This is an optimization exercise on Yosys and OpenROAD, whose aim is small area, not a production implementation. Function was checked by simulation only, so behaviour that the tests miss may differ from the original. Not every run is shown, and edits may drop behaviour that the tests do not exercise. Power is estimated from default activity; no workload was simulated.

<file path="flow/run.sh">
#!/bin/bash
# synth_recipe.tcl (not shown) runs the flow's synth.tcl, then flattens the netlist and writes it again
# the make line also repeats each setting of config.mk as NAME=value (left out here)
make -C /OpenROAD-flow-scripts/flow DESIGN_CONFIG=/design/flow/config.mk WORK_HOME=/design/flow/orfs CLKGATE_MAP_FILE= SYNTH_SCRIPT=/design/flow/synth_recipe.tcl finish
</file>
<file path="flow/config.mk">
export PLATFORM = sky130hd
export DESIGN_NAME = top
export DESIGN_NICKNAME = top
export VERILOG_FILES = /design/flow/design.v
export SDC_FILE = /design/flow/constraint.sdc
export NUM_CORES = 4
export LEC_CHECK = 0
export CAP_MARGIN = 20
export CORE_MARGIN = 2
export CORE_UTILIZATION = 35
export GPL_ROUTABILITY_DRIVEN = 1
export PLACE_DENSITY = 0.55
export SLEW_MARGIN = 20
</file>
<file path="flow/constraint.sdc">
create_clock -name core_clock -period 18.0 [get_ports {sys_clk}]
set_input_delay 3.6000 -clock core_clock [delete_from_list [all_inputs] [get_ports {sys_clk}]]
set_output_delay 3.6000 -clock core_clock [all_outputs]
set_load 0.01 [all_outputs]
</file>
<file path="flow/design.v">
`timescale 1ns/1ps
module top(
	input		sys_clk,
	input		sys_rst_n,
	input		[9:0]		i_adc,
	input		[9:0]		i_adc_dds,
	output		[9:0]		o_dac,
	output		[9:0]		o_dacP,
	input		phaseUpA,
	input		phaseDownA
);
wire	phaseClrA;
assign phaseClrA =1'b0;
wire	 	[9:0]	adc_data;
wire	 	[9:0]	adc_dds_data;
wire		[9:0]	la_filter_data;
wire		[9:0]	dacP_data;
wire		[9:0]	dacPMM_data;
wire		[63:0]	sum;
adc	adc_dutO(
	.clk			(sys_clk),
	.i_data			(i_adc),
	.o_data			(adc_data)
);
adc	adc_dutDds(
	.clk			(sys_clk),
	.i_data			(i_adc_dds),
	.o_data			(adc_dds_data)
);
dac	dac_dut(
	.clk			(sys_clk),
	.i_data			(la_filter_data),
	.o_data			(o_dac)
);
la_filter la_filter_dut(
	.clk			(sys_clk),
	.sys_rst_n		(sys_rst_n),
	.input_signal	(adc_data),
	.sigmaS_out		(la_filter_data),
	.sum			(sum)
);
dac	dac_dutPhase(
	.clk			(sys_clk),
	.i_data			(dacPMM_data),
	.o_data			(o_dacP)
);
phase_adjust phase_adjust_dut(
	.clk			(sys_clk),
	.sys_rst_n		(sys_rst_n),
	.input_signal	(adc_data),
	.output_signal	(dacP_data),
	.butt_phase_down(phaseUpA),
	.butt_phase_up	(phaseDownA),
	.butt_phase_clr	(phaseClrA)
);
b_rescue b_rescue_dut(
	.clk			(sys_clk),
	.sys_rst_n		(sys_rst_n),
	.rv_signal		(la_filter_data),
	.input_signalA	(dacP_data),
	.dds_input		(adc_dds_data),
	.dds_shift		(dacPMM_data)
);
endmodule
module adc(
	input			clk,
	input	[9:0]	i_data,
	output	[9:0]	o_data
);
parameter	DC_BIAS =10'd380;
assign o_data =i_data -DC_BIAS;
endmodule
module dac(
	input			clk,
	input	[9:0]	i_data,
	output	[9:0]	o_data
);
assign o_data =i_data;
endmodule
module la_filter(
	input			clk,
	input			sys_rst_n,
	input			[9:0]	input_signal,
	output			[9:0]	sigmaS_out,
	output reg		[63:0]	sum
);
reg	[9:0]	xi[0:127];
reg	[31:0]	sum128_to_16[0:15];
reg	[31:0]	sum16_to_4[0:3];
reg	[3:0]	delay_cnt;							 
integer	reg_index;
always @(posedge clk or negedge sys_rst_n)
	if(!sys_rst_n) begin
		for(reg_index =0;reg_index <128;reg_index =reg_index +1) begin
			xi[reg_index] <='d0;
		end
		delay_cnt <=3'd0;
	end
	else begin
		if(delay_cnt ==3'd2) begin
			delay_cnt <=3'd0;
			xi[0] <=input_signal;
			for(reg_index =0;reg_index <127;reg_index =reg_index +1) begin
				xi[reg_index +1] <=xi[reg_index];
			end
		end
		else
			delay_cnt <=delay_cnt +1'b1;
	end
always @(posedge clk or negedge sys_rst_n)		 
	if(!sys_rst_n) begin
		for(reg_index =0;reg_index <16;reg_index =reg_index +1) begin
			sum128_to_16[reg_index] <='d0;
		end
	end
	else begin
		for(reg_index =0;reg_index <16;reg_index =reg_index +1) begin
			sum128_to_16[reg_index] <=xi[reg_index*8]+xi[reg_index*8+1]+xi[reg_index*8+2]+xi[reg_index*8+3]
				+xi[reg_index*8+4]+xi[reg_index*8+5]+xi[reg_index*8+6]+xi[reg_index*8+7];
		end
	end
always @(posedge clk or negedge sys_rst_n)		 
	if(!sys_rst_n) begin
		for(reg_index =0;reg_index <4;reg_index =reg_index +1) begin
			sum16_to_4[reg_index] <='d0;
		end
	end
	else begin
		for(reg_index =0;reg_index <4;reg_index =reg_index +1) begin
			sum16_to_4[reg_index] <=sum128_to_16[4*reg_index] +sum128_to_16[4*reg_index+1] 
				+sum128_to_16[4*reg_index+2] +sum128_to_16[4*reg_index+3];
		end
	end
always @(posedge clk or negedge sys_rst_n)
	if(!sys_rst_n)
		sum <='d0;
	else 
		sum <=sum16_to_4[0]+sum16_to_4[1]+sum16_to_4[2]+sum16_to_4[3];
assign 		sigmaS_out =sum[10:1];				 
endmodule
module phase_adjust(
	input		clk,
	input		sys_rst_n,
	input		[9:0]	input_signal,
	output		[9:0]	output_signal,
	input		butt_phase_down,
	input		butt_phase_up,
	input		butt_phase_clr					 
);
wire	butt_phase_down_o;
wire	butt_phase_up_o;
reg			butt_phase_up_1,butt_phase_up_2;	
reg			butt_phase_down_1,butt_phase_down_2;	
reg	[8:0]		OUTPHASE;
parameter		PHASEFACTER		=16'd365;
integer			index;
reg	[9:0]	signal_shiftR[PHASEFACTER-1:0];
always @(posedge clk or negedge sys_rst_n)
	if(!sys_rst_n) begin
		for(index =0;index <PHASEFACTER;index =index +1) begin
			signal_shiftR[index] <='d0;
		end
	end
	else begin
		signal_shiftR[0] <=input_signal;
		for(index =0;index <PHASEFACTER -1;index =index +1) begin
			signal_shiftR[index +1] <=signal_shiftR[index];
		end
	end
wire	[PHASEFACTER*10-1:0]	signal_flat;
wire	[8:0]	rd_index =OUTPHASE -9'd1;
genvar	gi;
generate
	for(gi =0;gi <PHASEFACTER;gi =gi +1) begin : g_flat
		assign signal_flat[gi*10 +:10] =signal_shiftR[gi];
	end
endgenerate
assign output_signal =(OUTPHASE !=9'd0 &&OUTPHASE <=PHASEFACTER) ?signal_flat[rd_index*10 +:10] :10'd0;
always @(posedge clk or negedge sys_rst_n)
	if(!sys_rst_n) begin
		OUTPHASE <='d256;
	end
	else begin
		if(~butt_phase_down_o &&butt_phase_up_o && !butt_phase_clr)
			OUTPHASE <=OUTPHASE +'d2; 
		else if(butt_phase_down_o &&~butt_phase_up_o && !butt_phase_clr)
			OUTPHASE <=OUTPHASE -'d2;  
		else if (butt_phase_clr)
			OUTPHASE <='d256;
		else begin
			OUTPHASE <=OUTPHASE;
		end
	end
always @(posedge clk or negedge sys_rst_n) 
if(!sys_rst_n)begin
	butt_phase_down_1 <=1'b0;
	butt_phase_down_2 <=1'b0;
	butt_phase_up_1 <=1'b0;
	butt_phase_up_2 <=1'b0;
end
else begin
	butt_phase_down_1 <=butt_phase_down;
	butt_phase_down_2 <=butt_phase_down_1;
	butt_phase_up_1 <=butt_phase_up;
	butt_phase_up_2 <=butt_phase_up_1;
end
assign butt_phase_down_o =(butt_phase_down_2 &&~butt_phase_down_1);
assign butt_phase_up_o =(butt_phase_up_2 &&~butt_phase_up_1);	
endmodule
module b_rescue(
	input		clk,
	input		sys_rst_n,
	input		[9:0]	rv_signal,
	input		[9:0]	input_signalA,
	input		[9:0]	dds_input,
	output		[9:0]	dds_shift
);
reg	[9:0]	dds_input_shift	[255:0];
reg	[7:0]	shift_reg;
reg	[7:0]	tim_delay;
wire	signed [15:0]	R_error;
wire	signed [15:0]	N_error;
wire	signed [15:0]	L_error;
wire	 [15:0]	AbsR_error;
wire	 [15:0]	AbsN_error;
wire	 [15:0]	AbsL_error;
wire	[2559:0]	dds_flat;
wire	[7:0]	shift_up =shift_reg +8'd1;
wire	[7:0]	shift_dn =shift_reg -8'd1;
genvar	gi;
generate
	for(gi =0;gi <256;gi =gi +1) begin : g_flat
		assign dds_flat[gi*10 +:10] =dds_input_shift[gi];
	end
endgenerate
assign R_error =dds_flat[shift_up*10 +:10]+rv_signal		-input_signalA;
assign N_error =dds_flat[shift_reg*10 +:10] +rv_signal		-input_signalA;
assign L_error =dds_flat[shift_dn*10 +:10] +rv_signal  	-input_signalA;
assign AbsR_error=R_error[15] ==1'b1 ?~R_error+1'b1:R_error;
assign AbsN_error=N_error[15] ==1'b1 ?~N_error+1'b1:N_error;
assign AbsL_error=L_error[15] ==1'b1 ?~L_error+1'b1:L_error;
localparam	THOLD	='d11;				 
integer	reg_index;
always @(posedge clk or negedge sys_rst_n)
	if(!sys_rst_n) begin
		for(reg_index =0;reg_index <256;reg_index =reg_index +1) begin
			dds_input_shift[reg_index] <='d0;
		end
	end
	else begin
		dds_input_shift[0] <=dds_input;
		for(reg_index =0;reg_index <255;reg_index =reg_index +1) begin
			dds_input_shift[reg_index +1] <=dds_input_shift[reg_index];
		end
	end
always @(posedge clk or negedge sys_rst_n) 
	if(!sys_rst_n)
		tim_delay <='d0;
	else if(tim_delay !=240) begin
		tim_delay <=tim_delay +1'b1;
	end
	else begin
		tim_delay <=tim_delay;
	end
always @(posedge clk or negedge sys_rst_n) 
	if(!sys_rst_n)
		shift_reg <=8'h00;
	else if(tim_delay ==240) begin
		if(AbsR_error <AbsN_error  &&AbsN_error -AbsR_error >THOLD)
			shift_reg <=shift_reg +'d1;
		else if(AbsL_error <AbsN_error  &&AbsN_error -AbsL_error >THOLD)
			shift_reg <=shift_reg -'d1;
		else begin
			shift_reg <=shift_reg;
		end
	end
	else begin
		shift_reg <=8'h00;
	end
assign dds_shift =dds_flat[shift_reg*10 +:10];
endmodule
</file>
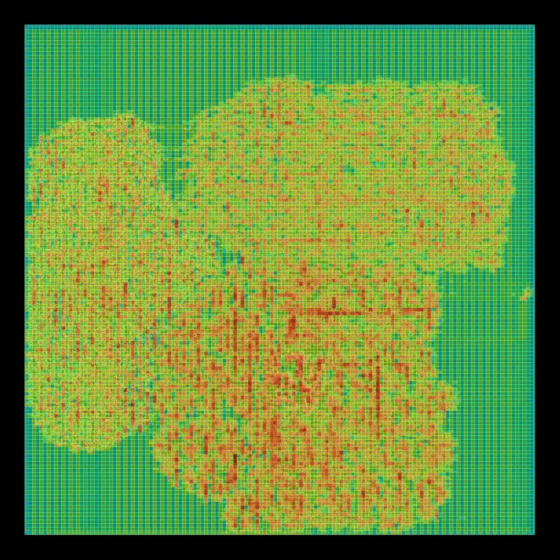
run_1/congestion.png
M2 GR Usage: 22.7%
Total Routing Usage GR: 14.5%

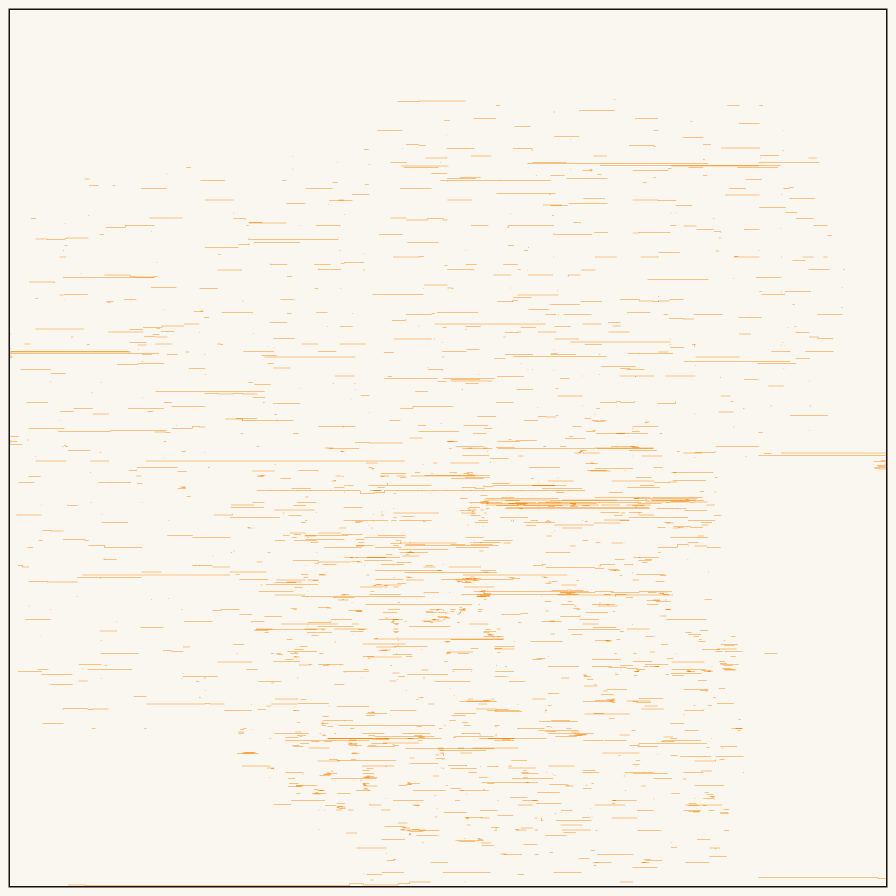
run_1/layer_met3.png
730 nets have wire on it. The longest straight run is 290 um. The layer holds 4.6% of the routed length.

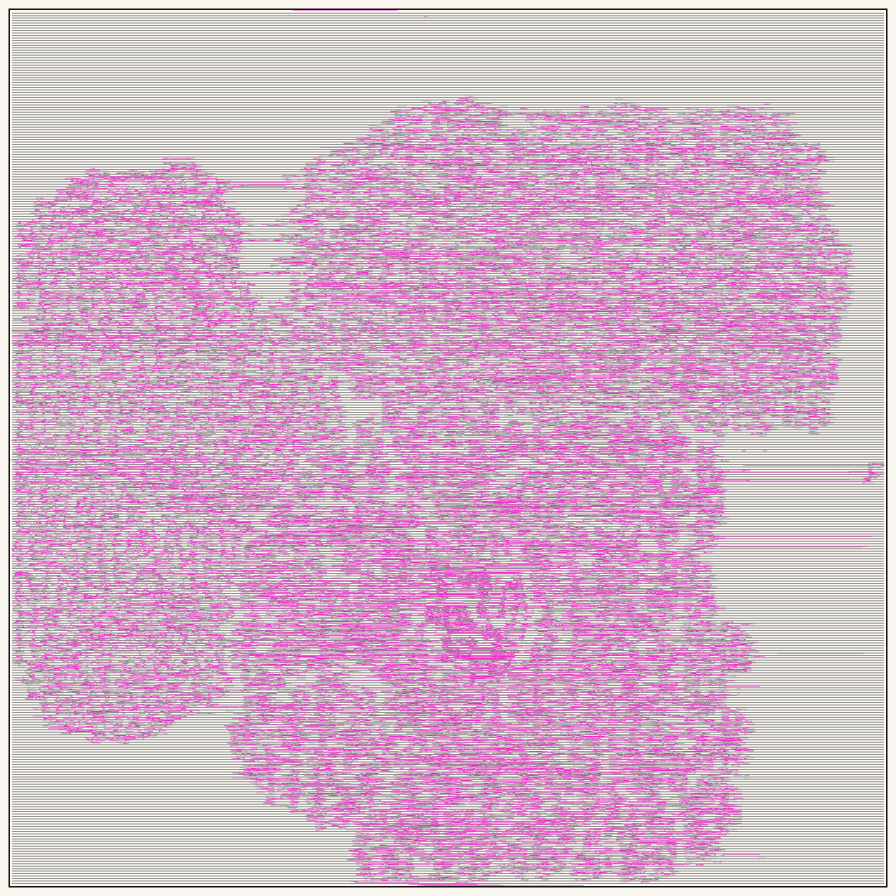
run_1/layer_met1.png
Supply wires on this layer in grey.
The layer holds 46% of the routed length. The longest straight run is 266 um. The layer carries 301 mm of wire. The wires run mostly horizontal. 20147 nets have wire on it.

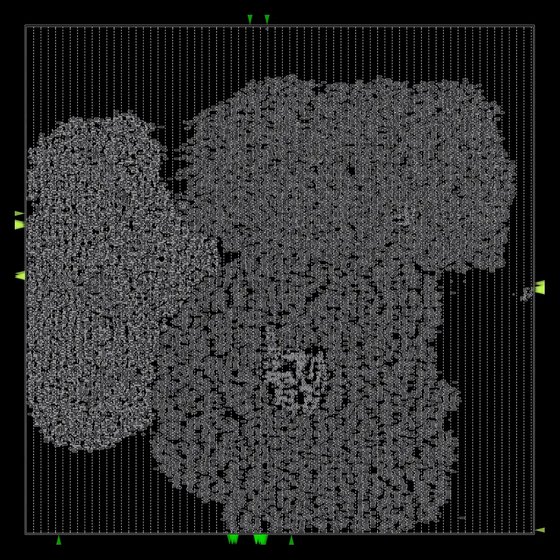
run_1/placement.png
num tapcells: 12200
FILL cells: 82400
Row Count: 351
Core Region: 0.913 mm^2

run 1: cells in the mapped netlist, drive strengths merged (5+ instances only):
cell,count,share of area [%]
dfrtp,7741,60
mux4,3098,22
nand2,3018,3.5
inv,1371,1.6
fa,1021,6.4
clkbuf,669,0.78
o21ai,629,0.98
buf,347,0.50
ha,337,1.3
xnor2,292,0.80
a21oi,205,0.32
nor2,110,0.13
xor2,88,0.24
a21o,67,0.16
nand3,52,0.081
o21bai,50,0.12
mux2,34,0.12
nor2b,30,0.059
nand2b,29,0.057
mux2i,27,0.084
a211oi,24,0.056
o21a,19,0.045
nor3,18,0.028
a31oi,14,0.027
nand4,13,0.025
o211ai,12,0.028
a21boi,10,0.023
o22ai,10,0.020
nor4,9,0.018
a221o,8,0.025
and3,8,0.016
o31ai,7,0.016
or2,6,0.012
or3,5,0.0098
run 1: final timing paths:
check,startpoint,end,cells past startpoint
max reg2reg,b_rescue_dut.shift_reg[1],b_rescue_dut.shift_reg[7],33
max,b_rescue_dut.shift_reg[1],b_rescue_dut.shift_reg[7],33
min in group asynchronous,sys_rst_n,b_rescue_dut.dds_input_shift[253][2],1
min,phase_adjust_dut.signal_shiftR[52][3],phase_adjust_dut.signal_shiftR[53][3],0
min reg2reg,phase_adjust_dut.signal_shiftR[52][3],phase_adjust_dut.signal_shiftR[53][3],0
max in group asynchronous,sys_rst_n,phase_adjust_dut.signal_shiftR[326][7],5
run 1: kinds of logic (layout without fill, tap and decap cells):
kind of cell	count (synthesis)	in the layout	synth area share, %
other	2	19	0.00234
buffers and inverters	2388	3177	2.89
and+or+nand+nor	3323	3323	4.03
AOI/OAI and AO/OA	1092	1092	1.92
muxes	3159	3159	22.0
adders and majority gates	1358	1358	7.69
xor gates and xnor gates	380	380	1.04
DFF	7742	7742	60.5
run 1: per-stage QoR:
stage | instances | area (um^2) | util (%) | power [uW]
after CTS | 32400 | 363000 | 39.8 | 48300
after global routing | 32400 | 364000 | 39.8 | 50200
after floorplan | 19500 | 321000 | - | 26600
after detailed placement | 30900 | 335000 | 36.7 | 30500
after global placement | 30900 | 335000 | 36.7 | 30500
final | 32400 | 364000 | 39.8 | 47600
run 1: power breakdown:
group / switching [uW] / internal, uW
clock: 7100 / 10400
combinational: 7490 / 4670
sequential: 255 / 17700
run 1: metal layers:
metal / routed length [um] / part of all wire (%) / up-vias / track usage [%]
li1: - / - / 68700 / -
met3: 30100 / 4.6 / 957 / 2.23
met4: 15700 / 2.4 / 12 / 3.28
met1: 301000 / 46 / 88500 / 21.5
met2: 310000 / 47 / 3135 / 22.7
met5: 69 / 0.010 / - / 0
run 1: layout make-up:
class	count	area, um^2
Clock buffer	1122	23000
Fill cell	82400	549000
Clock inverter	371	5240
Tap cell	12200	15200
Antenna cell	7	17.5
Timing Repair Buffer	312	3250
Sequential cell	7742	194000
Inverter	1372	5150
Multi-Input combinational cell	9324	118000
==> summary.txt, run 1 <==
IO Count 44; worst setup margin about 5.6 ns; RSZ-0062 raised after global routing false; largest net degree at the start of global routing between 200 and 250; Period minus WS final 12.35 ns; Min Hold Slack ~0.22 ns; crit-path max FO between 50 and 60; initial antenna violation count 29; pwr/cell area between 100 and 150 mW/mm^2; Period Utilization, post-route approximately 69%; Placer Congestion slightly below 0.8; most used cell, CP mux4_2; Setup Fix Bufs, Post-CTS 0; Fin. Hold Viols 0; DR DRC count 0; Post-synth EDFFs 0; number of global-route vias before repair 176000; worst min-delay path category reg -> reg; commonest non-fill, non-tap cells in the layout dfrtp_1, mux4_2, nand2_1; WS Path Type reg -> reg; Primary FF master, synth dfrtp_1; sequential cell area fraction in the yosys report 60.5%; cell family with most CP delay compound AO/OA/AOI/OAI gates; Max IR drop VDD about 0.5 mV; commonest non-fill, non-tap cell in the layout dfrtp_1; clock-pin slew on the worst setup and hold paths about 0.06 ns; CP Launch Type flip-flop; DIE AREA a little over 0.9 mm^2; biggest registers after layout phase_adjust_dut.signal_shiftR (3640), b_rescue_dut.dds_input_shift (2560), la_filter_dut.xi (1280); TritonRoute pass-1 iters 6; wirelength, routed 658000 um; clk root buf clkbuf_16; Worst-Skew Late Latency approximately 1.2 ns; remaining global-route overflow 0; CP Data Arrival Time approximately 13 ns; Avg Cell Area, Syn around 16 um^2; reg-to-reg slack, setup between 5 and 6 ns; Final Max Slew Viols 0; nature of the critical path endpoint flip-flop; Final HPWL DP ~400000 um; synthesized netlist cell count ~19000; drt wl/cell 20.3 um; Worst Path Buf+Inv 5; CTS tree built; data required time at the worst endpoint 19.01 ns; total number of vias between 150k and 200k; Netlist cell types between 70 and 80; Longest Clk Path Bufs 4; Warnings, synthesis 8; initial core utilization between 30% and 40%; Lkg Pwr around 0.16 uW; Vias/cell 4.97; pre-CTS WS ~5.2 ns; hold_buf cts 0; clk sinks ~7700; #FFs+latches synth roughly 7700; Critical Path Max Stage Delay a little under 1 ns; Max-slew headroom a little under a quarter; status finished clean; Num CTS Buffers about 800; Worst Tran Pin Value 1.15 ns; area delta synth->final 13.4%; PortBufs 43; nets@finish 20900; skew final 0.129 ns; Die Width slightly below 1000 um; first-pass GRT wire length between 1000000 and 1500000 um; PostCTS Resize Cnt 0; max reg flops between 3000 and 4000; Post-Syn Area roughly 0.32 mm^2; endpoints failing setup 0; setup_tns 0 ns; FFs w/ async S/R, synth 100%; die height slightly below 1000 um; fmax 80.9 MHz
==> run 2: a larger rewrite; changed files in full <==
==> flow/design.v <==
`timescale 1ns/1ps
module top(
	input		sys_clk,
	input		sys_rst_n,
	input		[9:0]		i_adc,
	input		[9:0]		i_adc_dds,
	output		[9:0]		o_dac,
	output		[9:0]		o_dacP,
	input		phaseUpA,
	input		phaseDownA
);
wire	[9:0]	adc_data;
wire	[9:0]	adc_dds_data;
wire	[9:0]	la_filter_data;
wire	[9:0]	dacP_data;
wire	[9:0]	dacPMM_data;
wire	[9:0]	tap2;		 
wire	[9:0]	tap_tail;	 
reg		[8:0]	cnt;
reg		[1:0]	dcnt;
always @(posedge sys_clk or negedge sys_rst_n)
	if(!sys_rst_n) begin
		cnt  <=9'd0;
		dcnt <=2'd0;
	end
	else begin
		if(cnt !=9'd511)
			cnt <=cnt +9'd1;
		dcnt <=(dcnt ==2'd2) ?2'd0 :dcnt +2'd1;
	end
adc	adc_dutO(
	.clk			(sys_clk),
	.i_data			(i_adc),
	.o_data			(adc_data)
);
adc	adc_dutDds(
	.clk			(sys_clk),
	.i_data			(i_adc_dds),
	.o_data			(adc_dds_data)
);
dac	dac_dut(
	.clk			(sys_clk),
	.i_data			(la_filter_data),
	.o_data			(o_dac)
);
phase_adjust phase_adjust_dut(
	.clk			(sys_clk),
	.sys_rst_n		(sys_rst_n),
	.cnt			(cnt),
	.input_signal	(adc_data),
	.output_signal	(dacP_data),
	.tap2			(tap2),
	.tap_tail		(tap_tail),
	.butt_phase_down(phaseUpA),
	.butt_phase_up	(phaseDownA)
);
la_filter la_filter_dut(
	.clk			(sys_clk),
	.sys_rst_n		(sys_rst_n),
	.cnt			(cnt),
	.dcnt			(dcnt),
	.tap2			(tap2),
	.tap_tail		(tap_tail),
	.sigmaS_out		(la_filter_data)
);
dac	dac_dutPhase(
	.clk			(sys_clk),
	.i_data			(dacPMM_data),
	.o_data			(o_dacP)
);
b_rescue b_rescue_dut(
	.clk			(sys_clk),
	.sys_rst_n		(sys_rst_n),
	.cnt			(cnt),
	.rv_signal		(la_filter_data),
	.input_signalA	(dacP_data),
	.dds_input		(adc_dds_data),
	.dds_shift		(dacPMM_data)
);
endmodule
module adc(
	input			clk,
	input	[9:0]	i_data,
	output	[9:0]	o_data
);
parameter	DC_BIAS =10'd380;
assign o_data =i_data -DC_BIAS;
endmodule
module dac(
	input			clk,
	input	[9:0]	i_data,
	output	[9:0]	o_data
);
assign o_data =i_data;
endmodule
module la_filter(
	input			clk,
	input			sys_rst_n,
	input			[8:0]	cnt,
	input			[1:0]	dcnt,
	input			[9:0]	tap2,
	input			[9:0]	tap_tail,
	output			[9:0]	sigmaS_out
);
reg		[79:0]	tail;
always @(posedge clk)
	if(dcnt ==2'd0)
		tail <={tail[69:0],tap_tail};
wire	[9:0]	x_in  =(cnt >9'd2)   ?tap2 :10'd0;
wire	[9:0]	x_out =(cnt >9'd386) ?tail[79:70] :10'd0;
reg		[10:0]	sum;
always @(posedge clk or negedge sys_rst_n)
	if(!sys_rst_n)
		sum <=11'd0;
	else if(dcnt ==2'd2)
		sum <=sum +{1'b0,x_in} -{1'b0,x_out};
assign 		sigmaS_out =sum[10:1];
endmodule
module phase_adjust(
	input		clk,
	input		sys_rst_n,
	input		[8:0]	cnt,
	input		[9:0]	input_signal,
	output	reg	[9:0]	output_signal,
	output		[9:0]	tap2,
	output		[9:0]	tap_tail,
	input		butt_phase_down,
	input		butt_phase_up
);
localparam	LEN	=364;
reg		[LEN*10-1:0]	sr;
always @(posedge clk)
	sr <={sr[LEN*10-11:0],input_signal};
assign tap2     =sr[2*10 +:10];
assign tap_tail =sr[(LEN-1)*10 +:10];
reg			butt_phase_up_1,butt_phase_up_2;
reg			butt_phase_down_1,butt_phase_down_2;
wire		butt_phase_down_o =butt_phase_down_2 &~butt_phase_down_1;
wire		butt_phase_up_o   =butt_phase_up_2 &~butt_phase_up_1;
reg		[7:0]	ph;
always @(posedge clk or negedge sys_rst_n)
	if(!sys_rst_n) begin
		butt_phase_down_1 <=1'b0;
		butt_phase_down_2 <=1'b0;
		butt_phase_up_1 <=1'b0;
		butt_phase_up_2 <=1'b0;
		ph <=8'd128;
	end
	else begin
		butt_phase_down_1 <=butt_phase_down;
		butt_phase_down_2 <=butt_phase_down_1;
		butt_phase_up_1 <=butt_phase_up;
		butt_phase_up_2 <=butt_phase_up_1;
		if(~butt_phase_down_o &butt_phase_up_o)
			ph <=ph +8'd1;
		else if(butt_phase_down_o &~butt_phase_up_o)
			ph <=ph -8'd1;
	end
wire	rd_ok =(ph !=8'd0) &&(ph <=8'd182) &&({ph,1'b0} <=cnt);
integer	k;
always @* begin
	output_signal =10'd0;
	for(k =0;k <182;k =k +1)
		output_signal =output_signal |({10{rd_ok &&(ph ==k+1)}} &sr[(2*k+1)*10 +:10]);
end
endmodule
module b_rescue(
	input		clk,
	input		sys_rst_n,
	input		[8:0]	cnt,
	input		[9:0]	rv_signal,
	input		[9:0]	input_signalA,
	input		[9:0]	dds_input,
	output		[9:0]	dds_shift
);
localparam	THOLD	=11;
reg		[2559:0]	dl;
always @(posedge clk)
	dl <={dl[2549:0],dds_input};
reg		[7:0]	shift_reg;
reg		[9:0]	w_l,w_n,w_r;
wire	[12:0]	b   ={3'b0,rv_signal} -{3'b0,input_signalA};
wire	[12:0]	e_r ={3'b0,w_r} +b;
wire	[12:0]	e_n ={3'b0,w_n} +b;
wire	[12:0]	e_l ={3'b0,w_l} +b;
wire	[11:0]	abs_r =e_r[12] ?-e_r[11:0] :e_r[11:0];
wire	[11:0]	abs_n =e_n[12] ?-e_n[11:0] :e_n[11:0];
wire	[11:0]	abs_l =e_l[12] ?-e_l[11:0] :e_l[11:0];
wire	run =(cnt >=9'd240);
wire	up  =run &&({1'b0,abs_n} >{1'b0,abs_r} +13'd11);
wire	dn  =run &&!up &&({1'b0,abs_n} >{1'b0,abs_l} +13'd11);
wire	[7:0]	i2 =shift_reg -8'd2;
wire	[7:0]	i3 =shift_reg -8'd3;
wire	[6:0]	ke =shift_reg[7:1] -7'd1;
wire	[6:0]	ko =shift_reg[0] ?ke :ke -7'd1;
reg		[9:0]	rd_e,rd_o;
integer	k;
always @* begin
	rd_e =10'd0;
	rd_o =10'd0;
	for(k =0;k <128;k =k +1) begin
		rd_e =rd_e |({10{ke ==k}} &dl[(2*k)*10 +:10]);
		rd_o =rd_o |({10{ko ==k}} &dl[(2*k+1)*10 +:10]);
	end
end
wire	[9:0]	x2 =({1'b0,i2} <cnt) ?(shift_reg[0] ?rd_o :rd_e) :10'd0;
wire	[9:0]	x3 =({1'b0,i3} <cnt) ?(shift_reg[0] ?rd_e :rd_o) :10'd0;
wire	[7:0]	s_nx =up ?shift_reg +8'd1 :dn ?shift_reg -8'd1 :shift_reg;
wire	[9:0]	nx_r =(s_nx ==8'd255) ?dds_input :up ?w_r :dn ?w_l :w_n;
wire	[9:0]	nx_n =(s_nx ==8'd0)   ?dds_input :up ?w_n :dn ?x2  :w_l;
wire	[9:0]	nx_l =(s_nx ==8'd1)   ?dds_input :up ?w_l :dn ?x3  :x2;
always @(posedge clk or negedge sys_rst_n)
	if(!sys_rst_n) begin
		shift_reg <=8'd0;
		w_l <=10'd0;
		w_n <=10'd0;
		w_r <=10'd0;
	end
	else begin
		shift_reg <=s_nx;
		w_l <=nx_l;
		w_n <=nx_n;
		w_r <=nx_r;
	end
assign dds_shift =w_n;
endmodule
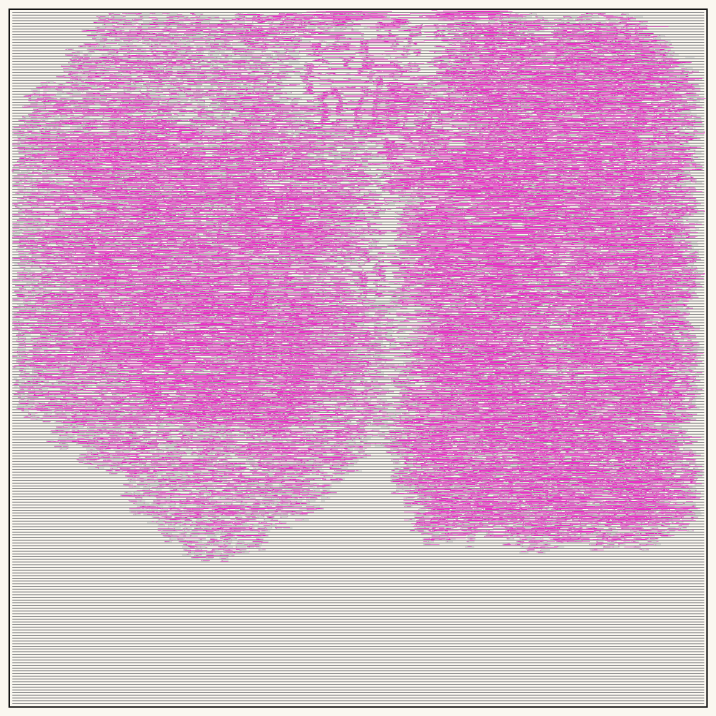
run_2/layer_met1.png
Drawn at 1 px/um. Supply wires on this layer in grey.
total number of vias: 122000
wirelength, routed: 830000 um
met1 global-route usage: 39.6%

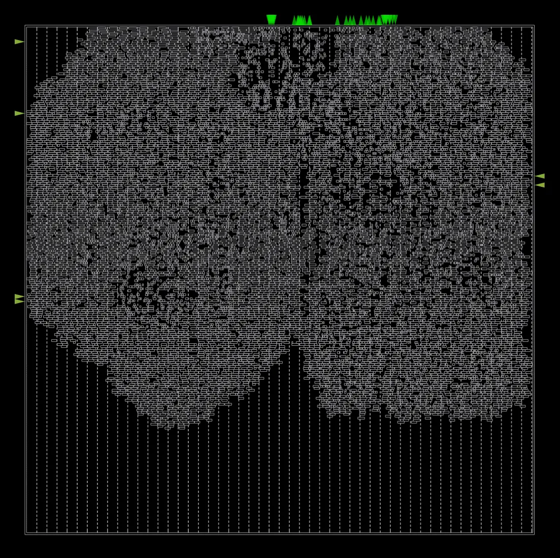
run_2/placement.png
Core Region: 0.478 mm^2
post-route insts no fill: 19900

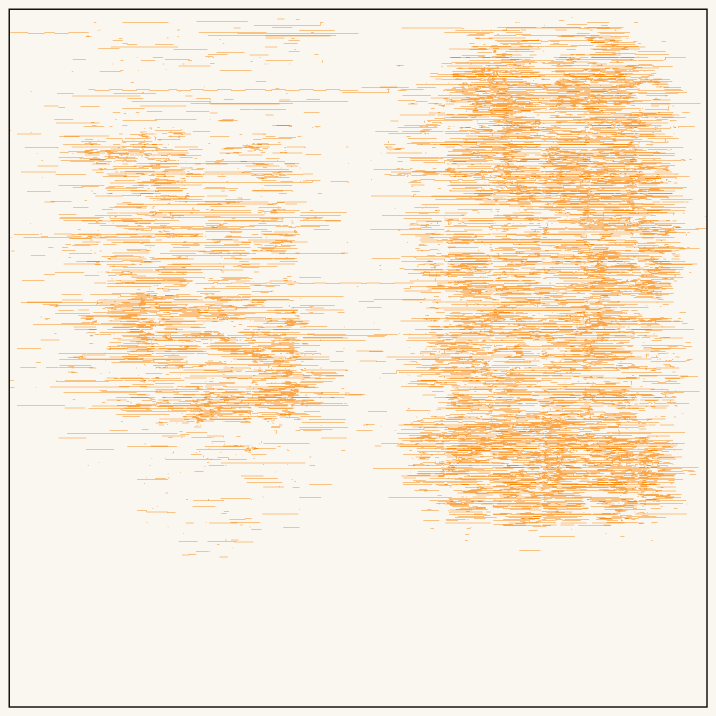
run_2/layer_met3.png
Drawn at 1 px/um.
The layer carries 107 mm of wire. The layer holds 13% of the routed length. 2409 nets have wire on it. The longest straight run is 260 um.
routing usage on met3: 12.7%

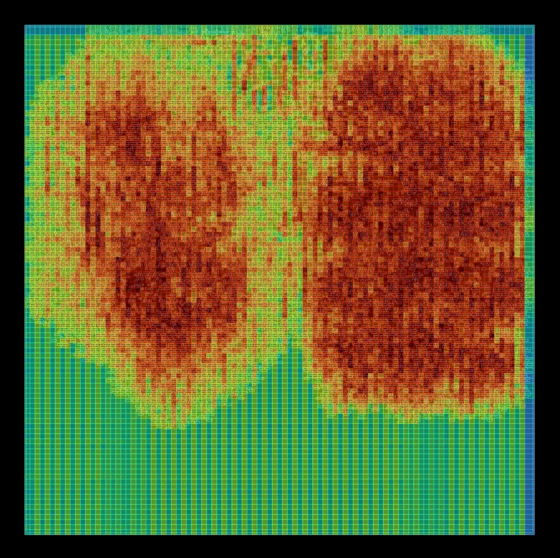
run_2/congestion.png
Total Routing Usage GR: 33.2%
GRT busiest layer: met2

==> summary.txt, run 2 <==
FF-to-FF path depth 43 (+30%); clock-pin slew on the worst setup and hold paths 0.06 ns (about the same); WS Path Type reg -> reg; largest cells by area after synthesis dfxtp_1, a22oi_1, nand3_1, a32oi_1, edfxtp_1; Reg2Reg Capture Point b_rescue_dut.w_n[6]; Post-synth EDFFs 80 (+80); Worst Tran Pin Value 1.37 ns (+0.215 ns); top-count cell post-synth dfxtp_1; data required time at the worst endpoint 18.97 ns (-0.04 ns); CTS tree built; clk sinks 6352 (-18%); worst min-delay path category reg -> reg; endpoints failing setup 0 (unchanged); DP Area 0.179 mm^2 (-47%); Post-Syn Area 0.168 mm^2 (-48%); RSZ-0062 raised after global routing false; cell family with most CP delay simple AND/OR/NAND/NOR gates; FFs w/ async S/R, synth 1.13% (-99 points); hold_buf cts 0 (unchanged); Vias/cell 6.12 (+23%); Setup crit end b_rescue_dut.w_n[6]; DIE AREA 0.485 mm^2 (-48%); Fin. Hold Viols 0 (unchanged); reg-to-reg slack, setup 3.69 ns (-1.95 ns); Max IR drop VDD 0.145 mV (-72%); Final Max Slew Viols 0 (unchanged); Warnings, synthesis 4 (-4); nets@finish 13100 (-38%); area delta synth->final 18.5%; first-pass GRT wire length 1070000 um (about the same); crit-path max FO 21 (-64%); Lkg Pwr 0.0744 uW (-55%); DR DRC count 0 (unchanged); Setup Fix Bufs, Post-CTS 0 (unchanged); Row Count 254 (-28%); initial antenna violation count 135 (+370%); skew final 0.0465 ns (-0.0824 ns); remaining global-route overflow 0 (unchanged); synthesized netlist cell count 12400 (-36%); fmax 69.9 MHz (-14%); Critical Path Max Stage Delay 1.01 ns (+0.03 ns); Period Utilization, post-route 79.5% (+11 points); Final HPWL DP 570000 um (+43%); Netlist cell types 103 (+43%); Longest Clk Path Bufs 4 (unchanged); largest area contributor in the netlist dfxtp_1; die height 696 um (-28%); setup_tns 0 ns (unchanged); Worst Path Buf+Inv 1 (-4); sequential cell area fraction in the yosys report 76.5% (+16 points); PortBufs 43 (unchanged); share of the synthesized area in the top cell type 74.0% (+14 points); Max-slew headroom 8.62% (-14 points); nature of the critical path endpoint flip-flop; status finished clean; Critical Path Source phase_adjust_dut.ph[6]; #FFs+latches synth 6352 (-18%); largest net degree at the start of global routing 92 (-60%); design area 0.199 mm^2 (-45%); TritonRoute pass-1 iters 10 (+4); Period minus WS final 14.31 ns (+1.95 ns); clk root buf clkbuf_16; initial core utilization 35.1% (about the same); Primary FF master, synth dfxtp_1; commonest non-fill, non-tap cells in the layout dfxtp_1, a22oi_1, clkbuf_16; drt wl/cell 41.7 um (+110%); Placer Congestion 1.05 (+32%); Reg2Reg Launch Point phase_adjust_dut.ph[6]; Worst path depth 43 (+30%); biggest registers after layout phase_adjust_dut.sr (3640), b_rescue_dut.dl (2560), la_filter_dut.tail (80); CP Data Arrival Time 15.28 ns (+1.92 ns); fin util 41.6% (+1.8 points)
==> run 2: cell types whose count changed in the layout (fill, tap and decap cells not counted), moves of 530 or more <==
cell     before   now
a22oi_1       2   826
dfrtp_1    7733    68
dfxtp_1       0  6200
fa_1       1021    14
inv_1      1371    89
mux4_2     3098     0
nand2_1    3018   425
nand3_1      52   582
==> run 2: cell families after synthesis <==
kind of cell,synth area share (%)
AND/OR/NAND/NOR,6.55
XOR/XNOR,0.688
AO/OA/AOI/OAI,13.0
adder cells (fa/ha/maj),1.07
multiplexers,0.452
buffers and inverters,1.75
flip-flops,76.5
==> run 2: cell type report <==
type	instances	area [um^2]
sequential	6352	128000
antenna	171	428
timing repair buffer	530	4300
inverter	96	360
tap	6400	8010
fill	44300	279000
multi-input combinational	5338	37900
clock buffer	822	16900
clock inverter	204	2600
==> run 2: how the worst min path moves through the flow <==
| stage | from | to | slack, ns | cells past startpoint |
|---|---|---|---|---|
| after floorplan | phase_adjust_dut.sr[1000] | phase_adjust_dut.sr[1010] | 0.31 | 0 |
| after detailed placement | phase_adjust_dut.sr[1580] | phase_adjust_dut.sr[1590] | 0.31 | 0 |
| after CTS | phase_adjust_dut.sr[555] | phase_adjust_dut.sr[565] | 0.30 | 0 |
| after global placement | phase_adjust_dut.sr[906] | phase_adjust_dut.sr[916] | 0.31 | 0 |
| after global routing | phase_adjust_dut.sr[555] | phase_adjust_dut.sr[565] | 0.31 | 0 |
| final | phase_adjust_dut.sr[2808] | phase_adjust_dut.sr[2818] | 0.30 | 0 |
==> run 2: per-stage QoR <==
stage | instances | setup WS [ns] | hold WS (ns) | power (uW)
6_report | 19900 | 3.69 | 0.304 | 31800
5_1_grt | 19800 | 2.73 | 0.307 | 32700
4_1_cts | 19700 | 3.93 | 0.297 | 31700
3_5_place_dp | 18700 | 3.96 | 0.312 | 19400
3_3_place_gp | 18700 | 3.88 | 0.310 | 19500
2_1_floorplan | 12400 | 7.32 | 0.310 | 17400
==> run 2: power breakdown <==
group | switching (uW) | internal (uW) | total [uW]
Sequential | 231 | 14300 | 14500
Combinational | 3240 | 1410 | 4640
Clock | 5550 | 7100 | 12600
==> run 2: per-layer routing <==
layer	track usage [%]	wire (um)
met3	12.7	107000
met2	46.0	331000
met1	39.6	300000
met5	0.0693	351
met4	29.8	92000
--- run 3: outline of the changes from run 2 ---
flow/design.v: 226 -> 1837 lines; modules unchanged: 4
  c_aoi222: new, 3 lines
  c_nand4: new, 3 lines
  c_nand3: new, 3 lines
  c_nand2: new, 3 lines
  c_nor2: new, 3 lines
  c_inv: new, 3 lines
  phase_adjust: edited, 48 -> 64 lines
  rdmux_182: new, 906 lines
  b_rescue: edited, 60 -> 75 lines
  rdmux_128: new, 656 lines
==> module b_rescue as of run 3 <==
module b_rescue(
	input		clk,
	input		sys_rst_n,
	input		[8:0]	cnt,
	input		[9:0]	rv_signal,
	input		[9:0]	input_signalA,
	input		[9:0]	dds_input,
	output		[9:0]	dds_shift
);
reg		[2559:0]	dl;
always @(posedge clk)
	dl <={dl[2549:0],dds_input};
reg		[7:0]	shift_reg;
reg		[9:0]	w_l,w_n,w_r;
wire	[12:0]	b   ={3'b0,rv_signal} -{3'b0,input_signalA};
wire	[12:0]	e_r ={3'b0,w_r} +b;
wire	[12:0]	e_n ={3'b0,w_n} +b;
wire	[12:0]	e_l ={3'b0,w_l} +b;
wire	[11:0]	abs_r =e_r[12] ?-e_r[11:0] :e_r[11:0];
wire	[11:0]	abs_n =e_n[12] ?-e_n[11:0] :e_n[11:0];
wire	[11:0]	abs_l =e_l[12] ?-e_l[11:0] :e_l[11:0];
wire	run =(cnt >=9'd240);
wire	up  =run &&({1'b0,abs_n} >{1'b0,abs_r} +13'd11);
wire	dn  =run &&!up &&({1'b0,abs_n} >{1'b0,abs_l} +13'd11);
wire	[7:0]	i2 =shift_reg -8'd2;
wire	[7:0]	i3 =shift_reg -8'd3;
wire	[6:0]	ke =i2[7:1];
wire	[6:0]	ko =i3[7:1];
wire	en_e =({1'b0,ke,1'b0} <cnt);
wire	en_o =({1'b0,ko,1'b1} <cnt);
wire	[15:0]	hie_n,hio_n;
wire	[7:0]	loe_n,loo_n;
wire	[127:0]	sel_e,sel_o;
wire	[1279:0]	d_e,d_o;
genvar	gi;
generate
	for(gi =0;gi <16;gi =gi +1) begin : g_hi
		assign hie_n[gi] =~(en_e &&(ke[6:3] ==gi));
		assign hio_n[gi] =~(en_o &&(ko[6:3] ==gi));
	end
	for(gi =0;gi <8;gi =gi +1) begin : g_lo
		assign loe_n[gi] =~(ke[2:0] ==gi);
		assign loo_n[gi] =~(ko[2:0] ==gi);
	end
	for(gi =0;gi <128;gi =gi +1) begin : g_sel
		c_nor2 u_sele(.a(hie_n[gi>>3]),.b(loe_n[gi&7]),.y(sel_e[gi]));
		c_nor2 u_selo(.a(hio_n[gi>>3]),.b(loo_n[gi&7]),.y(sel_o[gi]));
		assign d_e[gi*10 +:10] =dl[(2*gi)*10 +:10];
		assign d_o[gi*10 +:10] =dl[(2*gi+1)*10 +:10];
	end
endgenerate
wire	[9:0]	rd_e,rd_o;
rdmux_128 u_rde(.data(d_e),.sel(sel_e),.q(rd_e));
rdmux_128 u_rdo(.data(d_o),.sel(sel_o),.q(rd_o));
wire	[9:0]	x2 =shift_reg[0] ?rd_o :rd_e;
wire	[9:0]	x3 =shift_reg[0] ?rd_e :rd_o;
wire	[7:0]	s_nx =up ?shift_reg +8'd1 :dn ?shift_reg -8'd1 :shift_reg;
wire	[9:0]	nx_r =(s_nx ==8'd255) ?dds_input :up ?w_r :dn ?w_l :w_n;
wire	[9:0]	nx_n =(s_nx ==8'd0)   ?dds_input :up ?w_n :dn ?x2  :w_l;
wire	[9:0]	nx_l =(s_nx ==8'd1)   ?dds_input :up ?w_l :dn ?x3  :x2;
always @(posedge clk or negedge sys_rst_n)
	if(!sys_rst_n) begin
		shift_reg <=8'd0;
		w_l <=10'd0;
		w_n <=10'd0;
		w_r <=10'd0;
	end
	else begin
		shift_reg <=s_nx;
		w_l <=nx_l;
		w_n <=nx_n;
		w_r <=nx_r;
	end
assign dds_shift =w_n;
endmodule
==> module c_nand3 as of run 3 <==
module c_nand3(input a,b,c, output y);
assign y =~(a&b&c);
endmodule
==> module c_nor2 as of run 3 <==
module c_nor2(input a,b, output y);
assign y =~(a|b);
endmodule
==> module phase_adjust as of run 3 <==
module phase_adjust(
	input		clk,
	input		sys_rst_n,
	input		[8:0]	cnt,
	input		[9:0]	input_signal,
	output		[9:0]	output_signal,
	output		[9:0]	tap2,
	output		[9:0]	tap_tail,
	input		butt_phase_down,
	input		butt_phase_up
);
localparam	LEN	=364;
reg		[LEN*10-1:0]	sr;
always @(posedge clk)
	sr <={sr[LEN*10-11:0],input_signal};
assign tap2     =sr[2*10 +:10];
assign tap_tail =sr[(LEN-1)*10 +:10];
reg			butt_phase_up_1,butt_phase_up_2;
reg			butt_phase_down_1,butt_phase_down_2;
wire		butt_phase_down_o =butt_phase_down_2 &~butt_phase_down_1;
wire		butt_phase_up_o   =butt_phase_up_2 &~butt_phase_up_1;
reg		[7:0]	ph;
always @(posedge clk or negedge sys_rst_n)
	if(!sys_rst_n) begin
		butt_phase_down_1 <=1'b0;
		butt_phase_down_2 <=1'b0;
		butt_phase_up_1 <=1'b0;
		butt_phase_up_2 <=1'b0;
		ph <=8'd128;
	end
	else begin
		butt_phase_down_1 <=butt_phase_down;
		butt_phase_down_2 <=butt_phase_down_1;
		butt_phase_up_1 <=butt_phase_up;
		butt_phase_up_2 <=butt_phase_up_1;
		if(~butt_phase_down_o &butt_phase_up_o)
			ph <=ph +8'd1;
		else if(butt_phase_down_o &~butt_phase_up_o)
			ph <=ph -8'd1;
	end
wire	rd_en =({ph,1'b0} <=cnt);
wire	[22:0]	hi_n;
wire	[7:0]	lo_n;
wire	[181:0]	sel;
wire	[1819:0]	odd;
genvar	gi;
generate
	for(gi =0;gi <23;gi =gi +1) begin : g_hi
		assign hi_n[gi] =~(rd_en &&(ph[7:3] ==gi));
	end
	for(gi =0;gi <8;gi =gi +1) begin : g_lo
		assign lo_n[gi] =~(ph[2:0] ==gi);
	end
	for(gi =0;gi <182;gi =gi +1) begin : g_sel
		c_nor2 u_sel(.a(hi_n[(gi+1)>>3]),.b(lo_n[(gi+1)&7]),.y(sel[gi]));
		assign odd[gi*10 +:10] =sr[(2*gi+1)*10 +:10];
	end
endgenerate
rdmux_182 u_rd(
	.data	(odd),
	.sel	(sel),
	.q		(output_signal)
);
endmodule
==> module c_nand4 as of run 3 <==
module c_nand4(input a,b,c,d, output y);
assign y =~(a&b&c&d);
endmodule
==> module c_aoi222 as of run 3 <==
module c_aoi222(input a1,a2,b1,b2,c1,c2, output y);
assign y =~((a1&a2)|(b1&b2)|(c1&c2));
endmodule
==> module c_inv as of run 3 <==
module c_inv(input a, output y);
assign y =~a;
endmodule
==> module c_nand2 as of run 3 <==
module c_nand2(input a,b, output y);
assign y =~(a&b);
endmodule
--- a/flow/config.mk
+++ b/flow/config.mk
@@ -8,6 +8,11 @@
 export CAP_MARGIN = 20
 export CORE_MARGIN = 2
-export CORE_UTILIZATION = 35
+export CORE_UTILIZATION = 60
+export CTS_BUF_LIST = sky130_fd_sc_hd__clkbuf_8 sky130_fd_sc_hd__clkbuf_16
+export CTS_CLUSTER_DIAMETER = 60
+export CTS_CLUSTER_SIZE = 30
 export GPL_ROUTABILITY_DRIVEN = 1
-export PLACE_DENSITY = 0.55
+export PLACE_DENSITY = 0.7
 export SLEW_MARGIN = 20
+export SYNTH_HIERARCHICAL = 1
+export SYNTH_MINIMUM_KEEP_SIZE = 0
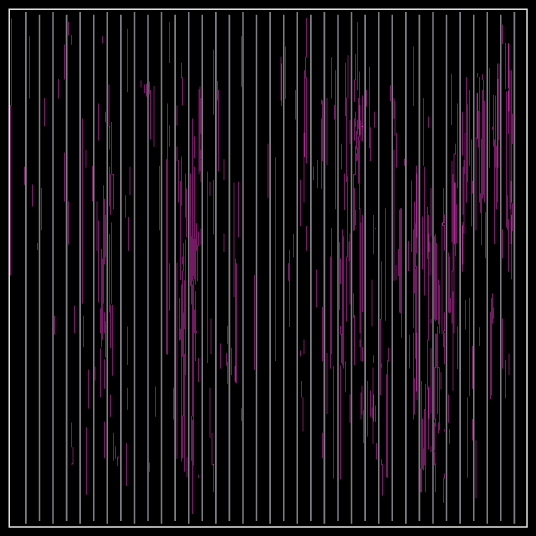
run_3/layer_met4.png
Drawn at 1 px/um. Supply wires on this layer in grey.
The layer carries 21.5 mm of wire. The layer holds 5.5% of the routed length.

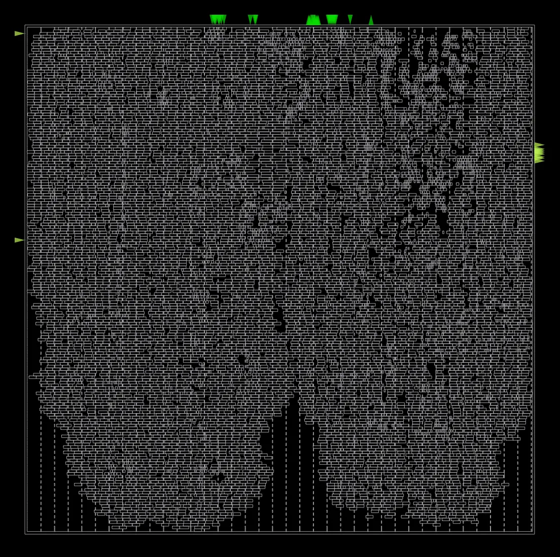
run_3/placement.png
Seq area share: 74.8%
num tapcells: 3515
FILL cells: 18400
fin util: 65.5%
post-route insts no fill: 14300

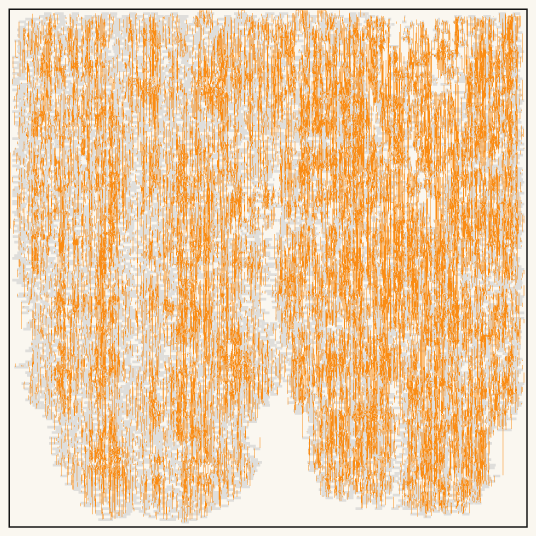
run_3/layer_met2.png
Drawn at 1 px/um.
The longest straight run is 161 um. 10016 nets have wire on it. The wires run mostly vertical. The layer holds 45% of the routed length. The layer carries 177 mm of wire.

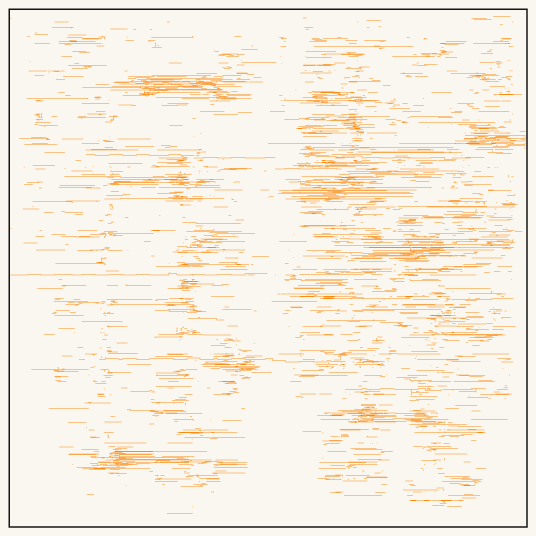
run_3/layer_met3.png
Drawn at 1 px/um.
The layer holds 8.1% of the routed length. 1448 nets have wire on it. The longest straight run is 148 um.
total number of vias: 88700
routing usage on met3: 4.97%
wirelength, routed: 391000 um

==> summary.txt, run 3 <==
post-synthesis xor/xnor area fraction 0.594% (-0.094 points); Post-synth EDFFs 80 (unchanged); largest area contributor in the netlist dfxtp_1; initial antenna violation count 10 (-93%); skew final 0.0803 ns (+0.0338 ns); Max IR drop VDD 0.201 mV (+39%); remaining global-route overflow 0 (unchanged); nature of the critical path endpoint flip-flop; largest cells by area after synthesis dfxtp_1, a222oi_1, nor2_1, nand4_1, edfxtp_1; data required time at the worst endpoint 18.80 ns (-0.17 ns); initial core utilization 60.2% (+25 points); setup_tns 0 ns (unchanged); RSZ-0062 raised after global routing false; Lkg Pwr 0.0650 uW (-13%); synthesized netlist cell count 10300 (-18%); status finished clean; drt wl/cell 27.4 um (-34%); sequential share of power 53.9% (+8.2 points); Period Utilization, post-route 78.3% (-1.2 points); largest net degree at the start of global routing 81 (-12%); Worst Tran Pin Value 1.27 ns (-0.0940 ns); Core Region 0.262 mm^2 (-45%); met1 global-route usage 38.1% (-1.5 points); fmax 70.9 MHz (+1.5%); Netlist cell types 98 (-4.9%); #FFs+latches synth 6352 (unchanged); register area 0.128 mm^2 (about the same); Row Count 188 (-26%); post-synthesis mux area share 0.380% (-0.072 points); Placer Congestion 1.01 (-3.9%); Post-Syn Area 0.157 mm^2 (-6.1%); share of the synthesized area in the top cell type 78.8% (+4.8 points); WS Path Type reg -> reg; simple-gate share of the synthesized area 4.68% (-1.9 points); Combinational Power Share 18.0% (+3.4 points); clk root buf clkbuf_16; die height 516 um (-26%); Longest Clk Path Bufs 4 (unchanged); top-count cell post-synth dfxtp_1; PortBufs 43 (unchanged); Critical Path Max Stage Delay 0.77 ns (-0.24 ns); Period minus WS final 14.10 ns (-0.209 ns); DR DRC count 0 (unchanged); biggest registers after layout phase_adjust_dut.sr (3640), b_rescue_dut.dl (2560), la_filter_dut.tail (80); hold_buf cts 0 (unchanged)
run 3: layout make-up:
class / count / area share, %
Timing Repair Buffer: 136 / 0.658
Tap cell: 3515 / 2.57
Sequential cell: 6352 / 74.8
Antenna cell: 3 / 0.00438
Inverter: 151 / 0.331
Multi-Input combinational cell: 3680 / 16.4
Clock buffer: 305 / 4.41
Clock inverter: 115 / 0.803
run 3: worst paths after layout:
check                                                      to  cells past startpoint                 startpoint  slack, ns
max in group asynchronous           b_rescue_dut.shift_reg[5]                      1                  sys_rst_n      14.67
setup reg to reg                          b_rescue_dut.w_n[4]                     51                     cnt[4]       3.90
hold / removal                      phase_adjust_dut.sr[2776]                      0  phase_adjust_dut.sr[2766]       0.31
setup / recovery                          b_rescue_dut.w_n[4]                     51                     cnt[4]       3.90
min in group asynchronous  phase_adjust_dut.butt_phase_down_1                      1                  sys_rst_n       2.67
hold reg to reg                     phase_adjust_dut.sr[2776]                      0  phase_adjust_dut.sr[2766]       0.31
run 3: logic make-up after synthesis:
kind of cell    count (synthesis)
compound gates               1793
xor+xnor                      106
fa+ha+maj                     135
buf+inv                       284
flops                        6352
mux                            52
other cells                     4
simple gates                 1532
run 3: Yosys stat by module (local to each module, per instance), excerpt:
module | copies in the design | cells inside | cell area [um^2]
phase_adjust | 1 | 3811 | 74300
rdmux_128 | 2 | 11 | 78.8
top | 1 | 36 | 468
dac | 2 | 10 | 75.1
c_aoi222 | 1470 | 1 | 10.0
c_nor2 | 648 | 1 | 3.75
c_nand2 | 20 | 1 | 3.75
c_nand3 | 20 | 1 | 5.00
adc | 2 | 23 | 164
c_nand4 | 390 | 1 | 6.26
rdmux_182 | 1 | 11 | 78.8
la_filter | 1 | 246 | 3770
run 3: routing by layer:
| layer | vias to the layer above | wire, um |
|---|---|---|
| met3 | 911 | 31700 |
| met4 | 2 | 21500 |
| met1 | 43900 | 160000 |
| met5 | - | 7 |
| met2 | 4449 | 177000 |
| li1 | 39400 | - |
run 3: through the flow:
stage | power, uW | std cells | setup slack (ns)
2_1_floorplan | 18100 | 10300 | 7.85
3_3_place_gp | 19600 | 13800 | 3.90
3_5_place_dp | 19600 | 13800 | 3.88
4_1_cts | 26900 | 14300 | 3.78
5_1_grt | 28000 | 14300 | 3.15
6_report | 26900 | 14300 | 3.90
run 3: power groups by stage:
stage / clock (uW) / sequential, uW / combinational (uW)
3_3_place_gp: 0 / 14800 / 4770
2_1_floorplan: 0 / 14700 / 3400
5_1_grt: 8140 / 14500 / 5310
3_5_place_dp: 0 / 14800 / 4770
6_report: 7580 / 14500 / 4830
4_1_cts: 7650 / 14500 / 4800
run 3: worst max-delay path, delay by kind of cell, from the launching register on:
family,cells,cell delay (ns)
compound gates,22,5.38
buf+inv,4,0.68
simple gates,17,4.97
xor+xnor,2,0.50
fa+ha+maj,5,1.49
mux,1,0.35
flops,1,0.50
==> run 4, diff against run 3 <==
--- a/flow/config.mk
+++ b/flow/config.mk
@@ -8,8 +8,8 @@
 export CAP_MARGIN = 20
 export CORE_MARGIN = 2
 export CORE_UTILIZATION = 60
-export CTS_BUF_LIST = sky130_fd_sc_hd__clkbuf_8 sky130_fd_sc_hd__clkbuf_16
-export CTS_CLUSTER_DIAMETER = 60
+export CTS_BUF_LIST = sky130_fd_sc_hd__clkbuf_16
+export CTS_CLUSTER_DIAMETER = 80
 export CTS_CLUSTER_SIZE = 30
 export GPL_ROUTABILITY_DRIVEN = 1
 export PLACE_DENSITY = 0.7
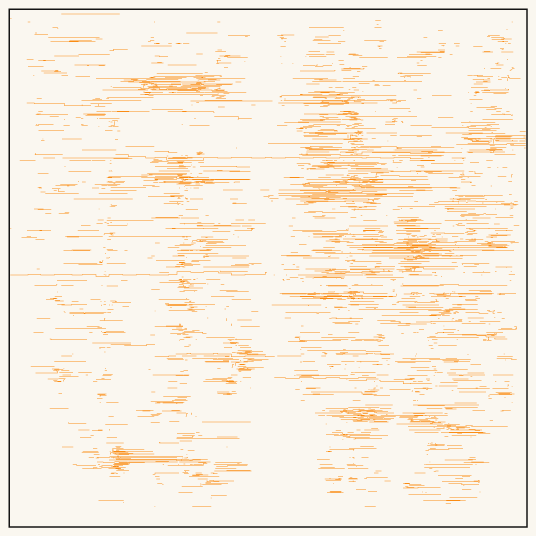
run_4/layer_met3.png
Drawn at 1 px/um.
total number of vias: 88000
routing usage on met3: 4.99%
wirelength, routed: 388000 um

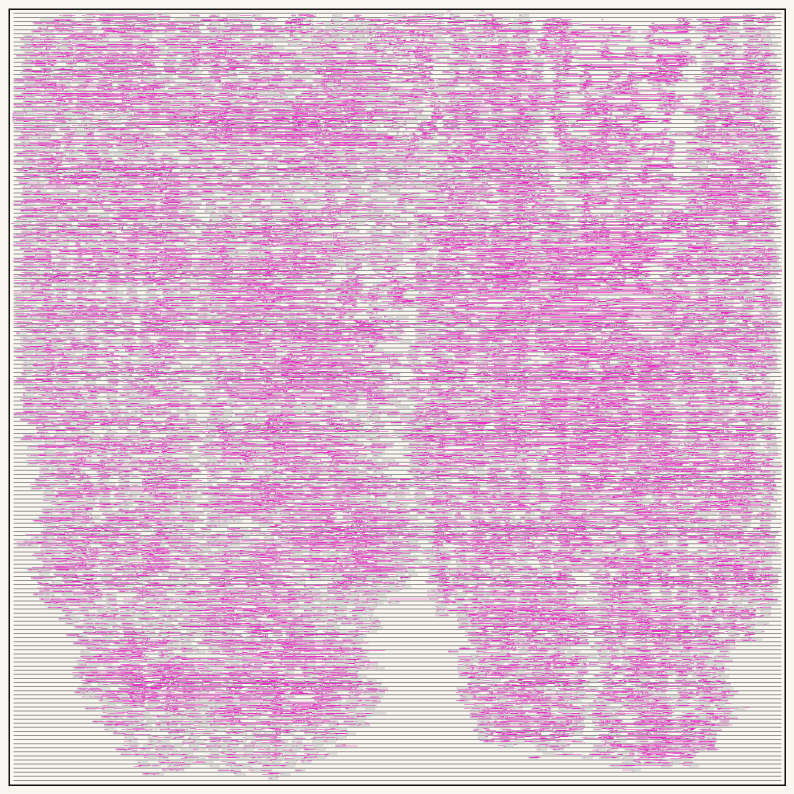
run_4/layer_met1.png
Drawn at 1.5 px/um. Supply wires on this layer in grey.
met1 global-route usage: 38.0%

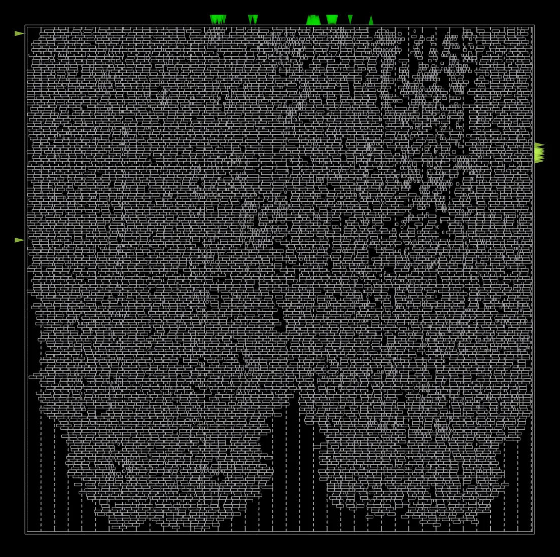
run_4/placement.png
Row Count: 188
Seq area share: 75.9%
FILL cells: 18700
Seq cells: 6352

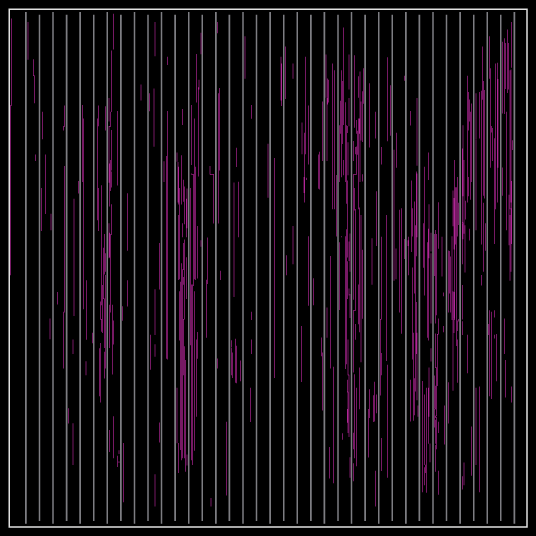
run_4/layer_met4.png
Drawn at 1 px/um. Supply wires on this layer in grey.
The layer carries 21.5 mm of wire. 251 nets have wire on it. The longest straight run is 248 um. The wires run mostly vertical.

==> summary.txt, run 4 <==
status finished clean; Netlist cell types 98 (unchanged); post-synthesis xor/xnor area fraction 0.594% (unchanged); dpl cells 13800 (unchanged); initial core utilization 60.2% (unchanged); fmax 70.2 MHz (-0.96%); post-synthesis mux area share 0.380% (unchanged); Total Power 25800 uW (-4.2%); Core Region 0.262 mm^2 (unchanged); Placer Congestion 1.01 (unchanged); #FFs+latches synth 6352 (unchanged); worst min-delay path category reg -> reg; worst setup margin 3.76 ns (-0.137 ns); DR DRC count 0 (unchanged); Primary FF master, synth dfxtp_1; synthesized netlist cell count 10300 (unchanged); PortBufs 43 (unchanged); Lkg Pwr 0.0637 uW (-1.9%); Worst Tran Pin Value 1.25 ns (-0.0234 ns); die height 516 um (unchanged); Post-synth EDFFs 80 (unchanged); top-count cell post-synth dfxtp_1; hold_buf cts 0 (unchanged); Max IR drop VDD 0.203 mV (+1.2%); largest cells by area after synthesis dfxtp_1, a222oi_1, nor2_1, nand4_1, edfxtp_1; post-route insts no fill 14100 (-0.95%); Post-Syn Area 0.157 mm^2 (unchanged); Period minus WS final 14.24 ns (+0.137 ns); simple-gate share of the synthesized area 4.68% (unchanged); largest area contributor in the netlist dfxtp_1; initial antenna violation count 13 (+3); fin util 64.5% (-0.94 points); setup_tns 0 ns (unchanged); Period Utilization, post-route 79.1% (+0.76 points); RSZ-0062 raised after global routing false; drt wl/cell 27.5 um (+0.32%); commonest non-fill, non-tap cells in the layout dfxtp_1, a222oi_1, nor2_1; Critical Path Max Stage Delay 0.79 ns (+0.02 ns); skew final 0.101 ns (+0.0209 ns); biggest registers after layout phase_adjust_dut.sr (3640), b_rescue_dut.dl (2560), la_filter_dut.tail (80); nature of the critical path endpoint flip-flop; share of layout cells above drive strength 1 ~4.5%
==> run 4: cell counts after synthesis <==
No cell type changed its count.
==> run 4: worst max-delay path: cells and delay by family, from the launching register on <==
kind | cells | cell delay (ns)
XOR/XNOR | 3 | 1.18
adder cells (fa/ha/maj) | 5 | 1.47
AO/OA/AOI/OAI | 19 | 4.85
AND/OR/NAND/NOR | 15 | 5.03
buffers and inverters | 4 | 0.60
flip-flops | 1 | 0.50
multiplexers | 1 | 0.35
==> run 4: worst paths after layout <==
path	startpoint	endpoint	slack (ns)	cells after the start
max	cnt[4]	b_rescue_dut.w_n[4]	3.76	47
min reg2reg	phase_adjust_dut.sr[2540]	phase_adjust_dut.sr[2550]	0.28	0
min	phase_adjust_dut.sr[2540]	phase_adjust_dut.sr[2550]	0.28	0
min in group asynchronous	sys_rst_n	la_filter_dut.sum[3]	2.67	1
max reg2reg	cnt[4]	b_rescue_dut.w_n[4]	3.76	47
max in group asynchronous	sys_rst_n	b_rescue_dut.shift_reg[5]	14.67	1
==> run 4: final cells by class <==
cell class,count,area [um^2]
multi-input cells,3680,28100
well taps,3515,4400
fillers,18700,92800
flip-flops and latches,6352,128000
clock buffers,245,6130
inverters,151,567
clock inverters,34,324
diodes,8,20.0
repair buffers,136,1130
==> run 4: cell families after synthesis <==
logic type | count (synthesis)
mux | 52
simple gates | 1532
compound gates | 1793
other cells | 4
buf+inv | 284
xor+xnor | 106
fa+ha+maj | 135
flops | 6352
==> run 4: where the power goes <==
part / leakage (uW) / switching [uW] / total (uW) / internal, uW
Clock: 0.00322 / 3980 / 6460 / 2480
Sequential: 0.0519 / 192 / 14500 / 14300
Combinational: 0.00861 / 3110 / 4830 / 1730
==> run 4: Yosys stat by module (local to each module, per instance) <==
| module | cells | times used | flops+latches |
|---|---|---|---|
| adc | 23 | 2 | 0 |
| b_rescue | 3458 | 1 | 2598 |
| c_aoi222 | 1 | 1470 | 0 |
| c_inv | 1 | 60 | 0 |
| c_nand2 | 1 | 20 | 0 |
| c_nand3 | 1 | 20 | 0 |
| c_nand4 | 1 | 390 | 0 |
| c_nor2 | 1 | 648 | 0 |
| dac | 10 | 2 | 0 |
| la_filter | 246 | 1 | 91 |
| phase_adjust | 3811 | 1 | 3652 |
| rdmux_128 | 11 | 2 | 0 |
| rdmux_182 | 11 | 1 | 0 |
| top | 36 | 1 | 11 |
==> run 4: through the flow <==
stage          cell area (um^2)  hold slack, ns
6_report                 169000           0.278
5_1_grt                  169000           0.295
4_1_cts                  169000           0.281
3_5_place_dp             162000           0.312
3_3_place_gp             162000           0.310
2_1_floorplan            158000           0.310
==> run 4: metal layers <==
metal / GRT usage [%] / share of wire [%] / vias up
met1: 38.0 / 41 / 43600
met3: 4.99 / 8.0 / 882
met5: 0 / 0.011 / -
met2: 44.3 / 45 / 4326
met4: 13.6 / 5.5 / 4
li1: - / - / 39200
--- run 5: outline of the changes from run 4 ---
flow/design.v: 1837 -> 1821 lines; modules unchanged: 10
  phase_adjust: edited, 64 -> 66 lines
  rdmux_182: edited, 906 -> 896 lines
  b_rescue: edited, 75 -> 77 lines
  rdmux_128: edited, 656 -> 646 lines
==> module b_rescue as of run 5 <==
module b_rescue(
	input		clk,
	input		sys_rst_n,
	input		[8:0]	cnt,
	input		[9:0]	rv_signal,
	input		[9:0]	input_signalA,
	input		[9:0]	dds_input,
	output		[9:0]	dds_shift
);
reg		[2559:0]	dl;
always @(posedge clk)
	dl <={dl[2549:0],dds_input};
reg		[7:0]	shift_reg;
reg		[9:0]	w_l,w_n,w_r;
wire	[12:0]	b   ={3'b0,rv_signal} -{3'b0,input_signalA};
wire	[12:0]	e_r ={3'b0,w_r} +b;
wire	[12:0]	e_n ={3'b0,w_n} +b;
wire	[12:0]	e_l ={3'b0,w_l} +b;
wire	[11:0]	abs_r =e_r[12] ?-e_r[11:0] :e_r[11:0];
wire	[11:0]	abs_n =e_n[12] ?-e_n[11:0] :e_n[11:0];
wire	[11:0]	abs_l =e_l[12] ?-e_l[11:0] :e_l[11:0];
wire	run =(cnt >=9'd240);
wire	up  =run &&({1'b0,abs_n} >{1'b0,abs_r} +13'd11);
wire	dn  =run &&!up &&({1'b0,abs_n} >{1'b0,abs_l} +13'd11);
wire	[7:0]	i2 =shift_reg -8'd2;
wire	[7:0]	i3 =shift_reg -8'd3;
wire	[6:0]	ke =i2[7:1];
wire	[6:0]	ko =i3[7:1];
wire	en_e =({1'b0,ke,1'b0} <cnt);
wire	en_o =({1'b0,ko,1'b1} <cnt);
wire	[15:0]	hie_n,hio_n;
wire	[7:0]	loe_n,loo_n;
wire	[127:0]	sel_e,sel_o;
wire	[1279:0]	d_e,d_o;
genvar	gi;
generate
	for(gi =0;gi <16;gi =gi +1) begin : g_hi
		assign hie_n[gi] =~(en_e &&(ke[6:3] ==gi));
		assign hio_n[gi] =~(en_o &&(ko[6:3] ==gi));
	end
	for(gi =0;gi <8;gi =gi +1) begin : g_lo
		assign loe_n[gi] =~(ke[2:0] ==gi);
		assign loo_n[gi] =~(ko[2:0] ==gi);
	end
	for(gi =0;gi <128;gi =gi +1) begin : g_sel
		c_nor2 u_sele(.a(hie_n[gi>>3]),.b(loe_n[gi&7]),.y(sel_e[gi]));
		c_nor2 u_selo(.a(hio_n[gi>>3]),.b(loo_n[gi&7]),.y(sel_o[gi]));
		assign d_e[gi*10 +:10] =dl[(2*gi)*10 +:10];
		assign d_o[gi*10 +:10] =dl[(2*gi+1)*10 +:10];
	end
endgenerate
wire	[9:0]	rde_n,rdo_n;
rdmux_128 u_rde(.data(d_e),.sel(sel_e),.q_n(rde_n));
rdmux_128 u_rdo(.data(d_o),.sel(sel_o),.q_n(rdo_n));
wire	[9:0]	rd_e =~rde_n;
wire	[9:0]	rd_o =~rdo_n;
wire	[9:0]	x2 =shift_reg[0] ?rd_o :rd_e;
wire	[9:0]	x3 =shift_reg[0] ?rd_e :rd_o;
wire	[7:0]	s_nx =up ?shift_reg +8'd1 :dn ?shift_reg -8'd1 :shift_reg;
wire	[9:0]	nx_r =(s_nx ==8'd255) ?dds_input :up ?w_r :dn ?w_l :w_n;
wire	[9:0]	nx_n =(s_nx ==8'd0)   ?dds_input :up ?w_n :dn ?x2  :w_l;
wire	[9:0]	nx_l =(s_nx ==8'd1)   ?dds_input :up ?w_l :dn ?x3  :x2;
always @(posedge clk or negedge sys_rst_n)
	if(!sys_rst_n) begin
		shift_reg <=8'd0;
		w_l <=10'd0;
		w_n <=10'd0;
		w_r <=10'd0;
	end
	else begin
		shift_reg <=s_nx;
		w_l <=nx_l;
		w_n <=nx_n;
		w_r <=nx_r;
	end
assign dds_shift =w_n;
endmodule
==> module phase_adjust as of run 5 <==
module phase_adjust(
	input		clk,
	input		sys_rst_n,
	input		[8:0]	cnt,
	input		[9:0]	input_signal,
	output		[9:0]	output_signal,
	output		[9:0]	tap2,
	output		[9:0]	tap_tail,
	input		butt_phase_down,
	input		butt_phase_up
);
localparam	LEN	=364;
reg		[LEN*10-1:0]	sr;
always @(posedge clk)
	sr <={sr[LEN*10-11:0],input_signal};
assign tap2     =sr[2*10 +:10];
assign tap_tail =sr[(LEN-1)*10 +:10];
reg			butt_phase_up_1,butt_phase_up_2;
reg			butt_phase_down_1,butt_phase_down_2;
wire		butt_phase_down_o =butt_phase_down_2 &~butt_phase_down_1;
wire		butt_phase_up_o   =butt_phase_up_2 &~butt_phase_up_1;
reg		[7:0]	ph;
always @(posedge clk or negedge sys_rst_n)
	if(!sys_rst_n) begin
		butt_phase_down_1 <=1'b0;
		butt_phase_down_2 <=1'b0;
		butt_phase_up_1 <=1'b0;
		butt_phase_up_2 <=1'b0;
		ph <=8'd128;
	end
	else begin
		butt_phase_down_1 <=butt_phase_down;
		butt_phase_down_2 <=butt_phase_down_1;
		butt_phase_up_1 <=butt_phase_up;
		butt_phase_up_2 <=butt_phase_up_1;
		if(~butt_phase_down_o &butt_phase_up_o)
			ph <=ph +8'd1;
		else if(butt_phase_down_o &~butt_phase_up_o)
			ph <=ph -8'd1;
	end
wire	rd_en =({ph,1'b0} <=cnt);
wire	[22:0]	hi_n;
wire	[7:0]	lo_n;
wire	[181:0]	sel;
wire	[1819:0]	odd;
genvar	gi;
generate
	for(gi =0;gi <23;gi =gi +1) begin : g_hi
		assign hi_n[gi] =~(rd_en &&(ph[7:3] ==gi));
	end
	for(gi =0;gi <8;gi =gi +1) begin : g_lo
		assign lo_n[gi] =~(ph[2:0] ==gi);
	end
	for(gi =0;gi <182;gi =gi +1) begin : g_sel
		c_nor2 u_sel(.a(hi_n[(gi+1)>>3]),.b(lo_n[(gi+1)&7]),.y(sel[gi]));
		assign odd[gi*10 +:10] =sr[(2*gi+1)*10 +:10];
	end
endgenerate
wire	[9:0]	rd_n;
rdmux_182 u_rd(
	.data	(odd),
	.sel	(sel),
	.q_n	(rd_n)
);
assign output_signal =~rd_n;
endmodule
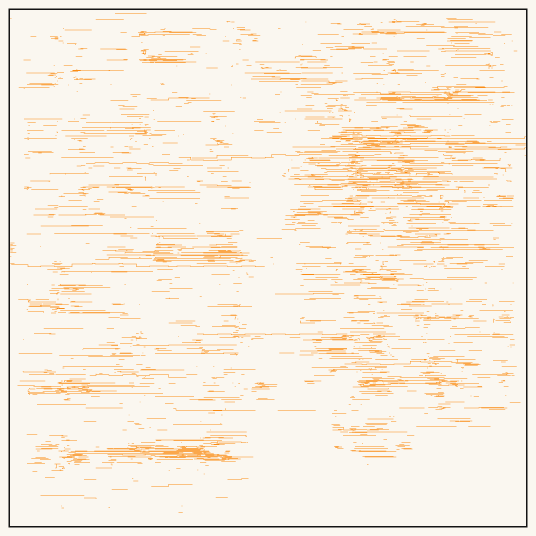
run_5/layer_met3.png
Drawn at 1 px/um.
routing usage on met3: 5.12%
wirelength, routed: 378000 um
total number of vias: 87600

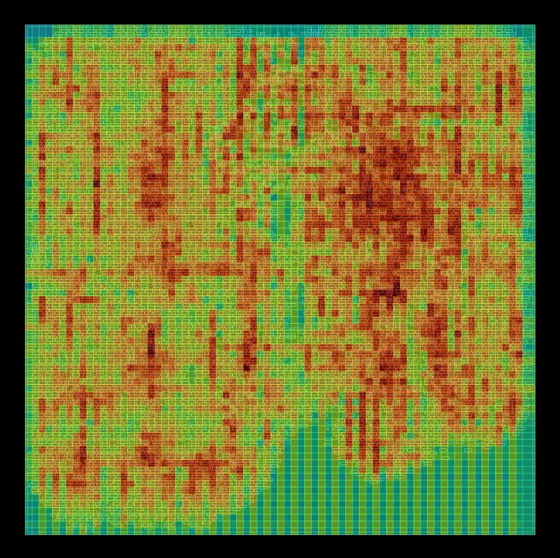
run_5/congestion.png
drt wl/cell: 27.0 um
Total Routing Usage GR: 27.6%
fin util: 64.4%

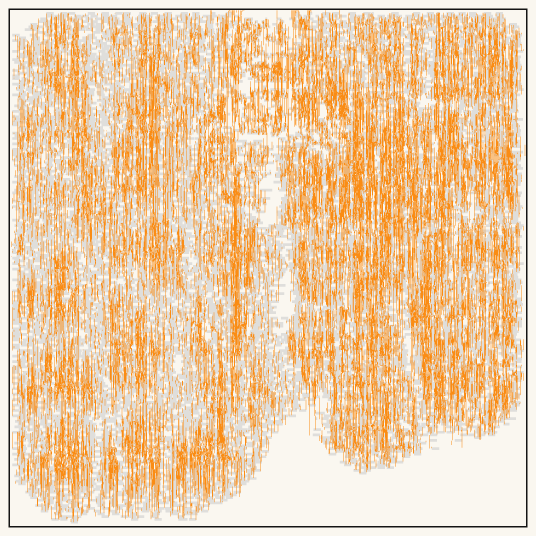
run_5/layer_met2.png
Drawn at 1 px/um.
The layer holds 44% of the routed length. 9846 nets have wire on it. The layer carries 166 mm of wire. The longest straight run is 161 um.

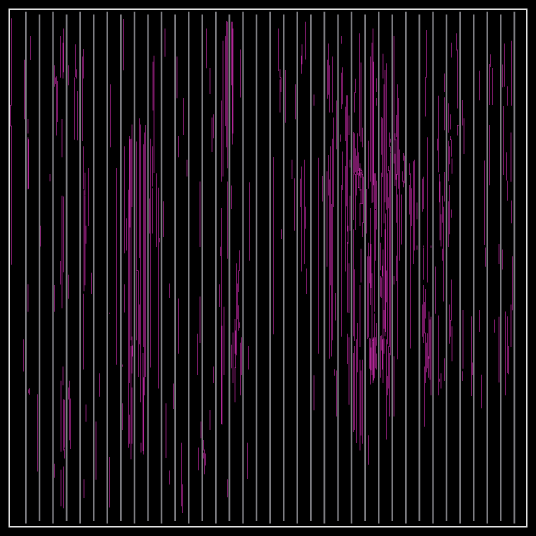
run_5/layer_met4.png
Drawn at 1 px/um. Supply wires on this layer in grey.
249 nets have wire on it. The longest straight run is 277 um. The wires run mostly vertical. The layer holds 6.0% of the routed length.

==> summary.txt, run 5 <==
Period minus WS final 13.78 ns (-0.454 ns); Primary FF master, synth dfxtp_1; Reg2Reg Capture Point b_rescue_dut.w_n[7]; hold_buf cts 0 (unchanged); Post-synth EDFFs 80 (unchanged); RSZ-0062 raised after global routing false; largest cells by area after synthesis dfxtp_1, a222oi_1, nor2_1, nand4_1, edfxtp_1; PortBufs 43 (unchanged); Worst Tran Pin Value 1.34 ns (+0.0920 ns); largest area contributor in the netlist dfxtp_1; Critical Path Max Stage Delay 0.74 ns (-0.05 ns); top-count cell post-synth dfxtp_1; Period Utilization, post-route 76.6% (-2.5 points); share of layout cells above drive strength 1 3.97% (-0.51 points); nets@finish 10600; post-route insts no fill 14000 (-0.94%); Setup Fix Bufs, Post-CTS 0; worst min-delay path category reg -> reg; Hold Crit Depth 0 (unchanged); Row Count 188 (unchanged); initial core utilization 60.2% (about the same); Max IR drop VDD 0.124 mV (-39%); FILL cells 18700 (+0.17%); Min-Delay Endpoint phase_adjust_dut.sr[2796]; commonest non-fill, non-tap cells in the layout dfxtp_1, a222oi_1, nor2_1; initial antenna violation count 9 (-4); reg-to-reg slack, setup 4.22 ns (+0.45 ns); Lkg Pwr 0.0633 uW (-0.75%); Multi-input gate area 0.0278 mm^2 (-0.92%); register area 0.128 mm^2 (unchanged); min-delay src phase_adjust_dut.sr[2786]; skew final 0.0975 ns (-0.00366 ns); status finished clean; setup_tns 0 ns (unchanged); DR DRC count 0 (unchanged); nature of the critical path endpoint flip-flop; fmax 72.6 MHz (+3.3%); biggest registers after layout phase_adjust_dut.sr (3640), b_rescue_dut.dl (2560), la_filter_dut.tail (80); die height 516 um (about the same); #FFs+latches synth 6352 (unchanged)
[run 5: changes by cell type after synthesis, sizes merged, moves of 12 or more]
cell,previous run,this run
nand4,409,396
mux2i,17,5
a22o,0,12
a221oi,23,2
inv,151,121
o221ai,1,22
[run 5: where the power goes]
part           internal [uW]  switching [uW]  total, uW
sequential             14300             170      14500
clock                   2430            4030       6450
combinational            982            1750       2730
total                  17700            5950      23600
[run 5: worst max-delay path by stage]
stage	from	to	slack [ns]	cells past startpoint
2_1_floorplan	cnt[2]	b_rescue_dut.w_n[0]	7.64	55
3_3_place_gp	phase_adjust_dut.ph[3]	b_rescue_dut.w_r[0]	4.35	49
3_5_place_dp	phase_adjust_dut.ph[3]	b_rescue_dut.w_r[8]	4.34	50
4_1_cts	phase_adjust_dut.ph[3]	b_rescue_dut.w_r[9]	4.18	50
5_1_grt	phase_adjust_dut.ph[3]	b_rescue_dut.w_n[7]	3.44	47
6_report	phase_adjust_dut.ph[3]	b_rescue_dut.w_n[7]	4.22	50
[run 5: cell type report]
cell class | count | area share [%]
Inverter | 121 | 0.270
Sequential cell | 6352 | 76.2
Multi-Input combinational cell | 3622 | 16.5
Clock inverter | 41 | 0.396
Timing Repair Buffer | 94 | 0.484
Tap cell | 3515 | 2.61
Antenna cell | 7 | 0.0104
Clock buffer | 236 | 3.51
[run 5: metal layers]
layer	up-vias	GRT usage [%]	part of all wire [%]
met1	43500	37.8	42
met2	4221	42.1	44
met4	8	14.5	6.0
met3	912	5.12	8.2
li1	39000	-	-
met5	-	0	0.012
[run 5: cell families (layout without fill, tap and decap cells)]
family / Yosys count / after routing / synth area share [%]
flip-flops: 6352 / 6352 / 81.6
AND/OR/NAND/NOR: 1534 / 1534 / 4.69
multiplexers: 42 / 42 / 0.323
adder cells (fa/ha/maj): 135 / 135 / 1.15
AO/OA/AOI/OAI: 1803 / 1803 / 10.9
XOR/XNOR: 106 / 106 / 0.590
buffers and inverters: 252 / 492 / 0.823
other: 1 / 9 / 0.00238
[run 5: worst max-delay path, delay by kind of cell, from the launching register on]
family | cells | cell delay [ns]
simple gates | 19 | 5.33
xor+xnor | 1 | 0.32
mux | 2 | 0.48
compound gates | 20 | 4.78
flops | 1 | 0.60
buf+inv | 3 | 0.49
fa+ha+maj | 5 | 1.56
[run 5: modules after synthesis, one instance, submodules excluded, excerpt]
module	cell area, um^2	flip-flops and latches	cells	times used
phase_adjust	74300	3652	3824	1
b_rescue	58300	2598	3445	1
la_filter	3770	91	246	1
top	468	11	36	1
adc	164	0	23	2
rdmux_128	75.1	0	10	2
rdmux_182	75.1	0	10	1
c_aoi222	10.0	0	1	1470
c_nand4	6.26	0	1	380
c_nand2	3.75	0	1	30
c_inv	3.75	0	1	20
c_nor2	3.75	0	1	648
[run 5: metrics by stage]
| step | hold slack (ns) | setup WS (ns) | power, uW | util, % | area (um^2) |
|---|---|---|---|---|---|
| after detailed placement | 0.312 | 4.34 | 17500 | 61.8 | 162000 |
| final | 0.267 | 4.22 | 23600 | 64.4 | 168000 |
| after global routing | 0.278 | 3.44 | 24500 | 64.4 | 168000 |
| after floorplan | 0.310 | 7.64 | 16600 | - | 157000 |
| after global placement | 0.310 | 4.35 | 17400 | 61.8 | 162000 |
| after CTS | 0.265 | 4.18 | 23700 | 64.4 | 168000 |

==> screenshots <==
Met2 routing.
image #1
Drawn at 1 px/um.
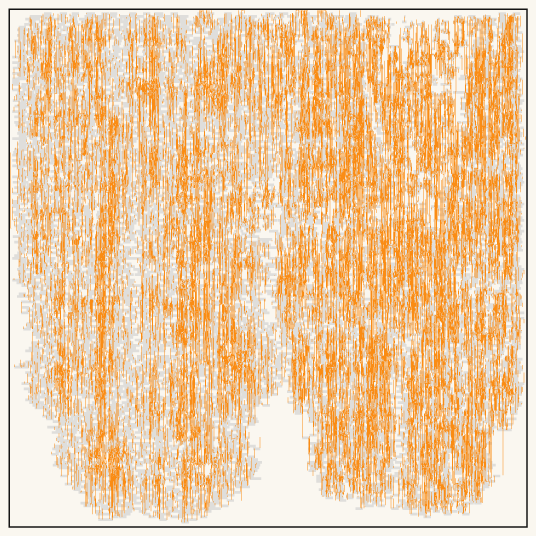
image #2
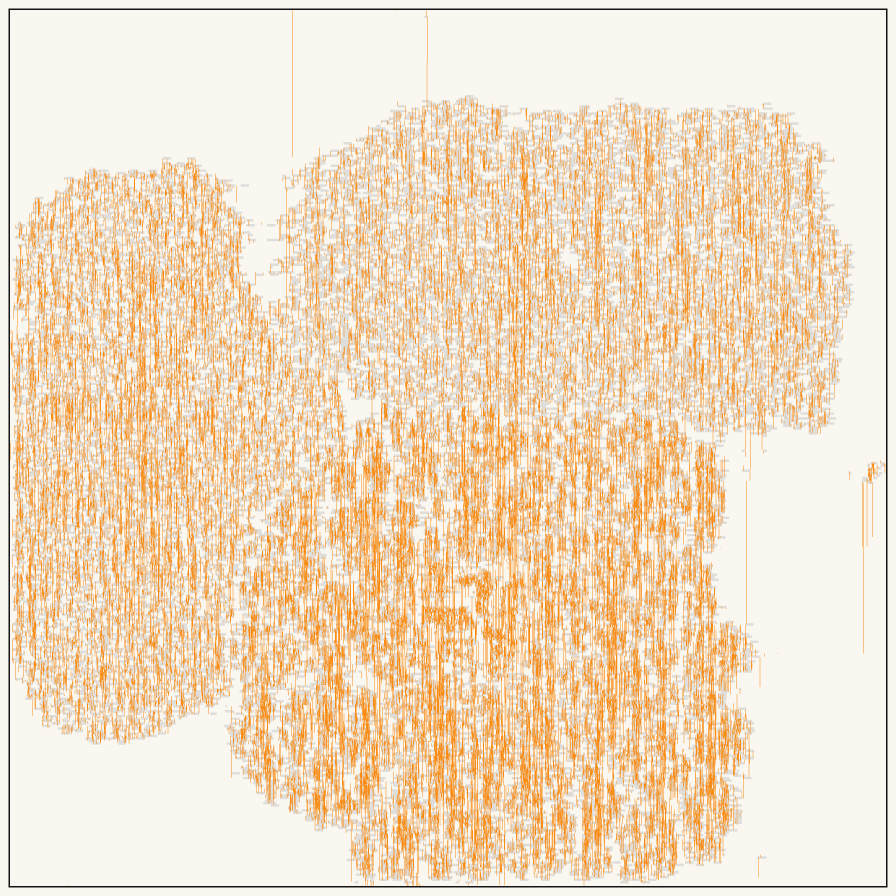
image #3
Drawn at 1 px/um.
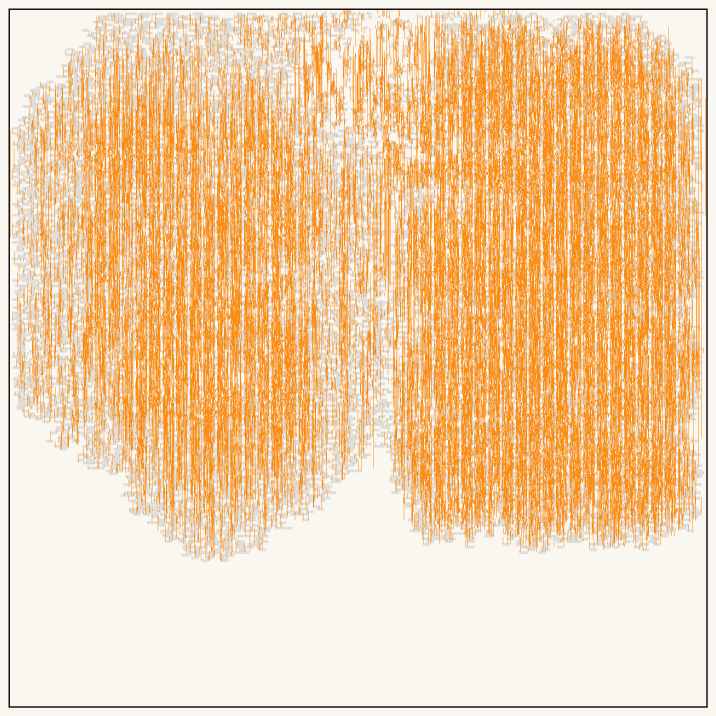
run 2 -> image #3
run 1 -> image #2
run 4 -> image #1
Of these, smallest die: image #1

Key to image #3:
11558 nets have wire on it. The layer holds 40% of the routed length. The layer carries 331 mm of wire. The longest straight run is 384 um. The wires run mostly vertical.

==> afterwards: timing with drivers on the ports <==
The results above use ideal ports. As a check the final layouts listed here were re-extracted and re-timed, cells and wires unchanged. Step 1, drivers: a clkbuf_16 drives sys_clk and a buf_2 each remaining input, both assumed. Step 2 adds t to the input delays and takes it off the output delays; t is the mean of the earliest and latest rising clock arrival at the registers after step 1. Input paths then give back, and output paths get back, about the clock's delay inside the block. a / b / c = ideal ports / drivers / drivers and shift; a / b = the first two.
| run | t, ns | slack for setup (ns) | worst setup path after step 2 | pins driven straight from the clock port |
|---|---|---|---|---|
| run 1 | 1.248 | 5.646 / 5.646 / 5.646 | register to register | 1 |
| run 2 | 1.228 | 3.692 / 3.692 / 3.692 | register to register | 1 |
| run 3 | 1.024 | 3.901 / 3.901 / 3.901 | register to register | 1 |
| run 4 | 1.024 | 3.764 / 3.764 / 3.764 | register to register | 1 |
| run 5 | 1.022 | 4.217 / 4.217 / 4.217 | register to register | 1 |
After both steps every run listed still meets setup and hold.
